This design comes from an exercise in tuning for small area on the open sky130 flow, not from production work.
Function was checked by simulation only, so behaviour that the tests miss may differ from the original.
Some runs may be left out. An edit can pass the tests and still lose a function that they never use. No driver is modelled on the clock port, so clocking that relies on it looks cheaper here than on a real chip.

[flow/config.mk]
export PLATFORM = sky130hd
export DESIGN_NAME = filter
export DESIGN_NICKNAME = filter
export VERILOG_FILES = /design/flow/design.v
export SDC_FILE = /design/flow/constraint.sdc
export NUM_CORES = 4
export LEC_CHECK = 0
export ABC_AREA = 1
export CAP_MARGIN = 20
export CORE_MARGIN = 2
export CORE_UTILIZATION = 65
export CTS_BUF_LIST = sky130_fd_sc_hd__clkbuf_16
export CTS_CLUSTER_DIAMETER = 90
export CTS_CLUSTER_SIZE = 28
export SLEW_MARGIN = 20
export SYNTH_HIERARCHICAL = 1
export SYNTH_MINIMUM_KEEP_SIZE = 0
[flow/constraint.sdc]
create_clock -name core_clock -period 50.0 [get_ports {clk}]
set_input_delay 10.0000 -clock core_clock [delete_from_list [all_inputs] [get_ports {clk}]]
set_output_delay 10.0000 -clock core_clock [all_outputs]
set_load 0.01 [all_outputs]
[flow/design.v]
`timescale 1 ns / 1 ns
module filter(
  input                clk         ,
  input                reset       ,
  input                sample_en   ,
  input signed [11:0]  filter_in   ,
  input [15:0]         coefdata    ,
  input                coefdata_en ,
  output signed [11:0] filter_out  ,
  output               out_valid
  );
  wire start = sample_en & ~coefdata_en;
  reg        busy;       
  reg        run;        
  reg  [5:0] s;          
  reg  [5:0] kk;         
  reg  [5:0] gd;         
  reg  [3:0] tj;         
  reg  [2:0] ta;
  reg  [5:0] f;          
  reg  [5:0] nsamp;      
  reg        pend;       
  reg  [3:0] v;          
  reg [11:0] out_reg;
  reg        valid_reg;
  reg [15:0] cr [0:60];
  reg [15:0] e  [0:3];
  wire       vany  = |v;
  wire       gapok = (kk == 6'd0)  | (kk == 6'd5)  | (kk == 6'd10) | (kk == 6'd15) |
                     (kk == 6'd20) | (kk == 6'd25) | (kk == 6'd30) | (kk == 6'd35) |
                     (kk == 6'd40) | (kk == 6'd45) | (kk == 6'd50) | (kk == 6'd55) |
                     (kk == 6'd60);
  wire       insc  = gapok & (vany | coefdata_en);
  wire [15:0] newc = v[3] ? e[3] : v[2] ? e[2] : v[1] ? e[1] : v[0] ? e[0] : coefdata;
  integer i;
  always @(posedge clk) begin
    for (i = 0; i < 60; i = i + 1) cr[i] <= cr[i+1];
    cr[60] <= cr[0];
    if (insc) begin
      for (i = 0; i < 12; i = i + 1)
        if (kk == 5 * i) cr[59 - 5 * i] <= newc;
      if (kk == 6'd60) cr[60] <= newc;
    end
    e[0] <= coefdata; e[1] <= e[0]; e[2] <= e[1]; e[3] <= e[2];
  end
  reg [11:0] dr [0:60];
  reg [11:0] xb;
  wire insd = pend & (gd == 6'd0);
  always @(posedge clk) begin
    for (i = 0; i < 60; i = i + 1) dr[i] <= dr[i+1];
    dr[60] <= insd ? xb : dr[0];
    if (start) xb <= filter_in;
  end
  reg [15:0] ctap;
  always @(*) begin
    case (ta)
      3'd0: ctap = cr[0];
      3'd1: ctap = cr[1];
      3'd2: ctap = cr[2];
      3'd3: ctap = cr[3];
      3'd4: ctap = cr[4];
      3'd5: ctap = cr[5];
      default: ctap = cr[6];
    endcase
  end
  reg [11:0] dtap;
  always @(*) begin
    case (tj)
      4'd0: dtap = dr[0];
      4'd1: dtap = dr[7];
      4'd2: dtap = dr[14];
      4'd3: dtap = dr[21];
      4'd4: dtap = dr[28];
      4'd5: dtap = dr[35];
      4'd6: dtap = dr[42];
      4'd7: dtap = dr[49];
      default: dtap = dr[56];
    endcase
  end
  wire       go   = busy & ~run & ~vany;
  wire       mac  = run | go;
  wire       last = run & (s == 6'd60);
  wire [6:0] kr   = {1'b0, kk} + {4'd0, ta} + 7'd1;       
  wire [5:0] k    = (kr >= 7'd61) ? kr - 7'd61 : kr[5:0];
  wire       val  = (k >= f) & (k < nsamp);               
  wire [11:0] xa  = val ? dtap : 12'd0;
  wire [15:0] cb  = ctap;
  reg  [27:0] accn;       
  wire [27:0] s0n;
  wire ppn_0_0 = ~(xa[0] & cb[0]);
  wire ppn_0_1 = ~(xa[0] & cb[1]);
  wire ppn_0_2 = ~(xa[0] & cb[2]);
  wire ppn_0_3 = ~(xa[0] & cb[3]);
  wire ppn_0_4 = ~(xa[0] & cb[4]);
  wire ppn_0_5 = ~(xa[0] & cb[5]);
  wire ppn_0_6 = ~(xa[0] & cb[6]);
  wire ppn_0_7 = ~(xa[0] & cb[7]);
  wire ppn_0_8 = ~(xa[0] & cb[8]);
  wire ppn_0_9 = ~(xa[0] & cb[9]);
  wire ppn_0_10 = ~(xa[0] & cb[10]);
  wire ppn_0_11 = ~(xa[0] & cb[11]);
  wire ppn_0_12 = ~(xa[0] & cb[12]);
  wire ppn_0_13 = ~(xa[0] & cb[13]);
  wire ppn_0_14 = ~(xa[0] & cb[14]);
  wire ppn_0_15 = xa[0] & cb[15];
  wire ppn_1_0 = ~(xa[1] & cb[0]);
  wire ppn_1_1 = ~(xa[1] & cb[1]);
  wire ppn_1_2 = ~(xa[1] & cb[2]);
  wire ppn_1_3 = ~(xa[1] & cb[3]);
  wire ppn_1_4 = ~(xa[1] & cb[4]);
  wire ppn_1_5 = ~(xa[1] & cb[5]);
  wire ppn_1_6 = ~(xa[1] & cb[6]);
  wire ppn_1_7 = ~(xa[1] & cb[7]);
  wire ppn_1_8 = ~(xa[1] & cb[8]);
  wire ppn_1_9 = ~(xa[1] & cb[9]);
  wire ppn_1_10 = ~(xa[1] & cb[10]);
  wire ppn_1_11 = ~(xa[1] & cb[11]);
  wire ppn_1_12 = ~(xa[1] & cb[12]);
  wire ppn_1_13 = ~(xa[1] & cb[13]);
  wire ppn_1_14 = ~(xa[1] & cb[14]);
  wire ppn_1_15 = xa[1] & cb[15];
  wire ppn_2_0 = ~(xa[2] & cb[0]);
  wire ppn_2_1 = ~(xa[2] & cb[1]);
  wire ppn_2_2 = ~(xa[2] & cb[2]);
  wire ppn_2_3 = ~(xa[2] & cb[3]);
  wire ppn_2_4 = ~(xa[2] & cb[4]);
  wire ppn_2_5 = ~(xa[2] & cb[5]);
  wire ppn_2_6 = ~(xa[2] & cb[6]);
  wire ppn_2_7 = ~(xa[2] & cb[7]);
  wire ppn_2_8 = ~(xa[2] & cb[8]);
  wire ppn_2_9 = ~(xa[2] & cb[9]);
  wire ppn_2_10 = ~(xa[2] & cb[10]);
  wire ppn_2_11 = ~(xa[2] & cb[11]);
  wire ppn_2_12 = ~(xa[2] & cb[12]);
  wire ppn_2_13 = ~(xa[2] & cb[13]);
  wire ppn_2_14 = ~(xa[2] & cb[14]);
  wire ppn_2_15 = xa[2] & cb[15];
  wire ppn_3_0 = ~(xa[3] & cb[0]);
  wire ppn_3_1 = ~(xa[3] & cb[1]);
  wire ppn_3_2 = ~(xa[3] & cb[2]);
  wire ppn_3_3 = ~(xa[3] & cb[3]);
  wire ppn_3_4 = ~(xa[3] & cb[4]);
  wire ppn_3_5 = ~(xa[3] & cb[5]);
  wire ppn_3_6 = ~(xa[3] & cb[6]);
  wire ppn_3_7 = ~(xa[3] & cb[7]);
  wire ppn_3_8 = ~(xa[3] & cb[8]);
  wire ppn_3_9 = ~(xa[3] & cb[9]);
  wire ppn_3_10 = ~(xa[3] & cb[10]);
  wire ppn_3_11 = ~(xa[3] & cb[11]);
  wire ppn_3_12 = ~(xa[3] & cb[12]);
  wire ppn_3_13 = ~(xa[3] & cb[13]);
  wire ppn_3_14 = ~(xa[3] & cb[14]);
  wire ppn_3_15 = xa[3] & cb[15];
  wire ppn_4_0 = ~(xa[4] & cb[0]);
  wire ppn_4_1 = ~(xa[4] & cb[1]);
  wire ppn_4_2 = ~(xa[4] & cb[2]);
  wire ppn_4_3 = ~(xa[4] & cb[3]);
  wire ppn_4_4 = ~(xa[4] & cb[4]);
  wire ppn_4_5 = ~(xa[4] & cb[5]);
  wire ppn_4_6 = ~(xa[4] & cb[6]);
  wire ppn_4_7 = ~(xa[4] & cb[7]);
  wire ppn_4_8 = ~(xa[4] & cb[8]);
  wire ppn_4_9 = ~(xa[4] & cb[9]);
  wire ppn_4_10 = ~(xa[4] & cb[10]);
  wire ppn_4_11 = ~(xa[4] & cb[11]);
  wire ppn_4_12 = ~(xa[4] & cb[12]);
  wire ppn_4_13 = ~(xa[4] & cb[13]);
  wire ppn_4_14 = ~(xa[4] & cb[14]);
  wire ppn_4_15 = xa[4] & cb[15];
  wire ppn_5_0 = ~(xa[5] & cb[0]);
  wire ppn_5_1 = ~(xa[5] & cb[1]);
  wire ppn_5_2 = ~(xa[5] & cb[2]);
  wire ppn_5_3 = ~(xa[5] & cb[3]);
  wire ppn_5_4 = ~(xa[5] & cb[4]);
  wire ppn_5_5 = ~(xa[5] & cb[5]);
  wire ppn_5_6 = ~(xa[5] & cb[6]);
  wire ppn_5_7 = ~(xa[5] & cb[7]);
  wire ppn_5_8 = ~(xa[5] & cb[8]);
  wire ppn_5_9 = ~(xa[5] & cb[9]);
  wire ppn_5_10 = ~(xa[5] & cb[10]);
  wire ppn_5_11 = ~(xa[5] & cb[11]);
  wire ppn_5_12 = ~(xa[5] & cb[12]);
  wire ppn_5_13 = ~(xa[5] & cb[13]);
  wire ppn_5_14 = ~(xa[5] & cb[14]);
  wire ppn_5_15 = xa[5] & cb[15];
  wire ppn_6_0 = ~(xa[6] & cb[0]);
  wire ppn_6_1 = ~(xa[6] & cb[1]);
  wire ppn_6_2 = ~(xa[6] & cb[2]);
  wire ppn_6_3 = ~(xa[6] & cb[3]);
  wire ppn_6_4 = ~(xa[6] & cb[4]);
  wire ppn_6_5 = ~(xa[6] & cb[5]);
  wire ppn_6_6 = ~(xa[6] & cb[6]);
  wire ppn_6_7 = ~(xa[6] & cb[7]);
  wire ppn_6_8 = ~(xa[6] & cb[8]);
  wire ppn_6_9 = ~(xa[6] & cb[9]);
  wire ppn_6_10 = ~(xa[6] & cb[10]);
  wire ppn_6_11 = ~(xa[6] & cb[11]);
  wire ppn_6_12 = ~(xa[6] & cb[12]);
  wire ppn_6_13 = ~(xa[6] & cb[13]);
  wire ppn_6_14 = ~(xa[6] & cb[14]);
  wire ppn_6_15 = xa[6] & cb[15];
  wire ppn_7_0 = ~(xa[7] & cb[0]);
  wire ppn_7_1 = ~(xa[7] & cb[1]);
  wire ppn_7_2 = ~(xa[7] & cb[2]);
  wire ppn_7_3 = ~(xa[7] & cb[3]);
  wire ppn_7_4 = ~(xa[7] & cb[4]);
  wire ppn_7_5 = ~(xa[7] & cb[5]);
  wire ppn_7_6 = ~(xa[7] & cb[6]);
  wire ppn_7_7 = ~(xa[7] & cb[7]);
  wire ppn_7_8 = ~(xa[7] & cb[8]);
  wire ppn_7_9 = ~(xa[7] & cb[9]);
  wire ppn_7_10 = ~(xa[7] & cb[10]);
  wire ppn_7_11 = ~(xa[7] & cb[11]);
  wire ppn_7_12 = ~(xa[7] & cb[12]);
  wire ppn_7_13 = ~(xa[7] & cb[13]);
  wire ppn_7_14 = ~(xa[7] & cb[14]);
  wire ppn_7_15 = xa[7] & cb[15];
  wire ppn_8_0 = ~(xa[8] & cb[0]);
  wire ppn_8_1 = ~(xa[8] & cb[1]);
  wire ppn_8_2 = ~(xa[8] & cb[2]);
  wire ppn_8_3 = ~(xa[8] & cb[3]);
  wire ppn_8_4 = ~(xa[8] & cb[4]);
  wire ppn_8_5 = ~(xa[8] & cb[5]);
  wire ppn_8_6 = ~(xa[8] & cb[6]);
  wire ppn_8_7 = ~(xa[8] & cb[7]);
  wire ppn_8_8 = ~(xa[8] & cb[8]);
  wire ppn_8_9 = ~(xa[8] & cb[9]);
  wire ppn_8_10 = ~(xa[8] & cb[10]);
  wire ppn_8_11 = ~(xa[8] & cb[11]);
  wire ppn_8_12 = ~(xa[8] & cb[12]);
  wire ppn_8_13 = ~(xa[8] & cb[13]);
  wire ppn_8_14 = ~(xa[8] & cb[14]);
  wire ppn_8_15 = xa[8] & cb[15];
  wire ppn_9_0 = ~(xa[9] & cb[0]);
  wire ppn_9_1 = ~(xa[9] & cb[1]);
  wire ppn_9_2 = ~(xa[9] & cb[2]);
  wire ppn_9_3 = ~(xa[9] & cb[3]);
  wire ppn_9_4 = ~(xa[9] & cb[4]);
  wire ppn_9_5 = ~(xa[9] & cb[5]);
  wire ppn_9_6 = ~(xa[9] & cb[6]);
  wire ppn_9_7 = ~(xa[9] & cb[7]);
  wire ppn_9_8 = ~(xa[9] & cb[8]);
  wire ppn_9_9 = ~(xa[9] & cb[9]);
  wire ppn_9_10 = ~(xa[9] & cb[10]);
  wire ppn_9_11 = ~(xa[9] & cb[11]);
  wire ppn_9_12 = ~(xa[9] & cb[12]);
  wire ppn_9_13 = ~(xa[9] & cb[13]);
  wire ppn_9_14 = ~(xa[9] & cb[14]);
  wire ppn_9_15 = xa[9] & cb[15];
  wire ppn_10_0 = ~(xa[10] & cb[0]);
  wire ppn_10_1 = ~(xa[10] & cb[1]);
  wire ppn_10_2 = ~(xa[10] & cb[2]);
  wire ppn_10_3 = ~(xa[10] & cb[3]);
  wire ppn_10_4 = ~(xa[10] & cb[4]);
  wire ppn_10_5 = ~(xa[10] & cb[5]);
  wire ppn_10_6 = ~(xa[10] & cb[6]);
  wire ppn_10_7 = ~(xa[10] & cb[7]);
  wire ppn_10_8 = ~(xa[10] & cb[8]);
  wire ppn_10_9 = ~(xa[10] & cb[9]);
  wire ppn_10_10 = ~(xa[10] & cb[10]);
  wire ppn_10_11 = ~(xa[10] & cb[11]);
  wire ppn_10_12 = ~(xa[10] & cb[12]);
  wire ppn_10_13 = ~(xa[10] & cb[13]);
  wire ppn_10_14 = ~(xa[10] & cb[14]);
  wire ppn_10_15 = xa[10] & cb[15];
  wire ppn_11_0 = xa[11] & cb[0];
  wire ppn_11_1 = xa[11] & cb[1];
  wire ppn_11_2 = xa[11] & cb[2];
  wire ppn_11_3 = xa[11] & cb[3];
  wire ppn_11_4 = xa[11] & cb[4];
  wire ppn_11_5 = xa[11] & cb[5];
  wire ppn_11_6 = xa[11] & cb[6];
  wire ppn_11_7 = xa[11] & cb[7];
  wire ppn_11_8 = xa[11] & cb[8];
  wire ppn_11_9 = xa[11] & cb[9];
  wire ppn_11_10 = xa[11] & cb[10];
  wire ppn_11_11 = xa[11] & cb[11];
  wire ppn_11_12 = xa[11] & cb[12];
  wire ppn_11_13 = xa[11] & cb[13];
  wire ppn_11_14 = xa[11] & cb[14];
  wire ppn_11_15 = ~(xa[11] & cb[15]);
  wire s0, c0;
  fir_han u0 (.a(ppn_0_11), .b(ppn_1_10), .s(s0), .co(c0));
  wire s1, c1;
  fir_han u1 (.a(ppn_0_12), .b(ppn_1_11), .s(s1), .co(c1));
  wire s2, c2;
  fir_han u2 (.a(ppn_0_13), .b(ppn_1_12), .s(s2), .co(c2));
  wire s3, c3;
  fir_han u3 (.a(ppn_0_14), .b(ppn_1_13), .s(s3), .co(c3));
  wire s4, c4;
  fir_ha u4 (.a(ppn_0_15), .b(ppn_1_14), .s(s4), .co(c4));
  wire s5, c5;
  fir_han u5 (.a(ppn_0_8), .b(ppn_1_7), .s(s5), .co(c5));
  wire s6, c6;
  fir_fa u6 (.a(ppn_0_9), .b(ppn_1_8), .c(ppn_2_7), .s(s6), .co(c6));
  wire s7, c7;
  fir_han u7 (.a(ppn_3_6), .b(ppn_4_5), .s(s7), .co(c7));
  wire s8, c8;
  fir_fa u8 (.a(ppn_0_10), .b(ppn_1_9), .c(ppn_2_8), .s(s8), .co(c8));
  wire s9, c9;
  fir_fa u9 (.a(ppn_3_7), .b(ppn_4_6), .c(ppn_5_5), .s(s9), .co(c9));
  wire s10, c10;
  fir_han u10 (.a(ppn_6_4), .b(ppn_7_3), .s(s10), .co(c10));
  wire s11, c11;
  fir_ha u11 (.a(s0), .b(ppn_2_9), .s(s11), .co(c11));
  wire s12, c12;
  fir_fa u12 (.a(ppn_3_8), .b(ppn_4_7), .c(ppn_5_6), .s(s12), .co(c12));
  wire s13, c13;
  fir_fa u13 (.a(ppn_6_5), .b(ppn_7_4), .c(ppn_8_3), .s(s13), .co(c13));
  wire s14, c14;
  fir_han u14 (.a(ppn_9_2), .b(ppn_10_1), .s(s14), .co(c14));
  wire s15, c15;
  fir_fa u15 (.a(c0), .b(s1), .c(ppn_2_10), .s(s15), .co(c15));
  wire s16, c16;
  fir_fa u16 (.a(ppn_3_9), .b(ppn_4_8), .c(ppn_5_7), .s(s16), .co(c16));
  wire s17, c17;
  fir_fa u17 (.a(ppn_6_6), .b(ppn_7_5), .c(ppn_8_4), .s(s17), .co(c17));
  wire s18, c18;
  fir_fa u18 (.a(ppn_9_3), .b(ppn_10_2), .c(ppn_11_1), .s(s18), .co(c18));
  wire s19, c19;
  fir_fa u19 (.a(c1), .b(s2), .c(ppn_2_11), .s(s19), .co(c19));
  wire s20, c20;
  fir_fa u20 (.a(ppn_3_10), .b(ppn_4_9), .c(ppn_5_8), .s(s20), .co(c20));
  wire s21, c21;
  fir_fa u21 (.a(ppn_6_7), .b(ppn_7_6), .c(ppn_8_5), .s(s21), .co(c21));
  wire s22, c22;
  fir_fa u22 (.a(ppn_9_4), .b(ppn_10_3), .c(ppn_11_2), .s(s22), .co(c22));
  wire s23, c23;
  fir_fa u23 (.a(c2), .b(s3), .c(ppn_2_12), .s(s23), .co(c23));
  wire s24, c24;
  fir_fa u24 (.a(ppn_3_11), .b(ppn_4_10), .c(ppn_5_9), .s(s24), .co(c24));
  wire s25, c25;
  fir_fa u25 (.a(ppn_6_8), .b(ppn_7_7), .c(ppn_8_6), .s(s25), .co(c25));
  wire s26, c26;
  fir_fa u26 (.a(ppn_9_5), .b(ppn_10_4), .c(ppn_11_3), .s(s26), .co(c26));
  wire s27, c27;
  fir_fa u27 (.a(c3), .b(s4), .c(ppn_2_13), .s(s27), .co(c27));
  wire s28, c28;
  fir_fa u28 (.a(ppn_3_12), .b(ppn_4_11), .c(ppn_5_10), .s(s28), .co(c28));
  wire s29, c29;
  fir_fa u29 (.a(ppn_6_9), .b(ppn_7_8), .c(ppn_8_7), .s(s29), .co(c29));
  wire s30, c30;
  fir_fa u30 (.a(ppn_9_6), .b(ppn_10_5), .c(ppn_11_4), .s(s30), .co(c30));
  wire s31, c31;
  fir_fa u31 (.a(c4), .b(ppn_1_15), .c(ppn_2_14), .s(s31), .co(c31));
  wire s32, c32;
  fir_fa u32 (.a(ppn_3_13), .b(ppn_4_12), .c(ppn_5_11), .s(s32), .co(c32));
  wire s33, c33;
  fir_fa u33 (.a(ppn_6_10), .b(ppn_7_9), .c(ppn_8_8), .s(s33), .co(c33));
  wire s34, c34;
  fir_fa u34 (.a(ppn_9_7), .b(ppn_10_6), .c(ppn_11_5), .s(s34), .co(c34));
  wire s35, c35;
  fir_fa u35 (.a(ppn_2_15), .b(ppn_3_14), .c(ppn_4_13), .s(s35), .co(c35));
  wire s36, c36;
  fir_fa u36 (.a(ppn_5_12), .b(ppn_6_11), .c(ppn_7_10), .s(s36), .co(c36));
  wire s37, c37;
  fir_fa u37 (.a(ppn_8_9), .b(ppn_9_8), .c(ppn_10_7), .s(s37), .co(c37));
  wire s38, c38;
  fir_fa u38 (.a(ppn_3_15), .b(ppn_4_14), .c(ppn_5_13), .s(s38), .co(c38));
  wire s39, c39;
  fir_fa u39 (.a(ppn_6_12), .b(ppn_7_11), .c(ppn_8_10), .s(s39), .co(c39));
  wire s40, c40;
  fir_fa u40 (.a(ppn_4_15), .b(ppn_5_14), .c(ppn_6_13), .s(s40), .co(c40));
  wire s41, c41;
  fir_han u41 (.a(ppn_0_5), .b(ppn_1_4), .s(s41), .co(c41));
  wire s42, c42;
  fir_fa u42 (.a(ppn_0_6), .b(ppn_1_5), .c(ppn_2_4), .s(s42), .co(c42));
  wire s43, c43;
  fir_han u43 (.a(ppn_3_3), .b(ppn_4_2), .s(s43), .co(c43));
  wire s44, c44;
  fir_fa u44 (.a(ppn_0_7), .b(ppn_1_6), .c(ppn_2_5), .s(s44), .co(c44));
  wire s45, c45;
  fir_fa u45 (.a(ppn_3_4), .b(ppn_4_3), .c(ppn_5_2), .s(s45), .co(c45));
  wire s46, c46;
  fir_han u46 (.a(ppn_6_1), .b(ppn_7_0), .s(s46), .co(c46));
  wire s47, c47;
  fir_fa u47 (.a(s5), .b(ppn_2_6), .c(ppn_3_5), .s(s47), .co(c47));
  wire s48, c48;
  fir_fa u48 (.a(ppn_4_4), .b(ppn_5_3), .c(ppn_6_2), .s(s48), .co(c48));
  wire s49, c49;
  fir_fa u49 (.a(ppn_7_1), .b(ppn_8_0), .c(accn[8]), .s(s49), .co(c49));
  wire s50, c50;
  fir_fa u50 (.a(c5), .b(s6), .c(s7), .s(s50), .co(c50));
  wire s51, c51;
  fir_fa u51 (.a(ppn_5_4), .b(ppn_6_3), .c(ppn_7_2), .s(s51), .co(c51));
  wire s52, c52;
  fir_fa u52 (.a(ppn_8_1), .b(ppn_9_0), .c(accn[9]), .s(s52), .co(c52));
  wire s53, c53;
  fir_fa u53 (.a(c6), .b(c7), .c(s8), .s(s53), .co(c53));
  wire s54, c54;
  fir_fa u54 (.a(s9), .b(s10), .c(ppn_8_2), .s(s54), .co(c54));
  wire s55, c55;
  fir_fa u55 (.a(ppn_9_1), .b(ppn_10_0), .c(accn[10]), .s(s55), .co(c55));
  wire s56, c56;
  fir_fa u56 (.a(c8), .b(c9), .c(c10), .s(s56), .co(c56));
  wire s57, c57;
  fir_fa u57 (.a(s11), .b(s12), .c(s13), .s(s57), .co(c57));
  wire s58, c58;
  fir_fa u58 (.a(s14), .b(ppn_11_0), .c(accn[11]), .s(s58), .co(c58));
  wire s59, c59;
  fir_fa u59 (.a(c11), .b(c12), .c(c13), .s(s59), .co(c59));
  wire s60, c60;
  fir_fa u60 (.a(c14), .b(s15), .c(s16), .s(s60), .co(c60));
  wire s61, c61;
  fir_fa u61 (.a(s17), .b(s18), .c(accn[12]), .s(s61), .co(c61));
  wire s62, c62;
  fir_fa u62 (.a(c15), .b(c16), .c(c17), .s(s62), .co(c62));
  wire s63, c63;
  fir_fa u63 (.a(c18), .b(s19), .c(s20), .s(s63), .co(c63));
  wire s64, c64;
  fir_fa u64 (.a(s21), .b(s22), .c(accn[13]), .s(s64), .co(c64));
  wire s65, c65;
  fir_fa u65 (.a(c19), .b(c20), .c(c21), .s(s65), .co(c65));
  wire s66, c66;
  fir_fa u66 (.a(c22), .b(s23), .c(s24), .s(s66), .co(c66));
  wire s67, c67;
  fir_fa u67 (.a(s25), .b(s26), .c(accn[14]), .s(s67), .co(c67));
  wire s68, c68;
  fir_fa u68 (.a(c23), .b(c24), .c(c25), .s(s68), .co(c68));
  wire s69, c69;
  fir_fa u69 (.a(c26), .b(s27), .c(s28), .s(s69), .co(c69));
  wire s70, c70;
  fir_fa u70 (.a(s29), .b(s30), .c(accn[15]), .s(s70), .co(c70));
  wire s71, c71;
  fir_fa u71 (.a(c27), .b(c28), .c(c29), .s(s71), .co(c71));
  wire s72, c72;
  fir_fa u72 (.a(c30), .b(s31), .c(s32), .s(s72), .co(c72));
  wire s73, c73;
  fir_fa u73 (.a(s33), .b(s34), .c(accn[16]), .s(s73), .co(c73));
  wire s74, c74;
  fir_fa u74 (.a(c31), .b(c32), .c(c33), .s(s74), .co(c74));
  wire s75, c75;
  fir_fa u75 (.a(c34), .b(s35), .c(s36), .s(s75), .co(c75));
  wire s76, c76;
  fir_fa u76 (.a(s37), .b(ppn_11_6), .c(accn[17]), .s(s76), .co(c76));
  wire s77, c77;
  fir_fa u77 (.a(c35), .b(c36), .c(c37), .s(s77), .co(c77));
  wire s78, c78;
  fir_fa u78 (.a(s38), .b(s39), .c(ppn_9_9), .s(s78), .co(c78));
  wire s79, c79;
  fir_fa u79 (.a(ppn_10_8), .b(ppn_11_7), .c(accn[18]), .s(s79), .co(c79));
  wire s80, c80;
  fir_fa u80 (.a(c38), .b(c39), .c(s40), .s(s80), .co(c80));
  wire s81, c81;
  fir_fa u81 (.a(ppn_7_12), .b(ppn_8_11), .c(ppn_9_10), .s(s81), .co(c81));
  wire s82, c82;
  fir_fa u82 (.a(ppn_10_9), .b(ppn_11_8), .c(accn[19]), .s(s82), .co(c82));
  wire s83, c83;
  fir_fa u83 (.a(c40), .b(ppn_5_15), .c(ppn_6_14), .s(s83), .co(c83));
  wire s84, c84;
  fir_fa u84 (.a(ppn_7_13), .b(ppn_8_12), .c(ppn_9_11), .s(s84), .co(c84));
  wire s85, c85;
  fir_fa u85 (.a(ppn_10_10), .b(ppn_11_9), .c(accn[20]), .s(s85), .co(c85));
  wire s86, c86;
  fir_fa u86 (.a(ppn_6_15), .b(ppn_7_14), .c(ppn_8_13), .s(s86), .co(c86));
  wire s87, c87;
  fir_fa u87 (.a(ppn_9_12), .b(ppn_10_11), .c(ppn_11_10), .s(s87), .co(c87));
  wire s88, c88;
  fir_fa u88 (.a(ppn_7_15), .b(ppn_8_14), .c(ppn_9_13), .s(s88), .co(c88));
  wire s89, c89;
  fir_han u89 (.a(ppn_0_3), .b(ppn_1_2), .s(s89), .co(c89));
  wire s90, c90;
  fir_fa u90 (.a(ppn_0_4), .b(ppn_1_3), .c(ppn_2_2), .s(s90), .co(c90));
  wire s91, c91;
  fir_han u91 (.a(ppn_3_1), .b(ppn_4_0), .s(s91), .co(c91));
  wire s92, c92;
  fir_fa u92 (.a(s41), .b(ppn_2_3), .c(ppn_3_2), .s(s92), .co(c92));
  wire s93, c93;
  fir_fa u93 (.a(ppn_4_1), .b(ppn_5_0), .c(accn[5]), .s(s93), .co(c93));
  wire s94, c94;
  fir_fa u94 (.a(c41), .b(s42), .c(s43), .s(s94), .co(c94));
  wire s95, c95;
  fir_fa u95 (.a(ppn_5_1), .b(ppn_6_0), .c(accn[6]), .s(s95), .co(c95));
  wire s96, c96;
  fir_fa u96 (.a(c42), .b(c43), .c(s44), .s(s96), .co(c96));
  wire s97, c97;
  fir_fa u97 (.a(s45), .b(s46), .c(accn[7]), .s(s97), .co(c97));
  wire s98, c98;
  fir_fa u98 (.a(c44), .b(c45), .c(c46), .s(s98), .co(c98));
  wire s99, c99;
  fir_fa u99 (.a(s47), .b(s48), .c(s49), .s(s99), .co(c99));
  wire s100, c100;
  fir_fa u100 (.a(c47), .b(c48), .c(c49), .s(s100), .co(c100));
  wire s101, c101;
  fir_fa u101 (.a(s50), .b(s51), .c(s52), .s(s101), .co(c101));
  wire s102, c102;
  fir_fa u102 (.a(c50), .b(c51), .c(c52), .s(s102), .co(c102));
  wire s103, c103;
  fir_fa u103 (.a(s53), .b(s54), .c(s55), .s(s103), .co(c103));
  wire s104, c104;
  fir_fa u104 (.a(c53), .b(c54), .c(c55), .s(s104), .co(c104));
  wire s105, c105;
  fir_fa u105 (.a(s56), .b(s57), .c(s58), .s(s105), .co(c105));
  wire s106, c106;
  fir_fa u106 (.a(c56), .b(c57), .c(c58), .s(s106), .co(c106));
  wire s107, c107;
  fir_fa u107 (.a(s59), .b(s60), .c(s61), .s(s107), .co(c107));
  wire s108, c108;
  fir_fa u108 (.a(c59), .b(c60), .c(c61), .s(s108), .co(c108));
  wire s109, c109;
  fir_fa u109 (.a(s62), .b(s63), .c(s64), .s(s109), .co(c109));
  wire s110, c110;
  fir_fa u110 (.a(c62), .b(c63), .c(c64), .s(s110), .co(c110));
  wire s111, c111;
  fir_fa u111 (.a(s65), .b(s66), .c(s67), .s(s111), .co(c111));
  wire s112, c112;
  fir_fa u112 (.a(c65), .b(c66), .c(c67), .s(s112), .co(c112));
  wire s113, c113;
  fir_fa u113 (.a(s68), .b(s69), .c(s70), .s(s113), .co(c113));
  wire s114, c114;
  fir_fa u114 (.a(c68), .b(c69), .c(c70), .s(s114), .co(c114));
  wire s115, c115;
  fir_fa u115 (.a(s71), .b(s72), .c(s73), .s(s115), .co(c115));
  wire s116, c116;
  fir_fa u116 (.a(c71), .b(c72), .c(c73), .s(s116), .co(c116));
  wire s117, c117;
  fir_fa u117 (.a(s74), .b(s75), .c(s76), .s(s117), .co(c117));
  wire s118, c118;
  fir_fa u118 (.a(c74), .b(c75), .c(c76), .s(s118), .co(c118));
  wire s119, c119;
  fir_fa u119 (.a(s77), .b(s78), .c(s79), .s(s119), .co(c119));
  wire s120, c120;
  fir_fa u120 (.a(c77), .b(c78), .c(c79), .s(s120), .co(c120));
  wire s121, c121;
  fir_fa u121 (.a(s80), .b(s81), .c(s82), .s(s121), .co(c121));
  wire s122, c122;
  fir_fa u122 (.a(c80), .b(c81), .c(c82), .s(s122), .co(c122));
  wire s123, c123;
  fir_fa u123 (.a(s83), .b(s84), .c(s85), .s(s123), .co(c123));
  wire s124, c124;
  fir_fa u124 (.a(c83), .b(c84), .c(c85), .s(s124), .co(c124));
  wire s125, c125;
  fir_fa u125 (.a(s86), .b(s87), .c(accn[21]), .s(s125), .co(c125));
  wire s126, c126;
  fir_fa u126 (.a(c86), .b(c87), .c(s88), .s(s126), .co(c126));
  wire s127, c127;
  fir_fa u127 (.a(ppn_10_12), .b(ppn_11_11), .c(accn[22]), .s(s127), .co(c127));
  wire s128, c128;
  fir_fa u128 (.a(c88), .b(ppn_8_15), .c(ppn_9_14), .s(s128), .co(c128));
  wire s129, c129;
  fir_fa u129 (.a(ppn_10_13), .b(ppn_11_12), .c(accn[23]), .s(s129), .co(c129));
  wire s130, c130;
  fir_fa u130 (.a(ppn_9_15), .b(ppn_10_14), .c(ppn_11_13), .s(s130), .co(c130));
  wire s131, c131;
  fir_han u131 (.a(ppn_0_2), .b(ppn_1_1), .s(s131), .co(c131));
  wire s132, c132;
  fir_fa u132 (.a(s89), .b(ppn_2_1), .c(ppn_3_0), .s(s132), .co(c132));
  wire s133, c133;
  fir_fa u133 (.a(c89), .b(s90), .c(s91), .s(s133), .co(c133));
  wire s134, c134;
  fir_fa u134 (.a(c90), .b(c91), .c(s92), .s(s134), .co(c134));
  wire s135, c135;
  fir_fa u135 (.a(c92), .b(c93), .c(s94), .s(s135), .co(c135));
  wire s136, c136;
  fir_fa u136 (.a(c94), .b(c95), .c(s96), .s(s136), .co(c136));
  wire s137, c137;
  fir_fa u137 (.a(c96), .b(c97), .c(s98), .s(s137), .co(c137));
  wire s138, c138;
  fir_fa u138 (.a(c98), .b(c99), .c(s100), .s(s138), .co(c138));
  wire s139, c139;
  fir_fa u139 (.a(c100), .b(c101), .c(s102), .s(s139), .co(c139));
  wire s140, c140;
  fir_fa u140 (.a(c102), .b(c103), .c(s104), .s(s140), .co(c140));
  wire s141, c141;
  fir_fa u141 (.a(c104), .b(c105), .c(s106), .s(s141), .co(c141));
  wire s142, c142;
  fir_fa u142 (.a(c106), .b(c107), .c(s108), .s(s142), .co(c142));
  wire s143, c143;
  fir_fa u143 (.a(c108), .b(c109), .c(s110), .s(s143), .co(c143));
  wire s144, c144;
  fir_fa u144 (.a(c110), .b(c111), .c(s112), .s(s144), .co(c144));
  wire s145, c145;
  fir_fa u145 (.a(c112), .b(c113), .c(s114), .s(s145), .co(c145));
  wire s146, c146;
  fir_fa u146 (.a(c114), .b(c115), .c(s116), .s(s146), .co(c146));
  wire s147, c147;
  fir_fa u147 (.a(c116), .b(c117), .c(s118), .s(s147), .co(c147));
  wire s148, c148;
  fir_fa u148 (.a(c118), .b(c119), .c(s120), .s(s148), .co(c148));
  wire s149, c149;
  fir_fa u149 (.a(c120), .b(c121), .c(s122), .s(s149), .co(c149));
  wire s150, c150;
  fir_fa u150 (.a(c122), .b(c123), .c(s124), .s(s150), .co(c150));
  wire s151, c151;
  fir_fa u151 (.a(c124), .b(c125), .c(s126), .s(s151), .co(c151));
  wire s152, c152;
  fir_fa u152 (.a(c126), .b(c127), .c(s128), .s(s152), .co(c152));
  wire s153, c153;
  fir_fa u153 (.a(c128), .b(c129), .c(s130), .s(s153), .co(c153));
  wire s154, c154;
  fir_fa u154 (.a(c130), .b(ppn_10_15), .c(ppn_11_14), .s(s154), .co(c154));
  wire s155, c155;
  fir_han u155 (.a(ppn_0_1), .b(ppn_1_0), .s(s155), .co(c155));
  wire s156, c156;
  fir_fa u156 (.a(s131), .b(ppn_2_0), .c(accn[2]), .s(s156), .co(c156));
  wire s157, c157;
  fir_fa u157 (.a(c131), .b(s132), .c(accn[3]), .s(s157), .co(c157));
  wire s158, c158;
  fir_fa u158 (.a(c132), .b(s133), .c(accn[4]), .s(s158), .co(c158));
  wire s159, c159;
  fir_fa u159 (.a(c133), .b(s134), .c(s93), .s(s159), .co(c159));
  wire s160, c160;
  fir_fa u160 (.a(c134), .b(s135), .c(s95), .s(s160), .co(c160));
  wire s161, c161;
  fir_fa u161 (.a(c135), .b(s136), .c(s97), .s(s161), .co(c161));
  wire s162, c162;
  fir_fa u162 (.a(c136), .b(s137), .c(s99), .s(s162), .co(c162));
  wire s163, c163;
  fir_fa u163 (.a(c137), .b(s138), .c(s101), .s(s163), .co(c163));
  wire s164, c164;
  fir_fa u164 (.a(c138), .b(s139), .c(s103), .s(s164), .co(c164));
  wire s165, c165;
  fir_fa u165 (.a(c139), .b(s140), .c(s105), .s(s165), .co(c165));
  wire s166, c166;
  fir_fa u166 (.a(c140), .b(s141), .c(s107), .s(s166), .co(c166));
  wire s167, c167;
  fir_fa u167 (.a(c141), .b(s142), .c(s109), .s(s167), .co(c167));
  wire s168, c168;
  fir_fa u168 (.a(c142), .b(s143), .c(s111), .s(s168), .co(c168));
  wire s169, c169;
  fir_fa u169 (.a(c143), .b(s144), .c(s113), .s(s169), .co(c169));
  wire s170, c170;
  fir_fa u170 (.a(c144), .b(s145), .c(s115), .s(s170), .co(c170));
  wire s171, c171;
  fir_fa u171 (.a(c145), .b(s146), .c(s117), .s(s171), .co(c171));
  wire s172, c172;
  fir_fa u172 (.a(c146), .b(s147), .c(s119), .s(s172), .co(c172));
  wire s173, c173;
  fir_fa u173 (.a(c147), .b(s148), .c(s121), .s(s173), .co(c173));
  wire s174, c174;
  fir_fa u174 (.a(c148), .b(s149), .c(s123), .s(s174), .co(c174));
  wire s175, c175;
  fir_fa u175 (.a(c149), .b(s150), .c(s125), .s(s175), .co(c175));
  wire s176, c176;
  fir_fa u176 (.a(c150), .b(s151), .c(s127), .s(s176), .co(c176));
  wire s177, c177;
  fir_fa u177 (.a(c151), .b(s152), .c(s129), .s(s177), .co(c177));
  wire s178, c178;
  fir_fa u178 (.a(c152), .b(s153), .c(accn[24]), .s(s178), .co(c178));
  wire s179, c179;
  fir_fa u179 (.a(c153), .b(s154), .c(accn[25]), .s(s179), .co(c179));
  wire s180, c180;
  fir_fa u180 (.a(c154), .b(ppn_11_15), .c(accn[26]), .s(s180), .co(c180));
  wire s181, c181;
  fir_han u181 (.a(ppn_0_0), .b(accn[0]), .s(s181), .co(c181));
  wire s182, c182;
  fir_fa u182 (.a(s155), .b(accn[1]), .c(c181), .s(s182), .co(c182));
  wire s183, c183;
  fir_fa u183 (.a(c155), .b(s156), .c(c182), .s(s183), .co(c183));
  wire s184, c184;
  fir_fa u184 (.a(c156), .b(s157), .c(c183), .s(s184), .co(c184));
  wire s185, c185;
  fir_fa u185 (.a(c157), .b(s158), .c(c184), .s(s185), .co(c185));
  wire s186, c186;
  fir_fa u186 (.a(c158), .b(s159), .c(c185), .s(s186), .co(c186));
  wire s187, c187;
  fir_fa u187 (.a(c159), .b(s160), .c(c186), .s(s187), .co(c187));
  wire s188, c188;
  fir_fa u188 (.a(c160), .b(s161), .c(c187), .s(s188), .co(c188));
  wire s189, c189;
  fir_fa u189 (.a(c161), .b(s162), .c(c188), .s(s189), .co(c189));
  wire s190, c190;
  fir_fa u190 (.a(c162), .b(s163), .c(c189), .s(s190), .co(c190));
  wire s191, c191;
  fir_fa u191 (.a(c163), .b(s164), .c(c190), .s(s191), .co(c191));
  wire s192, c192;
  fir_fa u192 (.a(c164), .b(s165), .c(c191), .s(s192), .co(c192));
  wire s193, c193;
  fir_fa u193 (.a(c165), .b(s166), .c(c192), .s(s193), .co(c193));
  wire s194, c194;
  fir_fa u194 (.a(c166), .b(s167), .c(c193), .s(s194), .co(c194));
  wire s195, c195;
  fir_fa u195 (.a(c167), .b(s168), .c(c194), .s(s195), .co(c195));
  wire s196, c196;
  fir_fa u196 (.a(c168), .b(s169), .c(c195), .s(s196), .co(c196));
  wire s197, c197;
  fir_fa u197 (.a(c169), .b(s170), .c(c196), .s(s197), .co(c197));
  wire s198, c198;
  fir_fa u198 (.a(c170), .b(s171), .c(c197), .s(s198), .co(c198));
  wire s199, c199;
  fir_fa u199 (.a(c171), .b(s172), .c(c198), .s(s199), .co(c199));
  wire s200, c200;
  fir_fa u200 (.a(c172), .b(s173), .c(c199), .s(s200), .co(c200));
  wire s201, c201;
  fir_fa u201 (.a(c173), .b(s174), .c(c200), .s(s201), .co(c201));
  wire s202, c202;
  fir_fa u202 (.a(c174), .b(s175), .c(c201), .s(s202), .co(c202));
  wire s203, c203;
  fir_fa u203 (.a(c175), .b(s176), .c(c202), .s(s203), .co(c203));
  wire s204, c204;
  fir_fa u204 (.a(c176), .b(s177), .c(c203), .s(s204), .co(c204));
  wire s205, c205;
  fir_fa u205 (.a(c177), .b(s178), .c(c204), .s(s205), .co(c205));
  wire s206, c206;
  fir_fa u206 (.a(c178), .b(s179), .c(c205), .s(s206), .co(c206));
  wire s207, c207;
  fir_fa u207 (.a(c179), .b(s180), .c(c206), .s(s207), .co(c207));
  wire s208, c208;
  fir_fa u208 (.a(c180), .b(accn[27]), .c(c207), .s(s208), .co(c208));
  assign s0n = {s208, s207, s206, s205, s204, s203, s202, s201, s200, s199, s198, s197, s196, s195, s194, s193, s192, s191, s190, s189, s188, s187, s186, s185, s184, s183, s182, s181};
  wire sp = (xa == 12'h800) & (cb == 16'h8000);    
  wire [27:0] sumn = {~(s0n[27] ^ sp), s0n[26:0]};    
  always @(posedge clk) accn <= mac ? sumn : 28'hfffffff;
  wire [27:0] sum = ~sumn;
  wire        rnd = sum[15] & (sum[16] | (|sum[14:0]));
  wire [11:0] y;
  wire [12:0] yc;
  assign yc[0] = rnd;
  genvar g;
  generate for (g = 0; g < 12; g = g + 1) begin : yinc
    fir_ha u (.a(sum[16+g]), .b(yc[g]), .s(y[g]), .co(yc[g+1]));
  end endgenerate
  wire [1:0] de = {1'b0, insc} + {1'b0, start};    
  always @(posedge clk or posedge reset) begin
    if (reset) begin
      busy <= 1'b0; run <= 1'b0; s <= 6'd0; kk <= 6'd0; gd <= 6'd0;
      tj <= 4'd1; ta <= 3'd6; f <= 6'd61; nsamp <= 6'd0; pend <= 1'b0;
      v <= 4'd0; out_reg <= 12'd0; valid_reg <= 1'b0;
    end else begin
      if (!insc) kk <= (kk == 6'd60) ? 6'd0 : kk + 6'd1;
      v[0] <= coefdata_en & ~(insc & ~vany);
      v[1] <= v[0] & ~(insc & v[0] & ~v[1] & ~v[2] & ~v[3]);
      v[2] <= v[1] & ~(insc & v[1] & ~v[2] & ~v[3]);
      v[3] <= v[2] & ~(insc & v[2] & ~v[3]);
      if (start) gd <= (gd == 6'd0) ? 6'd59 : (gd == 6'd1) ? 6'd60 : gd - 6'd2;
      else       gd <= (gd == 6'd0) ? 6'd60 : gd - 6'd1;
      if (start) pend <= 1'b1;
      else if (insd) pend <= 1'b0;
      if (de == 2'd1) begin
        if (ta != 3'd6) ta <= ta + 3'd1;
        else if (tj != 4'd0) begin tj <= tj - 4'd1; ta <= 3'd0; end
        else begin tj <= 4'd8; ta <= 3'd2; end
      end else if (de == 2'd2) begin
        if (ta <= 3'd4) ta <= ta + 3'd2;
        else if (tj != 4'd0) begin tj <= tj - 4'd1; ta <= ta - 3'd5; end
        else begin tj <= 4'd8; ta <= ta - 3'd3; end
      end
      if (start) begin
        busy <= 1'b1;
        if (nsamp != 6'd61) nsamp <= nsamp + 6'd1;
      end
      if (go) run <= 1'b1;
      if (mac) s <= s + 6'd1;
      if (last) begin
        busy <= 1'b0; run <= 1'b0; s <= 6'd0;
        out_reg <= y;
      end
      valid_reg <= last;
      if (coefdata_en && f != 6'd2) f <= f - 6'd1;
    end
  end
  assign filter_out = out_reg;
  assign out_valid  = valid_reg;
endmodule
module fir_fa(input a, input b, input c, output s, output co);
  assign s  = a ^ b ^ c;
  assign co = (a & b) | (a & c) | (b & c);
endmodule
module fir_ha(input a, input b, output s, output co);
  assign s  = a ^ b;
  assign co = a & b;
endmodule
module fir_han(input a, input b, output s, output co);
  fir_xnor ux (.a(a), .b(b), .y(s));
  fir_or   uo (.a(a), .b(b), .y(co));
endmodule
module fir_xnor(input a, input b, output y);
  assign y = ~(a ^ b);
endmodule
module fir_or(input a, input b, output y);
  assign y = a | b;
endmodule
[flow/run.sh]
#!/bin/bash
# synth_recipe.tcl (not shown) runs the flow's synth.tcl, then flattens the netlist and writes it again
# the make line also repeats each setting of config.mk as NAME=value (left out here)
make -C /OpenROAD-flow-scripts/flow DESIGN_CONFIG=/design/flow/config.mk WORK_HOME=/design/flow/orfs CLKGATE_MAP_FILE= SYNTH_SCRIPT=/design/flow/synth_recipe.tcl finish
==> results.toml, run 1 <==
[grt]
antenna_found_initial = 0
grt_max_degree = 58
global_route.usage.met2_pct = 36.6
grt_pass1_vias = 26100
grt-ovfl-total = 0

[logic_synthesis]
synthTopCellsByCount = "dfxtp_1, nand2_1, inv_1, fa_1, o21ai_0"
synth-seq-cells = 1869
netlist-cell-type-count = 57
synth.most_common_cell = "dfxtp_1"
synthTopCellsByArea = "dfxtp_1, fa_1, nand2_1"
yosysWarnings = 10

[finish]
n_fill_cell = 5337
fin_area_um2 = 54600
largest_register = "cr"
final_common_cell = "dfxtp_1"
final_cell_mix = "dfxtp_1, nand2_1, inv_1, fa_1, o21ai_0"
area_growth_pct = 7.44

[routing]
drt-pass1-iter-count = 7
ant_nets = 0
drc = 0
vias = 25400

[clock_network]
clk_pin_slew_ps = 110
cts_max_level = 3
holdBufCountCts = 0
cts_sinks = 1869
clock_latency_ps = 670
tritoncts = "done"
clock-root-buffer = "clkbuf_16"

[placement]
placed_area_um2 = 52300
routabilityCongestion = 0.901
place_inst = 4947

[critical_path]
rr_endpoint = "out_reg[11]"
critical_path_buf_inv_count = 5
r2r_setup_slack_ps = 33620
cp.depth = 56
critPathRequiredTime_ps = 50570
rr_startpoint = "ta[2]"
crit_start = "ta[2]"
cp-start-kind = "flop"
worst_setup_path_end_kind = "flop"

[sta]
tightest_slew_ps = 1030
worst_clock_skew_ps = 36.5
finalSetupViolCount = 0
fin_crit_ps = 16380
fin_ws_ps = 33620
holdWs_ps = 315

[floorplan]
num_io_pins = 45

[hold_path]
hold_path_depth = 0

[status]
status = "finished clean"
-- run 1: Yosys stat by module (local to each module, per instance), excerpt --
module,copies in the design,area [µm²]
filter,1,46300
fir_fa,191,20.0
fir_ha,14,12.5
fir_or,16,11.3
fir_xnor,16,18.8
-- run 1: layout make-up --
cell class | count | area [µm²] | share of cell area (%)
Clock buffer | 79 | 1980 | 3.62
Clock inverter | 27 | 272 | 0.498
Inverter | 259 | 972 | 1.78
Multi-Input combinational cell | 1699 | 11500 | 21.1
Sequential cell | 1869 | 37800 | 69.3
Tap cell | 1040 | 1300 | 2.38
Timing Repair Buffer | 80 | 711 | 1.30
-- run 1: kinds of logic (layout without fill, tap and decap cells) --
kind of cell / after synthesis / count (layout) / share of synthesized area, %
compound gates: 405 / 405 / 4.89
xor+xnor: 13 / 13 / 0.224
fa+ha+maj: 244 / 244 / 8.85
buf+inv: 392 / 445 / 3.07
flops: 1869 / 1869 / 74.5
mux: 4 / 4 / 0.0887
simple gates: 1033 / 1033 / 8.39
run_1/util_map.png
Scale bar: 100 µm. The die is cut into 28 by 28 equal tiles; white is low, dark blue is high, 0 to 100% covered.
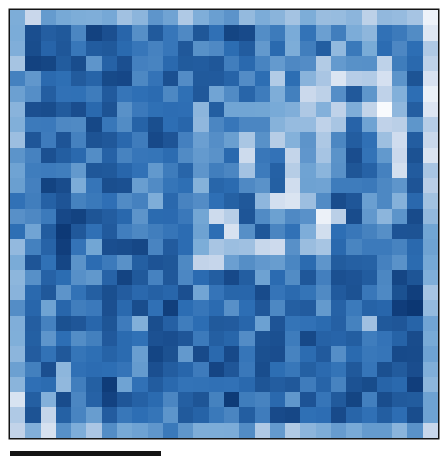
fullest tile = 97%
tiles over 75% full = 39%
emptiest ninth of the die = north-east
Core Region: 77500 µm²
starting density of the core: 65.6%

run_1/pinout.png
Scale bar: 100 µm. Pins as bars across the die edge, other pins in grey.
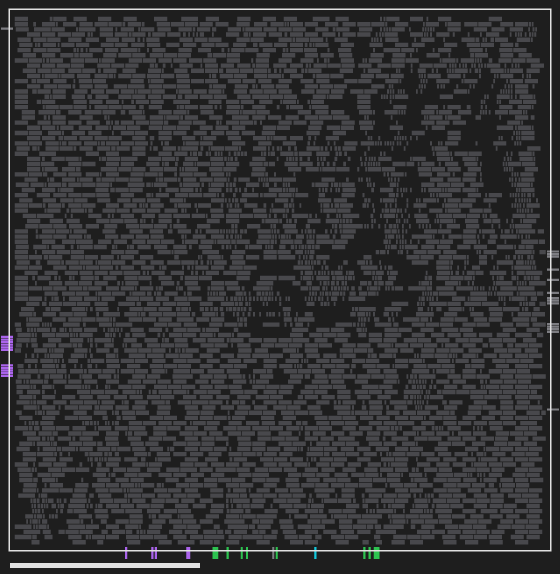
green -> filter_in  # pins 12, direction input, edge south
cyan -> coefdata_en  # pins 1, direction input, edge south
purple -> coefdata  # pins 16, direction input, edge 11 west, 5 south
all pins by edge = 19 south, 14 east, 12 west
Die Y: 284 µm
IO buf count: 44

run_1/top_view.png
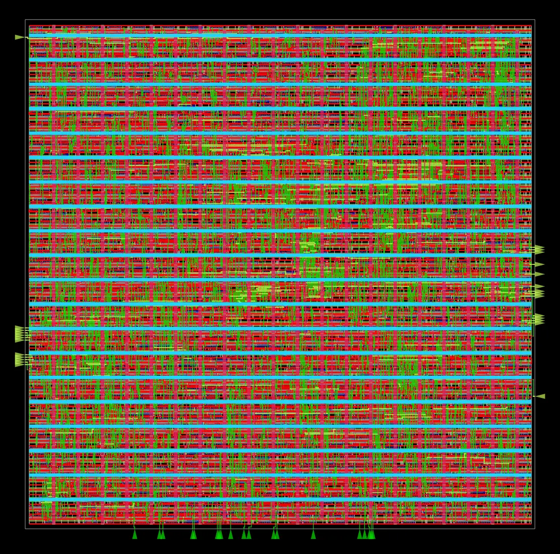
die width: 284 µm
FP Rows: 102
area of the die: 80400 µm²
Final Util: 70.4%
final std cells w/o fill: 5053

run_1/gates.png
Scale bar: 100 µm.
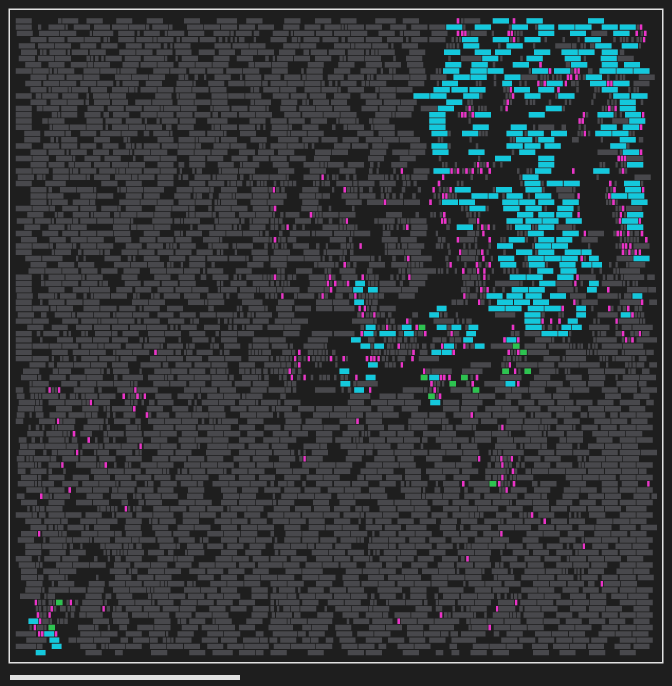

==> run 2, diff against run 1 <==
--- a/flow/config.mk
+++ b/flow/config.mk
@@ -6,11 +6,10 @@
 export NUM_CORES = 4
 export LEC_CHECK = 0
-export ABC_AREA = 1
 export CAP_MARGIN = 20
 export CORE_MARGIN = 2
 export CORE_UTILIZATION = 65
 export CTS_BUF_LIST = sky130_fd_sc_hd__clkbuf_16
-export CTS_CLUSTER_DIAMETER = 90
-export CTS_CLUSTER_SIZE = 28
+export CTS_CLUSTER_DIAMETER = 100
+export CTS_CLUSTER_SIZE = 30
 export SLEW_MARGIN = 20
 export SYNTH_HIERARCHICAL = 1
run_2/gates.png
Scale bar: 100 µm.
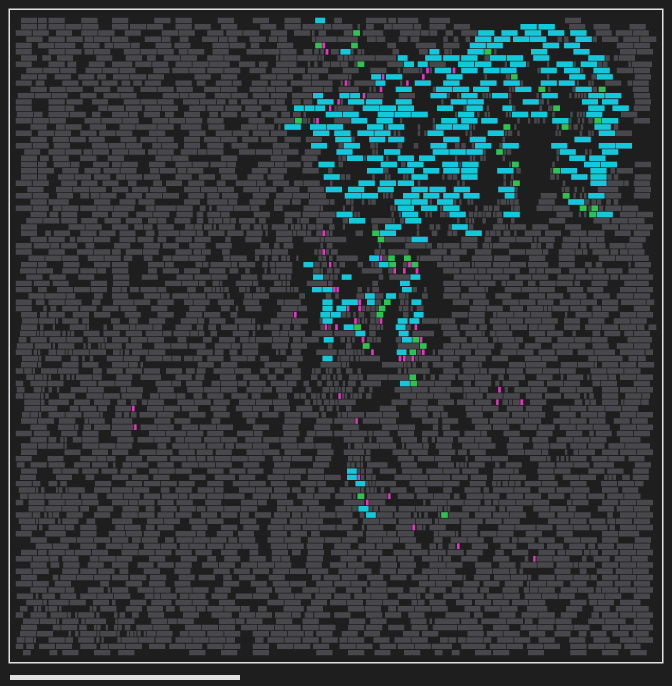
magenta -> inv cells  # cells 52, where a column down the middle
green -> xor and xnor cells  # cells 39
cyan -> fa/ha/maj cells  # cells 245
multi-input combinational area share: 22.5%
commonest non-fill, non-tap cell in the layout: dfxtp_1
final std cells w/o fill: 4489

run_2/top_view.png
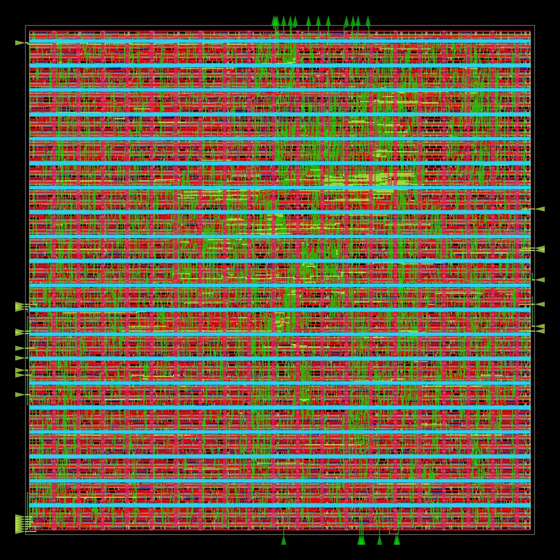
final WL: 85.2 mm
Final Cell Area: 54400 µm²
Die Y: 283 µm
Final Util: 70.4%
Ports: 45

==> run 2 against run 1 <==
First-iteration DRC count is 9.4% lower. Sequential share of layout area increased by 0.20 points. Core utilization decreased by 0.083 points. Critical path depth down 6. Worst setup slack got worse by 1400 ps. Synthesized cell count is 15% lower. Clock skew is 14 ps lower. Highest routed layer unchanged.
==> results.toml, run 2 <==
[routing]
drt-pass1-iter-count = 7
vias = 23100

[finish]
largest_cell_class = "sequential cells"
final-seq-area_um2 = 37800
inverters = 52
final_cell_mix = "dfxtp_1, mux2_2, nand2_1, fa_1, nor2_1"
n_fill_cell = 5195
final-clk-cell-share_pct = 3.70
multi_input_gates = 1331
sh_seq_area_pct = 69.5
largest_register = "cr"

[logic_synthesis]
synth_top_family_by_area = "adder cells"
netlist-cell-type-count = 72
synthTopCellsByArea = "dfxtp_1, fa_1, mux2_2"

[sta]
tightest_slew_ps = 1120

[floorplan]
taps = 1040
die_area_um2 = 80300
initial_core_util_pct = 65.6

[placement]
io_buffers = 44

[grt]
antenna_found_initial = 0
grt_max_degree = 58
grt_pass1_vias = 24700

[critical_path]
crit_start = "ta[0]"
cp-start-kind = "flop"

[clock_network]
cts_max_level = 3

[status]
status = "finished clean"

[hold_path]
hold_path_depth = 0
==> run 2: through the flow <==
stage          std cells  area [µm²]  hold WS, ps
2_1_floorplan       3385       50700          310
3_3_place_gp        4389       52400          310
3_5_place_dp        4390       52400          312
4_1_cts             4489       54400          320
5_1_grt             4489       54400          318
6_report            4489       54400          316
==> run 2: critical path: cells and delay by family (launching register included) <==
kind                     cells  cell delay, ps
AND/OR/NAND/NOR              6            1990
flip-flops                   1             450
AO/OA/AOI/OAI                5            1370
XOR/XNOR                     2             380
multiplexers                 1             260
buffers and inverters        3             300
adder cells (fa/ha/maj)     33           12850
==> run 2: layer usage <==
metal	share of wire (%)	vias up	wire length, µm	global-route usage, %
li1	-	11100	-	-
met1	46	11500	39500	29.7
met2	48	408	40600	36.3
met3	3.3	136	2790	2.98
met4	2.7	0	2260	6.63
met5	0	-	0	0
run_2/ff_map.png
Scale bar: 100 µm.
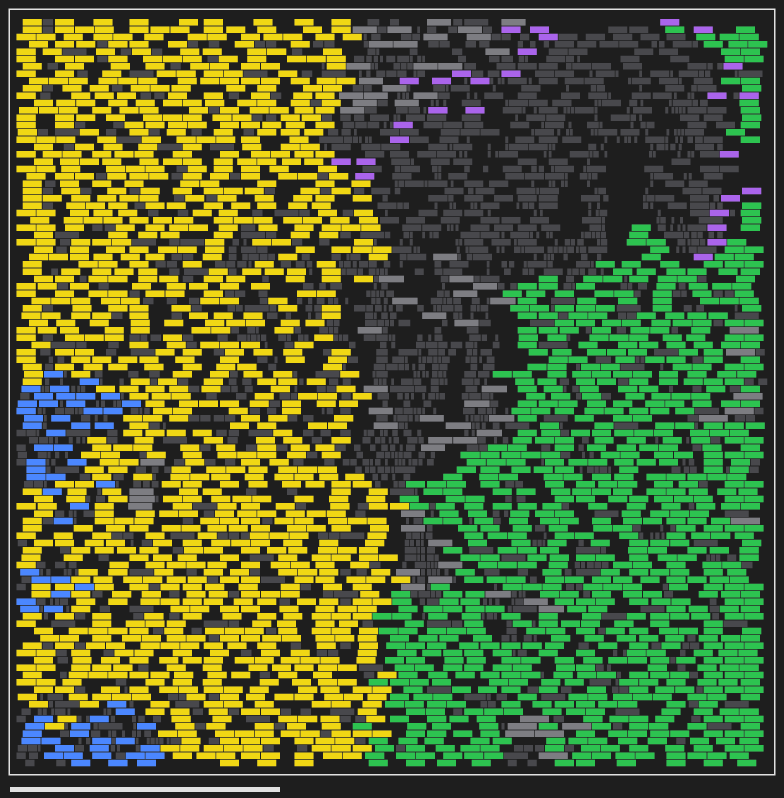

==> run 3, diff against run 2 <==
==> flow/flow/run.sh (new file) <==
#!/bin/bash
# Layout flow: the standard flow (standard.sh, ORFS) with three ORFS settings
# changed; its output goes to standard.log, ORFS's own logs to orfs/logs/.
#  - REMOVE_ABC_BUFFERS=1: drop the buffers that ABC put on high-fanout nets
#    (the clock period is long; repair_design adds back any that are needed)
#  - port buffers of the smallest buffer cell
#  - clock tree without dummy loads
set -eo pipefail
bash standard.sh \
  REMOVE_ABC_BUFFERS=1 \
  "BUFFER_PORTS_ARGS=-buffer_cell sky130_fd_sc_hd__buf_1" \
  "CTS_ARGS=-sink_clustering_enable -repair_clock_nets -sink_clustering_size 28 -sink_clustering_max_diameter 90 -buf_list sky130_fd_sc_hd__clkbuf_16 -dont_use_dummy_load" \
  finish > standard.log 2>&1
==> flow/standard.sh (new file) <==
#!/bin/bash
# synth_recipe.tcl (not shown) runs the flow's synth.tcl, then flattens the netlist and writes it again
# the make line also repeats each setting of config.mk as NAME=value (left out here)
make -C /OpenROAD-flow-scripts/flow DESIGN_CONFIG=/design/flow/config.mk WORK_HOME=/design/flow/orfs CLKGATE_MAP_FILE= SYNTH_SCRIPT=/design/flow/synth_recipe.tcl "${@:-finish}"
==> flow/config.mk (replaced) <==
export PLATFORM = sky130hd
export DESIGN_NAME = filter
export DESIGN_NICKNAME = filter
export VERILOG_FILES = /design/flow/design.v
export SDC_FILE = /design/flow/constraint.sdc
export NUM_CORES = 4
export LEC_CHECK = 0
export CAP_MARGIN = 0
export CORE_MARGIN = 2
export CORE_UTILIZATION = 65
export CTS_BUF_LIST = sky130_fd_sc_hd__clkbuf_16
export CTS_CLUSTER_DIAMETER = 90
export CTS_CLUSTER_SIZE = 28
export SLEW_MARGIN = 0
export SYNTH_HIERARCHICAL = 1
export SYNTH_MINIMUM_KEEP_SIZE = 0
removed: flow/run.sh
run_3/ff_map.png
Scale bar: 100 µm.
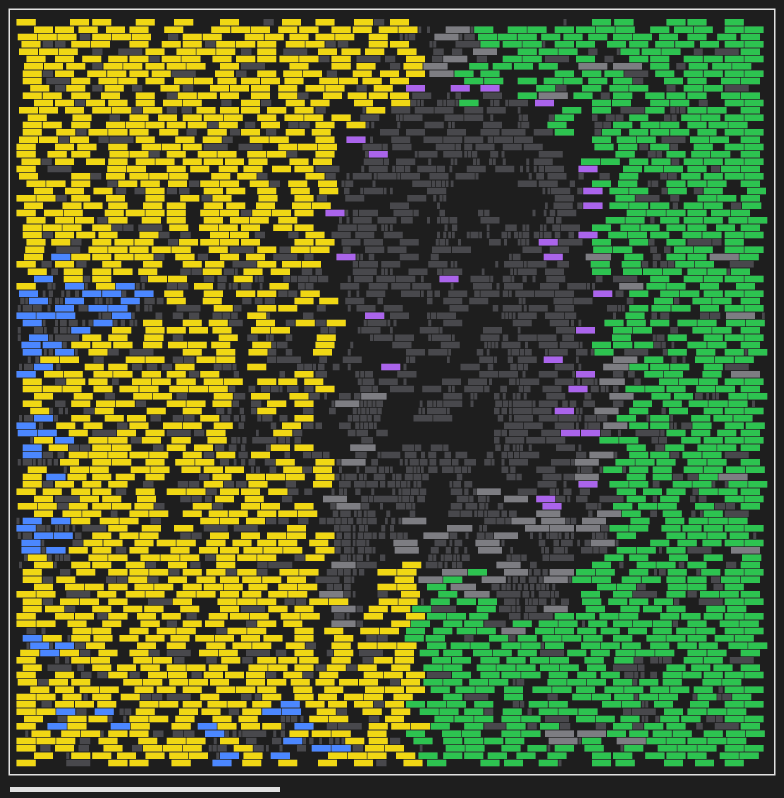
green -> dr  # sequential cells 732
yellow -> cr  # sequential cells 976
blue -> e  # sequential cells 64
purple -> accn  # sequential cells 28
not coloured = 69
Final Util: 70.0%
Sequential Area: 37800 µm²

==> run 3 against run 2 <==
Critical path depth is the same. Core utilization shrank 0.40 points. Final cell count shrank 0.36%. Clock-buffer cell count grew 5. Routed wire length shrank 0.79%. Via count shrank 0.49%.
==> results.toml, run 3 <==
[status]
status = "finished clean"

[grt]
grt_pass1_vias = 24400
antenna_found_initial = 0
grt-ovfl-total = 0
grt_max_degree = 58

[logic_synthesis]
synth_fa_ha_area_share_pct = 8.88
yosysSeqAreaShare_pct = 74.6
syn-cell-area_um2 = 50700
synthTopCellsByArea = "dfxtp_1, fa_1, mux2_2"
synth_top_family_by_area = "adder cells"
syn_inst = 3385
synthTopCellsByCount = "dfxtp_1, mux2_2, nand2_1, fa_1, clkbuf_1"
netlist-cell-type-count = 72
synthArstFlopShare_pct = 3.05

[routing]
drt-pass1-iter-count = 6
vias = 23000
routed_wl_mm = 84.5
dr.first_iter.drc_count = 1305

[floorplan]
die_area_um2 = 80300
die_y_um = 283
num_io_pins = 45
placement_rows = 102

[sta]
fmax_mhz = 56.2
tightest_slew_ps = 1150
holdWs_ps = 280
finalSetupViolCount = 0

[placement]
placed_area_um2 = 52100
io_buffers = 44
place_inst = 4395

[clock_network]
cts_setup_buffers = 0
cts_max_level = 3

[critical_path]
crit_top_cell = "fa_1"
cp_slowest_cell = "nor2_1"
crit_start = "ta[0]"
cp-start-kind = "flop"

[finish]
drive_above_1_share_pct = 12.0
largest_register = "cr"
fin_area_um2 = 54100
final_common_cell = "dfxtp_1"
final_cell_mix = "dfxtp_1, mux2_2, nand2_1, fa_1, nor2_1"
instances_no_fill = 4473
n_fill_cell = 5196
multiInputGateArea_um2 = 12200

[hold_path]
hold_path_depth = 0

[pwr]
run_3/util_map.png
Scale bar: 100 µm. The die is cut into 28 by 28 equal tiles; white is low, dark blue is high, 0 to 100% covered.
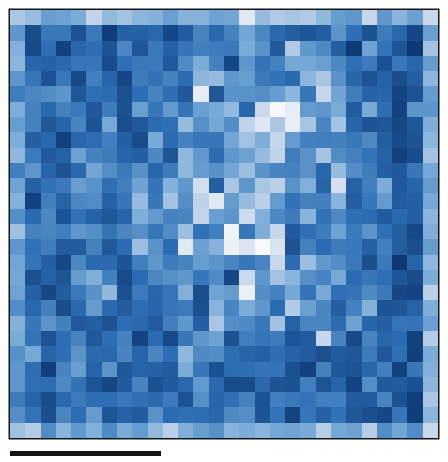
mean over tiles = 66%
tiles over 75% full = 35%
fullest tile = 97%
Core Region: 77300 µm²
starting density of the core: 65.6%

==> run 3: worst max-delay path, delay by kind of cell, from the launching register on <==
kind,cells,cell delay [ps]
adders and majority gates,33,13000
AOI/OAI and AO/OA,5,1280
buffers and inverters,3,320
and+or+nand+nor,6,1910
xor gates and xnor gates,2,400
DFF,1,450
muxes,1,260
==> run 3: metal layers <==
metal  vias to the layer above  track usage, %  part of all wire (%)
met4                         0            6.56                   2.4
met1                     11400            30.4                    48
met5                         -               0                     0
met2                       400            34.9                    46
li1                      11100               -                     -
met3                       126            2.73                   3.5
==> run 3: final cells by class <==
class	count	share of cell area, %
sequential	1869	69.9
multi-input combinational	1331	22.6
clock buffer	78	3.61
tap	1040	2.41
timing repair buffer	103	1.12
inverter	52	0.361
run_3/gates.png
Scale bar: 100 µm.
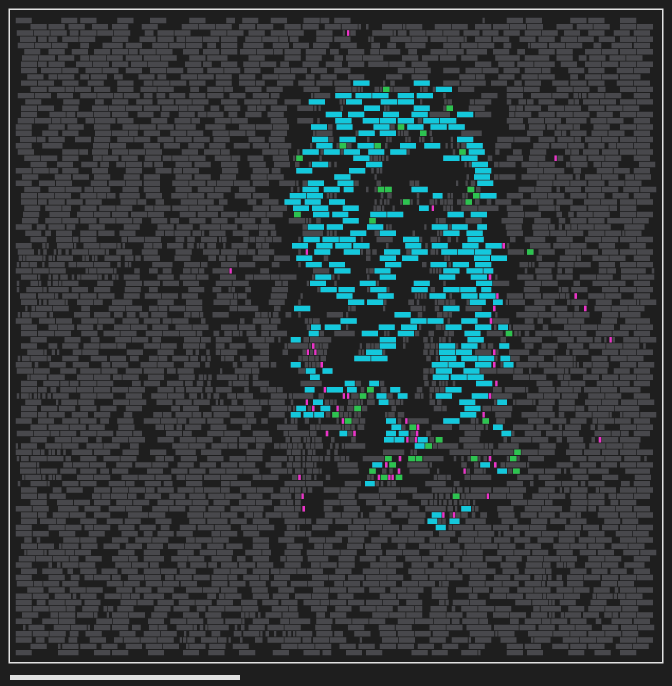

==> run 4, diff against run 3 <==
--- a/flow/config.mk
+++ b/flow/config.mk
@@ -12,4 +12,5 @@
 export CTS_CLUSTER_DIAMETER = 90
 export CTS_CLUSTER_SIZE = 28
+export GPL_TIMING_DRIVEN = 0
 export SLEW_MARGIN = 0
 export SYNTH_HIERARCHICAL = 1
run_4/gates.png
Scale bar: 100 µm.
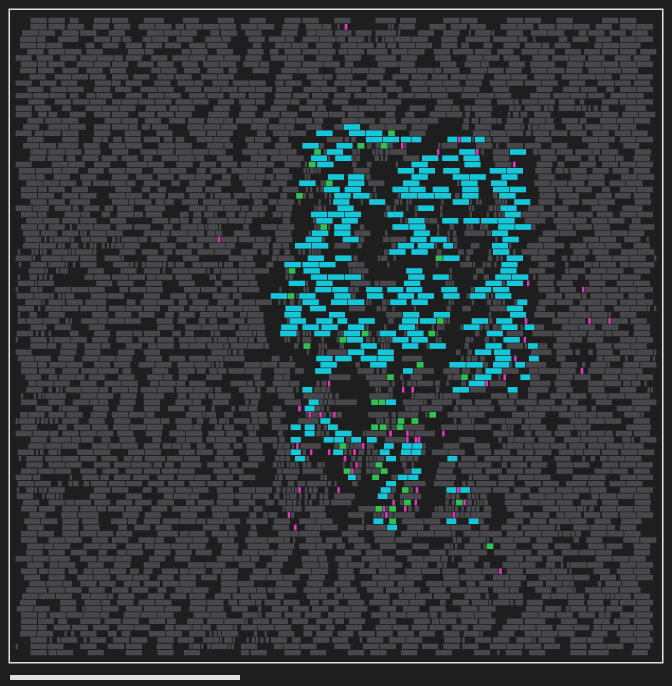
magenta -> inv cells  # cells 52
cyan -> fa/ha/maj cells  # cells 245
green -> xor and xnor cells  # cells 39
multi-input combinational area share: 22.7%
final std cells w/o fill: 4446

==> run 4 against run 3 <==
Final cell count fell by 0.60%. Clock-buffer cell count did not move. Sequential share of layout area barely moved. Sequential cell count did not move. Global-route usage grew 0.17 points. Synthesized cell count stayed put. Register-to-register slack got worse by 420 ps. Critical endpoint unchanged.
==> results.toml, run 4 <==
[status]
status = "finished clean"

[grt]
grt_use_met3_pct = 3.29
antenna_found_initial = 0
grt_busiest_layer = "met2"
grt_pass1_vias = 24600

[logic_synthesis]
synthArstFlopShare_pct = 3.05
synthTopCellsByCount = "dfxtp_1, mux2_2, nand2_1, fa_1, clkbuf_1"
yosysSeqAreaShare_pct = 74.6
syn-cell-area_um2 = 50700

[critical_path]
critical_path_buf_inv_count = 1
cp_slowest_cell = "dfstp_2"
crit_top_cell = "fa_1"
crit_start = "ta[2]"
crit_family = "adder cells"

[routing]
met1_length_mm = 39.9
met3_length_mm = 2.88
dr.first_iter.drc_count = 1255
drt-pass1-iter-count = 5

[floorplan]
num_io_pins = 45
placement_rows = 102
die_y_um = 283
initial_core_util_pct = 65.6

[sta]
fmax_mhz = 54.9
tightest_slew_ps = 1340
finalSetupViolCount = 0
holdWs_ps = 279

[finish]
final_common_cell = "dfxtp_1"
final-seq-area_um2 = 37800
multiInputGateArea_um2 = 12300
drive_above_1_share_pct = 11.7

[placement]
placed_area_um2 = 52100

[clock_network]
cts_max_level = 3
run_4/util_map.png
Scale bar: 100 µm. The die is cut into 28 by 28 equal tiles; white is low, dark blue is high, 0 to 100% covered.
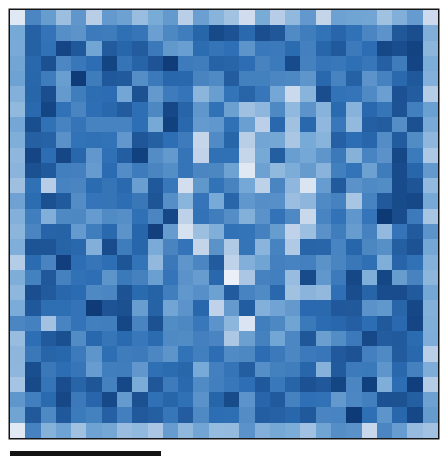
Final Util: 69.9%

==> run 4: changes by cell type in the layout (fill, tap and decap cells not counted), moves of 5 or more <==
cell and change:
a31oi_1 -5, o21ai_0 -16, buf_6 +9, buf_8 +5
a31oi_2 +5, o21ai_1 +16, buf_4 -46
==> run 4: per-module statistics from Yosys, one instance, submodules excluded, excerpt <==
module    flops+latches  times used
filter             1869           1
fir_fa                0         191
fir_ha                0          14
fir_xnor              0          16
fir_or                0          16
==> run 4: cell type report <==
cell class | instances | area share (%)
Tap cell | 1040 | 2.41
Clock buffer | 78 | 3.61
Inverter | 52 | 0.361
Multi-Input combinational cell | 1331 | 22.7
Antenna cell | 1 | 0.00463
Timing Repair Buffer | 75 | 0.974
Sequential cell | 1869 | 70.0
==> run 4: worst reg2reg max path, delay by kind of cell, from the launching register on <==
| family | cells | cell delay, ps |
|---|---|---|
| xor gates and xnor gates | 3 | 750 |
| buffers and inverters | 1 | 330 |
| DFF | 1 | 1120 |
| and+or+nand+nor | 5 | 1690 |
| adders and majority gates | 31 | 12740 |
| AOI/OAI and AO/OA | 6 | 1270 |
| muxes | 1 | 260 |
run_4/top_view.png
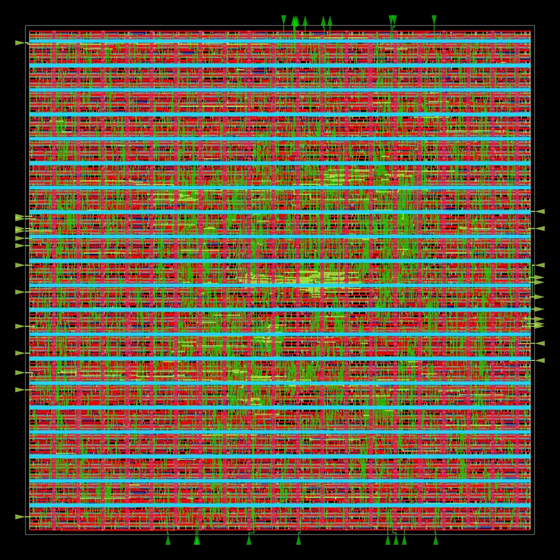

==> run 5, diff against run 4 <==
--- a/flow/flow/run.sh
+++ b/flow/flow/run.sh
@@ -10,4 +10,4 @@
   REMOVE_ABC_BUFFERS=1 \
   "BUFFER_PORTS_ARGS=-buffer_cell sky130_fd_sc_hd__buf_1" \
-  "CTS_ARGS=-sink_clustering_enable -repair_clock_nets -sink_clustering_size 28 -sink_clustering_max_diameter 90 -buf_list sky130_fd_sc_hd__clkbuf_16 -dont_use_dummy_load" \
+  "CTS_ARGS=-sink_clustering_enable -repair_clock_nets -sink_clustering_size 30 -sink_clustering_max_diameter 100 -buf_list sky130_fd_sc_hd__clkbuf_16 -dont_use_dummy_load" \
   finish > standard.log 2>&1
--- a/flow/config.mk
+++ b/flow/config.mk
@@ -10,6 +10,6 @@
 export CORE_UTILIZATION = 65
 export CTS_BUF_LIST = sky130_fd_sc_hd__clkbuf_16
-export CTS_CLUSTER_DIAMETER = 90
-export CTS_CLUSTER_SIZE = 28
+export CTS_CLUSTER_DIAMETER = 100
+export CTS_CLUSTER_SIZE = 30
 export GPL_TIMING_DRIVEN = 0
 export SLEW_MARGIN = 0
run_5/top_view.png
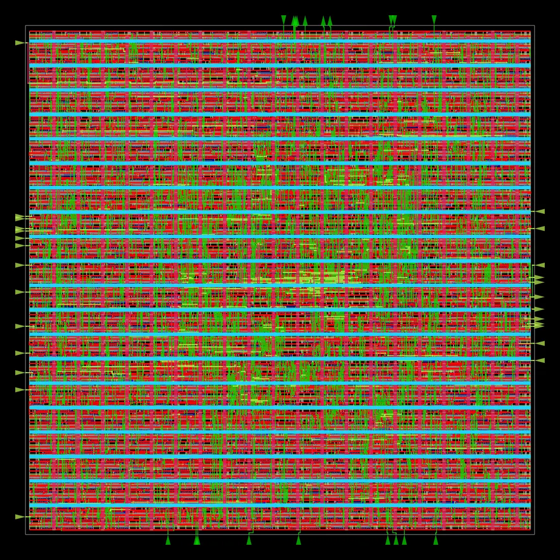
die width: 283 µm
Final Cell Area: 54000 µm²
Final Util: 69.8%

run_5/ff_map.png
Scale bar: 100 µm.
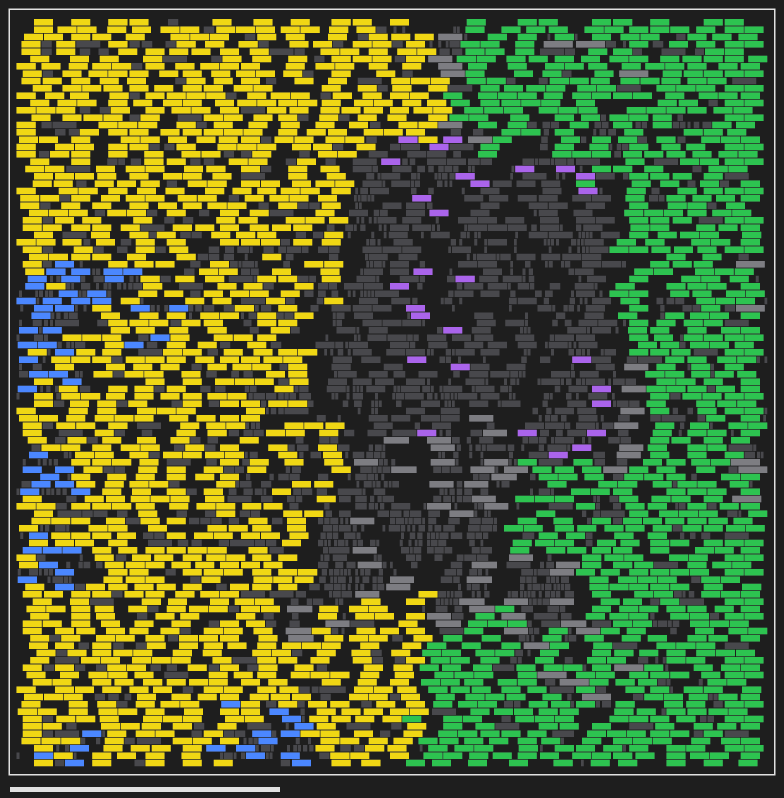
yellow -> cr  # sequential cells 976
purple -> accn  # sequential cells 28
blue -> e  # sequential cells 64
green -> dr  # sequential cells 732
not coloured = 69
Sequential Area: 37800 µm²
fraction of area in registers: 70.1%

==> run 5 against run 4 <==
Sequential share of layout area grew 0.17 points. Routed wire length is essentially flat. Largest cell class unchanged. Global-route usage shrank 0.064 points. Die area is the same. Clock-buffer cell count shrank 5. Still clean. Register-to-register slack lost 20 ps. Worst setup slack lost 17 ps. Via count shrank 0.43%. Synthesized cell count is the same.
==> results.toml, run 5 <==
[status]
status = "finished clean"

[grt]
grt_pass1_vias = 24600
grt_busiest_layer = "met2"
antenna_found_initial = 0

[critical_path]
crit_top_cell = "fa_1"
cp_slowest_cell = "dfstp_2"
crit_family = "adder cells"
crit_start = "ta[2]"
critical_path_buf_inv_count = 1

[routing]
met3_length_mm = 2.94
dr.first_iter.drc_count = 1232
met1_length_mm = 40.2

[sta]
holdWs_ps = 297
fmax_mhz = 54.9
finalSetupViolCount = 0

[logic_synthesis]
syn-cell-area_um2 = 50700
synthTopCellsByCount = "dfxtp_1, mux2_2, nand2_1, fa_1, clkbuf_1"
synthArstFlopShare_pct = 3.05
yosysSeqAreaShare_pct = 74.6

[clock_network]
cts_max_level = 3

[finish]
n_antenna_cell = 0
instances_no_fill = 4440

[floorplan]
placement_rows = 102
num_io_pins = 45

[placement]
placed_area_um2 = 52100
-- run 5: changes by cell type in the layout (fill, tap and decap cells not counted), sizes merged --
cell	delta
diode	-1
clkbuf	-5
-- run 5: layout make-up --
class / instances / share of cell area [%]
Inverter: 52 / 0.362
Timing Repair Buffer: 75 / 0.976
Tap cell: 1040 / 2.41
Clock buffer: 73 / 3.39
Sequential cell: 1869 / 70.1
Multi-Input combinational cell: 1331 / 22.7
-- run 5: Yosys stat by module, one instance, submodules excluded, excerpt --
module,cell area [µm²],flops+latches,times used
fir_or,6.26,0,16
filter,46500,1869,1
fir_xnor,8.76,0,16
fir_ha,12.5,0,14
fir_fa,20.0,0,191
-- run 5: cells by family after synthesis --
kind of cell	Yosys count	share of synthesized area, %
flops	1869	74.6
simple gates	513	4.74
mux	308	6.75
fa+ha+maj	245	8.88
compound gates	226	2.95
buf+inv	185	1.43
xor+xnor	39	0.673
run_5/gates.png
Scale bar: 100 µm.
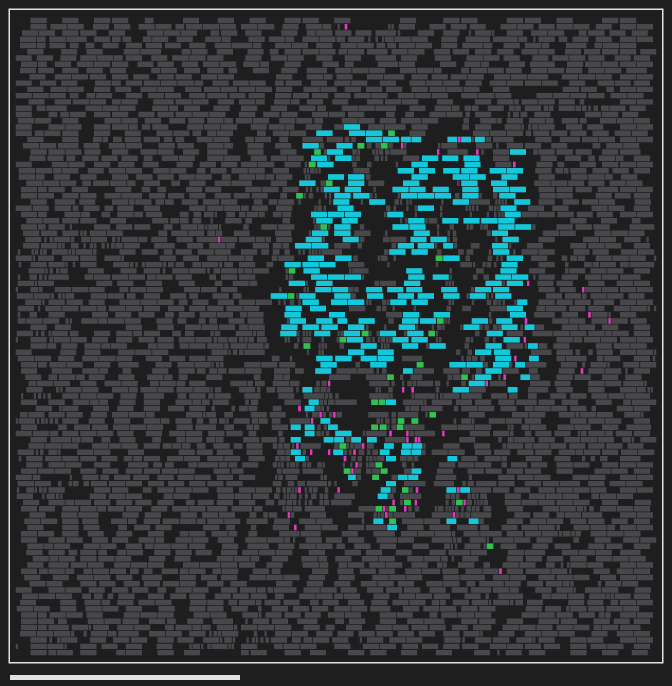

==> run 6, diff against run 5 <==
--- a/flow/design.v
+++ b/flow/design.v
@@ -21,16 +21,13 @@
   reg  [5:0] nsamp;      
   reg        pend;       
-  reg  [3:0] v;          
+  reg  [2:0] v;          
   reg [11:0] out_reg;
   reg        valid_reg;
   reg [15:0] cr [0:60];
-  reg [15:0] e  [0:3];
+  reg [15:0] e  [0:2];
   wire       vany  = |v;
-  wire       gapok = (kk == 6'd0)  | (kk == 6'd5)  | (kk == 6'd10) | (kk == 6'd15) |
-                     (kk == 6'd20) | (kk == 6'd25) | (kk == 6'd30) | (kk == 6'd35) |
-                     (kk == 6'd40) | (kk == 6'd45) | (kk == 6'd50) | (kk == 6'd55) |
-                     (kk == 6'd60);
+  wire       gapok = (kk == 6'd0) | (kk == 6'd4) | (kk == 6'd8) | (kk == 6'd12) | (kk == 6'd16) | (kk == 6'd20) | (kk == 6'd24) | (kk == 6'd28) | (kk == 6'd32) | (kk == 6'd36) | (kk == 6'd40) | (kk == 6'd44) | (kk == 6'd48) | (kk == 6'd52) | (kk == 6'd56) | (kk == 6'd60);
   wire       insc  = gapok & (vany | coefdata_en);
-  wire [15:0] newc = v[3] ? e[3] : v[2] ? e[2] : v[1] ? e[1] : v[0] ? e[0] : coefdata;
+  wire [15:0] newc = v[2] ? e[2] : v[1] ? e[1] : v[0] ? e[0] : coefdata;
   integer i;
   always @(posedge clk) begin
@@ -38,9 +35,22 @@
     cr[60] <= cr[0];
     if (insc) begin
-      for (i = 0; i < 12; i = i + 1)
-        if (kk == 5 * i) cr[59 - 5 * i] <= newc;
+      if (kk == 6'd0) cr[59] <= newc;
+      if (kk == 6'd4) cr[55] <= newc;
+      if (kk == 6'd8) cr[51] <= newc;
+      if (kk == 6'd12) cr[47] <= newc;
+      if (kk == 6'd16) cr[43] <= newc;
+      if (kk == 6'd20) cr[39] <= newc;
+      if (kk == 6'd24) cr[35] <= newc;
+      if (kk == 6'd28) cr[31] <= newc;
+      if (kk == 6'd32) cr[27] <= newc;
+      if (kk == 6'd36) cr[23] <= newc;
+      if (kk == 6'd40) cr[19] <= newc;
+      if (kk == 6'd44) cr[15] <= newc;
+      if (kk == 6'd48) cr[11] <= newc;
+      if (kk == 6'd52) cr[7] <= newc;
+      if (kk == 6'd56) cr[3] <= newc;
       if (kk == 6'd60) cr[60] <= newc;
     end
-    e[0] <= coefdata; e[1] <= e[0]; e[2] <= e[1]; e[3] <= e[2];
+    e[0] <= coefdata; e[1] <= e[0]; e[2] <= e[1];
   end
   reg [11:0] dr [0:60];
@@ -716,11 +726,10 @@
       busy <= 1'b0; run <= 1'b0; s <= 6'd0; kk <= 6'd0; gd <= 6'd0;
       tj <= 4'd1; ta <= 3'd6; f <= 6'd61; nsamp <= 6'd0; pend <= 1'b0;
-      v <= 4'd0; out_reg <= 12'd0; valid_reg <= 1'b0;
+      v <= 3'd0; out_reg <= 12'd0; valid_reg <= 1'b0;
     end else begin
       if (!insc) kk <= (kk == 6'd60) ? 6'd0 : kk + 6'd1;
       v[0] <= coefdata_en & ~(insc & ~vany);
-      v[1] <= v[0] & ~(insc & v[0] & ~v[1] & ~v[2] & ~v[3]);
-      v[2] <= v[1] & ~(insc & v[1] & ~v[2] & ~v[3]);
-      v[3] <= v[2] & ~(insc & v[2] & ~v[3]);
+      v[1] <= v[0] & ~(insc & v[0] & ~v[1] & ~v[2]);
+      v[2] <= v[1] & ~(insc & v[1] & ~v[2]);
       if (start) gd <= (gd == 6'd0) ? 6'd59 : (gd == 6'd1) ? 6'd60 : gd - 6'd2;
       else       gd <= (gd == 6'd0) ? 6'd60 : gd - 6'd1;
--- a/flow/flow/run.sh
+++ b/flow/flow/run.sh
@@ -10,4 +10,4 @@
   REMOVE_ABC_BUFFERS=1 \
   "BUFFER_PORTS_ARGS=-buffer_cell sky130_fd_sc_hd__buf_1" \
-  "CTS_ARGS=-sink_clustering_enable -repair_clock_nets -sink_clustering_size 30 -sink_clustering_max_diameter 100 -buf_list sky130_fd_sc_hd__clkbuf_16 -dont_use_dummy_load" \
+  "CTS_ARGS=-sink_clustering_enable -repair_clock_nets -sink_clustering_size 10 -sink_clustering_max_diameter 50 -buf_list sky130_fd_sc_hd__clkbuf_4 -dont_use_dummy_load" \
   finish > standard.log 2>&1
--- a/flow/config.mk
+++ b/flow/config.mk
@@ -6,5 +6,5 @@
 export NUM_CORES = 4
 export LEC_CHECK = 0
-export CAP_MARGIN = 0
+export CAP_MARGIN = 10
 export CORE_MARGIN = 2
 export CORE_UTILIZATION = 65
@@ -13,5 +13,5 @@
 export CTS_CLUSTER_SIZE = 30
 export GPL_TIMING_DRIVEN = 0
-export SLEW_MARGIN = 0
+export SLEW_MARGIN = 10
 export SYNTH_HIERARCHICAL = 1
 export SYNTH_MINIMUM_KEEP_SIZE = 0
run_6/gates.png
Scale bar: 100 µm.
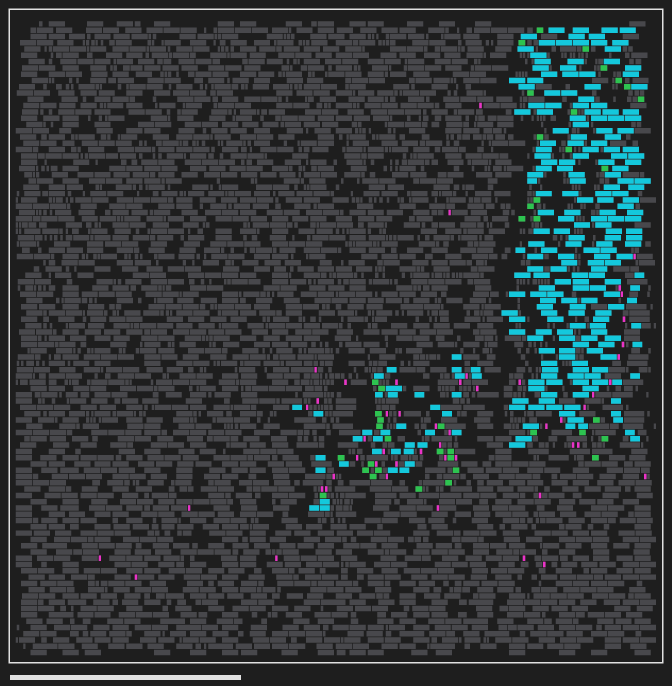
green -> xor and xnor cells  # cells 40
magenta -> inv cells  # cells 50
cyan -> fa/ha/maj cells  # cells 244
multi-input combinational area share: 22.7%
final std cells w/o fill: 4810

run_6/ff_map.png
Scale bar: 100 µm.
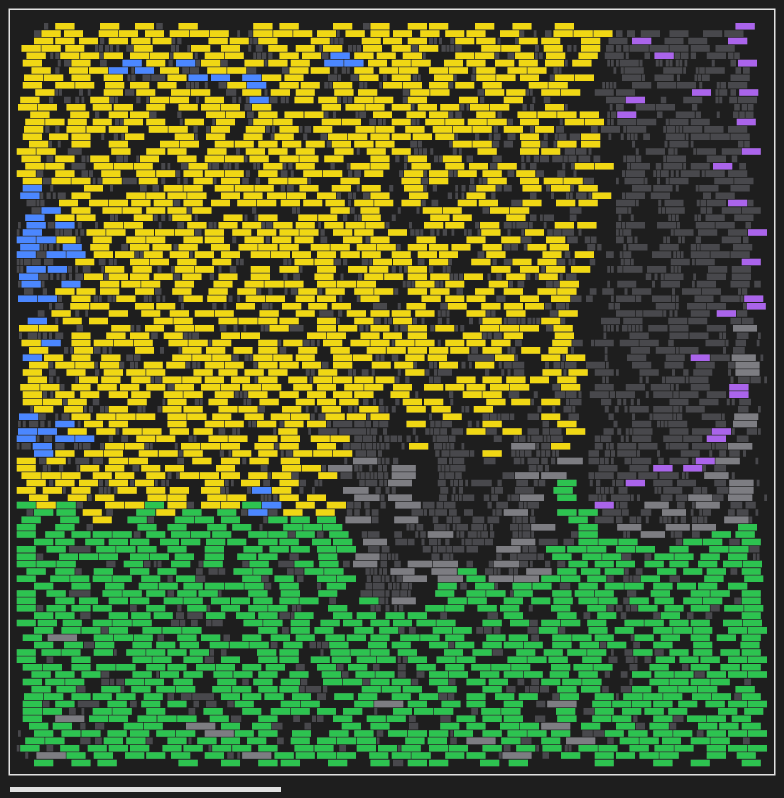
green -> dr  # sequential cells 732
purple -> accn  # sequential cells 28
blue -> e  # sequential cells 48
yellow -> cr  # sequential cells 976
Final Util: 69.8%
fraction of area in registers: 70.5%

==> run 6 against run 5 <==
Maximum frequency up 2.8%. Final area shrank 1.4%. Critical endpoint unchanged. Largest cell class unchanged. Sequential cell count is 17 lower. Via count up 7.9%. Sequential share of layout area is 0.38 points higher. Worst setup slack better by 500 ps. Clock-buffer cell count is 134 higher.
==> results.toml, run 6 <==
[finish]
buffer_area_share_pct = 1.06
final-clk-cell-share_pct = 2.92
multi_input_gates = 1596
n_antenna_cell = 3
fin_area_um2 = 53200
final-seq-area_um2 = 37500
final_common_cell = "dfxtp_1"
inverters = 50
nClkBuffers = 207
design.seq.count = 1852

[critical_path]
crit_start = "ta[2]"
crit_top_cell = "fa_1"
crit_family = "adder cells"
cp-start-kind = "flop"
cp_slowest_cell = "dfstp_2"

[logic_synthesis]
yosysSeqAreaShare_pct = 74.6
synthTopCellsByCount = "dfxtp_1, nand2_1, nor2_1, a21oi_1, fa_1"
synthArstFlopShare_pct = 3.02
syn-cell-area_um2 = 50300
avgSynthCellArea_um2 = 13.8

[floorplan]
taps = 1030
num_io_pins = 45
die_x_um = 282

[grt]
grt_max_degree = 49
grt_busiest_layer = "met2"
antenna_found_initial = 2
grt_pass1_vias = 26400

[placement]
placed_area_um2 = 51600

[routing]
met3_length_mm = 3.76
dr.first_iter.drc_count = 1383
met1_length_mm = 41.0

[sta]
maxSlewHeadroom_pct = 17.0
finalSetupViolCount = 0
holdWs_ps = 223
fmax_mhz = 56.4

[status]
status = "finished clean"

[clock_network]
cts_max_level = 4
ctsResizeCount = 0
[run 6: changes by cell type in the layout (fill, tap and decap cells not counted), moves of 14 or more]
| cell | previous run | this run |
|---|---|---|
| dfxtp_1 | 1800 | 1784 |
| nand2_1 | 241 | 335 |
| nor2_1 | 82 | 233 |
| and3_1 | 25 | 3 |
| mux2i_1 | 55 | 38 |
| clkbuf_4 | 0 | 207 |
| mux2_2 | 246 | 55 |
| o21ai_1 | 16 | 2 |
| a21oi_1 | 61 | 209 |
| o21ai_0 | 30 | 124 |
| clkbuf_16 | 73 | 0 |
[run 6: worst max path at each step]
stage	endpoint	slack, ps
floorplan	out_reg[11]	32640
global placement	out_reg[11]	30660
detailed placement	out_reg[11]	32260
CTS	out_reg[11]	32190
global route	out_reg[11]	31500
finish	out_reg[11]	32270
[run 6: logic make-up after synthesis]
group / count (synthesis) / synth area share, %
AND/OR/NAND/NOR: 756 / 6.59
adder cells (fa/ha/maj): 244 / 8.94
multiplexers: 99 / 2.21
flip-flops: 1852 / 74.6
buffers and inverters: 204 / 1.75
XOR/XNOR: 40 / 0.697
AO/OA/AOI/OAI: 457 / 5.24
run_6/util_map.png
Scale bar: 100 µm. The die is cut into 28 by 28 equal tiles; white is low, dark blue is high, 0 to 100% covered.
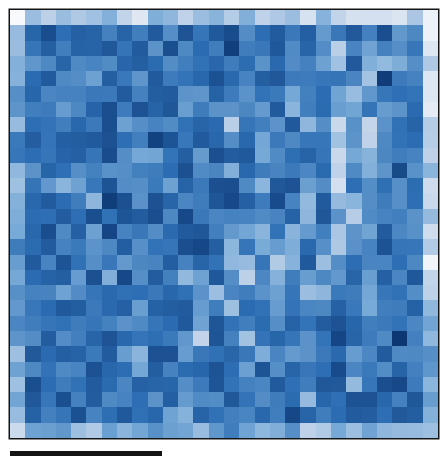

==> run 7, diff against run 6 <==
--- a/flow/flow/run.sh
+++ b/flow/flow/run.sh
@@ -10,4 +10,4 @@
   REMOVE_ABC_BUFFERS=1 \
   "BUFFER_PORTS_ARGS=-buffer_cell sky130_fd_sc_hd__buf_1" \
-  "CTS_ARGS=-sink_clustering_enable -repair_clock_nets -sink_clustering_size 10 -sink_clustering_max_diameter 50 -buf_list sky130_fd_sc_hd__clkbuf_4 -dont_use_dummy_load" \
+  "CTS_ARGS=-sink_clustering_enable -repair_clock_nets -sink_clustering_size 18 -sink_clustering_max_diameter 70 -buf_list sky130_fd_sc_hd__clkbuf_8 -dont_use_dummy_load" \
   finish > standard.log 2>&1
--- a/flow/config.mk
+++ b/flow/config.mk
@@ -8,5 +8,5 @@
 export CAP_MARGIN = 10
 export CORE_MARGIN = 2
-export CORE_UTILIZATION = 65
+export CORE_UTILIZATION = 72
 export CTS_BUF_LIST = sky130_fd_sc_hd__clkbuf_16
 export CTS_CLUSTER_DIAMETER = 100
run_7/util_map.png
Scale bar: 100 µm. The die is cut into 27 by 27 equal tiles; white is low, dark blue is high, 0 to 100% covered.
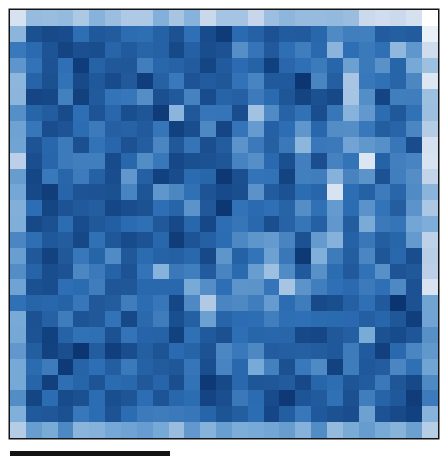
nearly empty tiles = 0.10%
mean over tiles = 72%
tiles over 75% full = 54%
fullest tile = 98%
Core Region: 68800 µm²
Final Util: 77.1%
starting density of the core: 73.0%

==> run 7 against run 6 <==
Still clean on timing, DRC and antenna. Via count is 1.5% lower. Maximum frequency is 0.53% higher.
==> results.toml, run 7 <==
[critical_path]
cp-start-kind = "flop"
crit_top_cell = "fa_1"
cp_slowest_stage_delay_ps = 1260
cp_slowest_cell = "dfstp_2"
critPathCapture = "out_reg[11]"
r2r_setup_slack_ps = 32360
crit_family = "adder cells"
crit_start = "ta[2]"
critical_path_buf_inv_count = 1

[floorplan]
num_io_pins = 45
die_x_um = 268
die_area_um2 = 71900

[logic_synthesis]
synth-edff-count = 12
avgSynthCellArea_um2 = 13.8
synth_top_area_share_pct = 71.1
synthArstFlopShare_pct = 3.02
synthTopCellsByCount = "dfxtp_1, nand2_1, nor2_1, a21oi_1, fa_1"
synthTopCellsByArea = "dfxtp_1, fa_1, nand2_1"
yosysSeqAreaShare_pct = 74.6
syn-cell-area_um2 = 50300

[finish]
final_common_cell = "dfxtp_1"
fin_area_um2 = 53100

[sta]
maxSlewHeadroom_pct = 17.1
holdWs_ps = 271
fmax_mhz = 56.7
finalSetupViolCount = 0
final_max_slew_viol_count = 0

[placement]
io_buffers = 44
placed_area_um2 = 51400
routabilityCongestion = 0.835

[grt]
grt_busiest_layer = "met2"
grt_pass1_vias = 25400
grt_util_all_layers_pct = 23.7
global_route.usage.met2_pct = 37.5
grt_max_degree = 49
grt_pass1_wl_mm = 133
grt_use_met3_pct = 3.51
antenna_found_initial = 1

[clock_network]
ctsResizeCount = 0
cts_max_level = 3

[routing]
ant_nets = 0
dr.first_iter.drc_count = 1568

[status]
status = "finished clean"
run_7/gates.png
Scale bar: 100 µm.
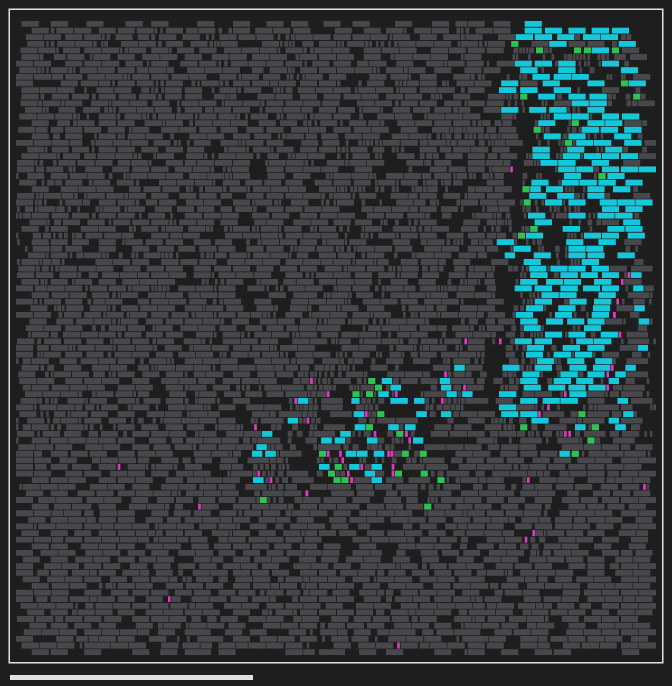
multi-input combinational area share: 22.8%
final std cells w/o fill: 4616

[run 7: cell counts after synthesis]
Identical to the previous run, type by type.
[run 7: cells by family (layout without fill, tap and decap cells)]
| family | after synthesis | after routing | share of synthesized area [%] |
|---|---|---|---|
| flops | 1852 | 1852 | 74.6 |
| buf+inv | 204 | 236 | 1.75 |
| xor+xnor | 40 | 40 | 0.697 |
| other cells | 0 | 1 | 0 |
| simple gates | 756 | 756 | 6.59 |
| fa+ha+maj | 244 | 244 | 8.94 |
| compound gates | 457 | 457 | 5.24 |
| mux | 99 | 99 | 2.21 |
[run 7: routing by layer]
layer / vias to the layer above / part of all wire, %
met5: - / 0
met4: 0 / 2.5
met3: 144 / 4.0
met2: 513 / 45
met1: 12000 / 49
li1: 11800 / -
[run 7: final cells by class]
| class | instances | area [µm²] | share of cell area [%] |
|---|---|---|---|
| inverters | 50 | 188 | 0.353 |
| well taps | 931 | 1160 | 2.19 |
| clock buffers | 116 | 1600 | 3.01 |
| repair buffers | 70 | 569 | 1.07 |
| multi-input cells | 1596 | 12100 | 22.8 |
| diodes | 1 | 2.50 | 0.00471 |
| flip-flops and latches | 1852 | 37500 | 70.6 |
run_7/pinout.png
Scale bar: 100 µm. Pins as bars across the die edge, other pins in grey.
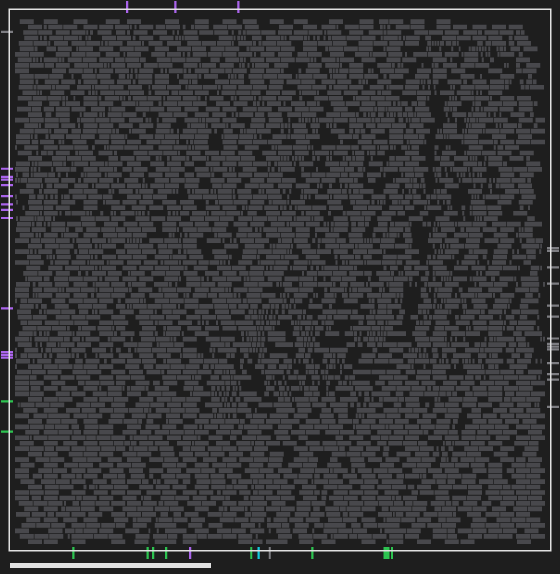

==> run 8, diff against run 7 <==
--- a/flow/config.mk
+++ b/flow/config.mk
@@ -8,5 +8,5 @@
 export CAP_MARGIN = 10
 export CORE_MARGIN = 2
-export CORE_UTILIZATION = 72
+export CORE_UTILIZATION = 80
 export CTS_BUF_LIST = sky130_fd_sc_hd__clkbuf_16
 export CTS_CLUSTER_DIAMETER = 100
run_8/pinout.png
Scale bar: 100 µm. Pins as bars across the die edge, other pins in grey.
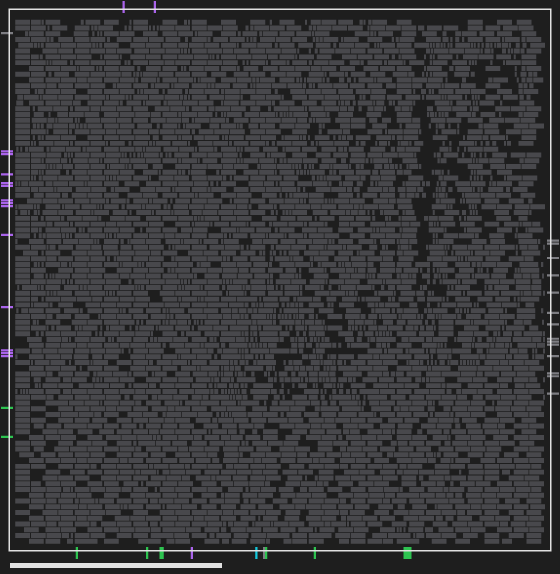
Die Y: 255 µm
die width: 255 µm

==> run 8 against run 7 <==
Clock-buffer cell count fell by 1. Non-clock buffer count fell by 3. Highest routed layer unchanged.
==> results.toml, run 8 <==
[routing]
met3_length_mm = 5.15
met2_length_mm = 49.3

[finish]
multiInputGateArea_um2 = 12100
final-seq-area_um2 = 37500
post-route-util_pct = 85.4

[grt]
antenna_found_initial = 2
grt_pass1_wl_mm = 153
grt_busiest_layer = "met2"
grt_util_all_layers_pct = 31.2
grt_max_degree = 49
grt_use_met3_pct = 4.82

[logic_synthesis]
synth_fa_ha_area_share_pct = 8.94
synthArstFlopShare_pct = 3.02
yosysSeqAreaShare_pct = 74.6
avgSynthCellArea_um2 = 13.8
synth_top_family_by_area = "adder cells"
synth_top_area_share_pct = 71.1
synthTopCellsByCount = "dfxtp_1, nand2_1, nor2_1, a21oi_1, fa_1"

[clock_network]
ctsResizeCount = 0

[status]
status = "finished clean"

[floorplan]
initial_core_util_pct = 81.2
die_area_um2 = 64900

[sta]
finalSetupViolCount = 0
final_max_slew_viol_count = 0
fmax_mhz = 56.0
maxSlewHeadroom_pct = 17.1

[critical_path]
cp_slowest_cell = "dfstp_2"
cp-start-kind = "flop"
run_8/gates.png
Scale bar: 100 µm.
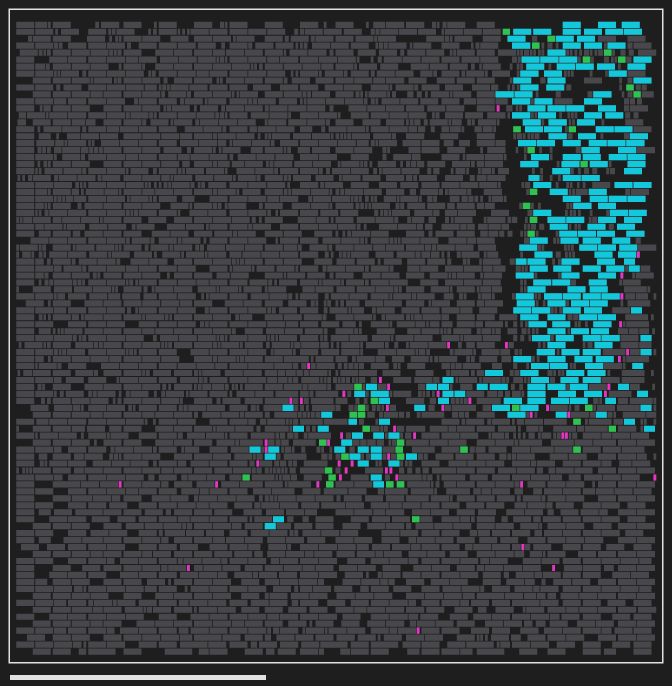
magenta -> inv cells  # cells 50
cyan -> fa/ha/maj cells  # cells 244
green -> xor and xnor cells  # cells 40
final std cells w/o fill: 4519
multi-input combinational area share: 22.8%

run 8: final timing paths:
kind | slack (ps) | from | endpoint
worst max-delay path | 32150 | ta[2] | out_reg[11]
worst min-delay path | 250 | dr[33][6] | dr[32][6]
worst max register to register | 32150 | ta[2] | out_reg[11]
worst min register to register | 250 | dr[33][6] | dr[32][6]
max in group asynchronous | 40120 | reset | f[3]
min in group asynchronous | 9200 | reset | out_reg[10]
run 8: area by class of cell:
| type | instances | share of cell area (%) |
|---|---|---|
| Sequential cell | 1852 | 70.9 |
| Multi-Input combinational cell | 1596 | 22.8 |
| Clock buffer | 115 | 2.99 |
| Tap cell | 837 | 1.98 |
| Timing Repair Buffer | 67 | 0.967 |
| Inverter | 50 | 0.355 |
| Antenna cell | 2 | 0.00946 |
run 8: per-module statistics from Yosys (local to each module, per instance), excerpt:
module | flip-flops and latches | cell area, µm²
fir_xnor | 0 | 8.76
fir_ha | 0 | 12.5
fir_fa | 0 | 20.0
fir_or | 0 | 6.26
filter | 1852 | 46000
run 8: per-stage QoR:
stage               area [µm²]  hold WS (ps)  worst slack, ps
floorplan                49600           310            32640
global placement         50800           309            30780
detailed placement       51300           312            32260
CTS                      52900           224            32210
global route             52900           235            31400
finish                   52900           251            32150
run_8/top_view.png
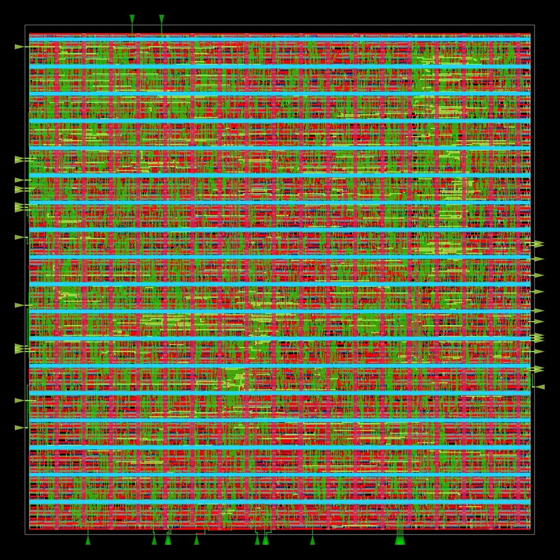

==> run 9, diff against run 8 <==
--- a/flow/config.mk
+++ b/flow/config.mk
@@ -8,5 +8,5 @@
 export CAP_MARGIN = 10
 export CORE_MARGIN = 2
-export CORE_UTILIZATION = 80
+export CORE_UTILIZATION = 65
 export CTS_BUF_LIST = sky130_fd_sc_hd__clkbuf_16
 export CTS_CLUSTER_DIAMETER = 100
run_9/top_view.png
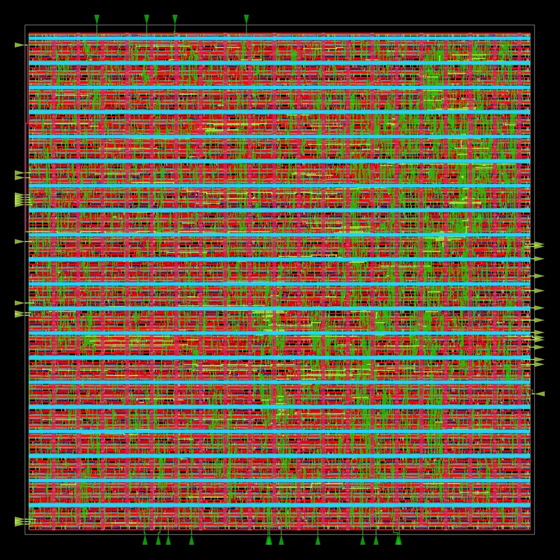
final std cells w/o fill: 4716
final WL: 83.2 mm
FP Rows: 101
Final Util: 69.8%

==> run 9 against run 8 <==
Maximum frequency rose by 0.84%. Non-clock buffer count rose by 5. Synthesized area did not move. Final area up 0.56%. Sequential share of layout area is 0.39 points lower. Register-to-register slack better by 150 ps. Critical endpoint unchanged. Largest cell class unchanged. Highest routed layer unchanged.
==> results.toml, run 9 <==
[logic_synthesis]
yosysWarnings = 10
synthArstFlopShare_pct = 3.02
synthTopCellsByCount = "dfxtp_1, nand2_1, nor2_1, a21oi_1, fa_1"
yosysSeqAreaShare_pct = 74.6
avgSynthCellArea_um2 = 13.8
synth_top_area_share_pct = 71.1

[sta]
finalSetupViolCount = 0
fmax_mhz = 56.5
final_max_slew_viol_count = 0
fin_ws_ps = 32300
holdWs_ps = 287
maxSlewHeadroom_pct = 18.0

[critical_path]
crit_start = "ta[2]"
r2r_cells = 48
cp_slowest_cell = "dfstp_2"
rr_startpoint = "ta[2]"
r2r_setup_slack_ps = 32300
rr_endpoint = "out_reg[11]"

[finish]
multiInputGateArea_um2 = 12100
n_fill_cell = 5285
final-seq-area_um2 = 37500
fin_area_um2 = 53200

[hold_path]
min_from = "cr[38][15]"
hold_end = "cr[37][15]"

[routing]
vias_per_cell = 5.16
wl_per_cell_um = 17.6
met2_length_mm = 37.0
met3_length_mm = 3.03

[grt]
grt_util_all_layers_pct = 21.5
antenna_found_initial = 1
grt_busiest_layer = "met2"
grt_pass1_wl_mm = 135
grt_use_met3_pct = 3.16

[floorplan]
initial_core_util_pct = 66.0
die_area_um2 = 79600

[placement]
placed_area_um2 = 51600
dp_slack_ps = 32260

[status]
status = "finished clean"

[clock_network]
ctsResizeCount = 0
run_9/pinout.png
Scale bar: 100 µm. Pins as bars across the die edge, other pins in grey.
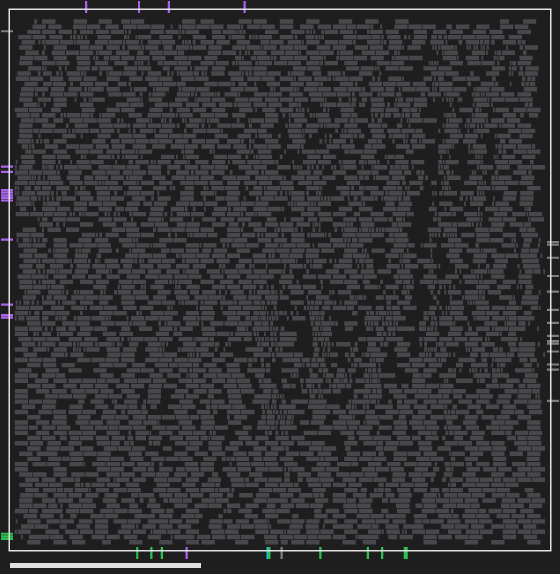
die width: 282 µm
Die Y: 282 µm

[run 9: cell counts after synthesis]
No cell type changed its count.
[run 9: cell type report]
cell class	instances	share of cell area, %
repair buffers	72	1.06
diodes	1	0.00470
flip-flops and latches	1852	70.5
clock buffers	115	2.98
multi-input cells	1596	22.7
well taps	1030	2.42
inverters	50	0.353
[run 9: Yosys stat by module (local to each module, per instance), a selection]
module    cells inside  flip-flops and latches
filter            3415                    1852
fir_fa               1                       0
fir_ha               1                       0
fir_or               1                       0
fir_xnor             1                       0
[run 9: worst max-delay path: cells and delay by family (launching register included)]
family / cells / cell delay, ps
multiplexers: 1 / 260
AO/OA/AOI/OAI: 5 / 940
flip-flops: 1 / 1230
XOR/XNOR: 4 / 1010
buffers and inverters: 1 / 220
adder cells (fa/ha/maj): 30 / 12200
AND/OR/NAND/NOR: 7 / 1670
[run 9: cells by family after synthesis]
kind of cell / share of synthesized area, %
AOI/OAI and AO/OA: 5.24
xor gates and xnor gates: 0.697
adders and majority gates: 8.94
buffers and inverters: 1.75
DFF: 74.6
muxes: 2.21
and+or+nand+nor: 6.59

## Gallery

The whole layout, all layers.
(a)
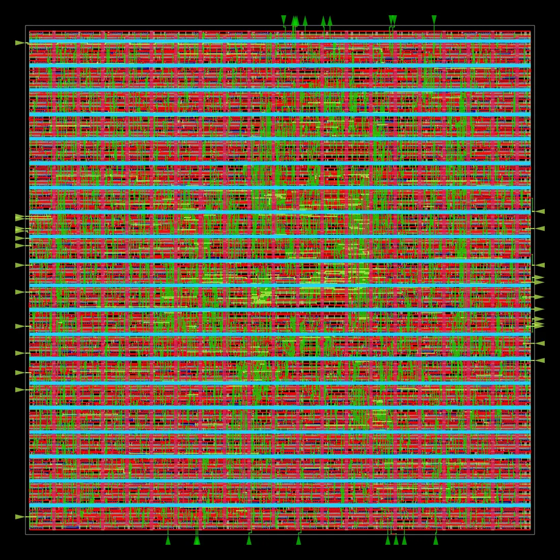
(b)
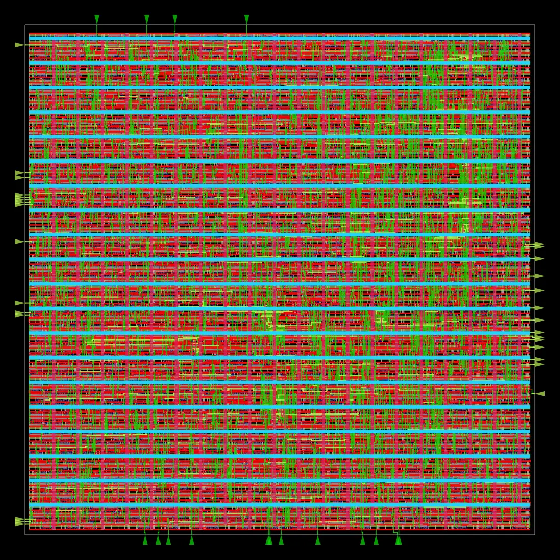
(a) comes from run 3.
(b) comes from run 6.

## separate check: timing with driven ports
In the flow no input, the clock included, has a driving cell. The finished layouts below were timed again as built, in two steps.
Step 1, drivers: a clkbuf_16 drives clk and a buf_2 each remaining input, both assumed.
Step 2 times the ports against the registers' clock, not the clock port: input delays grow and output delays shrink by t, the midpoint of the rising clock arrivals with the driver on.
Three values: ideal ports, drivers, drivers and shift; two values: the first two.
| run | t (ns) | slack for setup (ns) | hold slack, ns | worst data-port slew with drivers (ns) | pins driven straight from the clock port |
|---|---|---|---|---|---|
| run 1 | 0.730 | 33.625 / 33.625 / 33.625 | 0.315 / 0.315 / 0.315 | 0.07 | 1 |
| run 2 | 0.716 | 32.245 / 32.245 / 32.245 | 0.316 / 0.316 / 0.316 | 0.09 | 1 |
| run 3 | 0.692 | 32.207 / 32.207 / 32.207 | 0.280 / 0.280 / 0.280 | 0.06 | 1 |
| run 4 | 0.699 | 31.788 / 31.788 / 31.788 | 0.279 / 0.279 / 0.279 | 0.06 | 1 |
| run 5 | 0.697 | 31.771 / 31.771 / 31.771 | 0.297 / 0.297 / 0.297 | 0.06 | 1 |
| run 6 | 1.050 | 32.270 / 32.270 / 32.270 | 0.223 / 0.223 / 0.223 | 0.08 | 1 |
| run 7 | 0.801 | 32.364 / 32.364 / 32.364 | 0.271 / 0.271 / 0.271 | 0.07 | 1 |
| run 8 | 0.804 | 32.154 / 32.154 / 32.154 | 0.251 / 0.251 / 0.251 | 0.07 | 1 |
| run 9 | 0.780 | 32.302 / 32.302 / 32.302 | 0.287 / 0.287 / 0.287 | 0.07 | 1 |
After both steps every run listed still meets setup and hold.
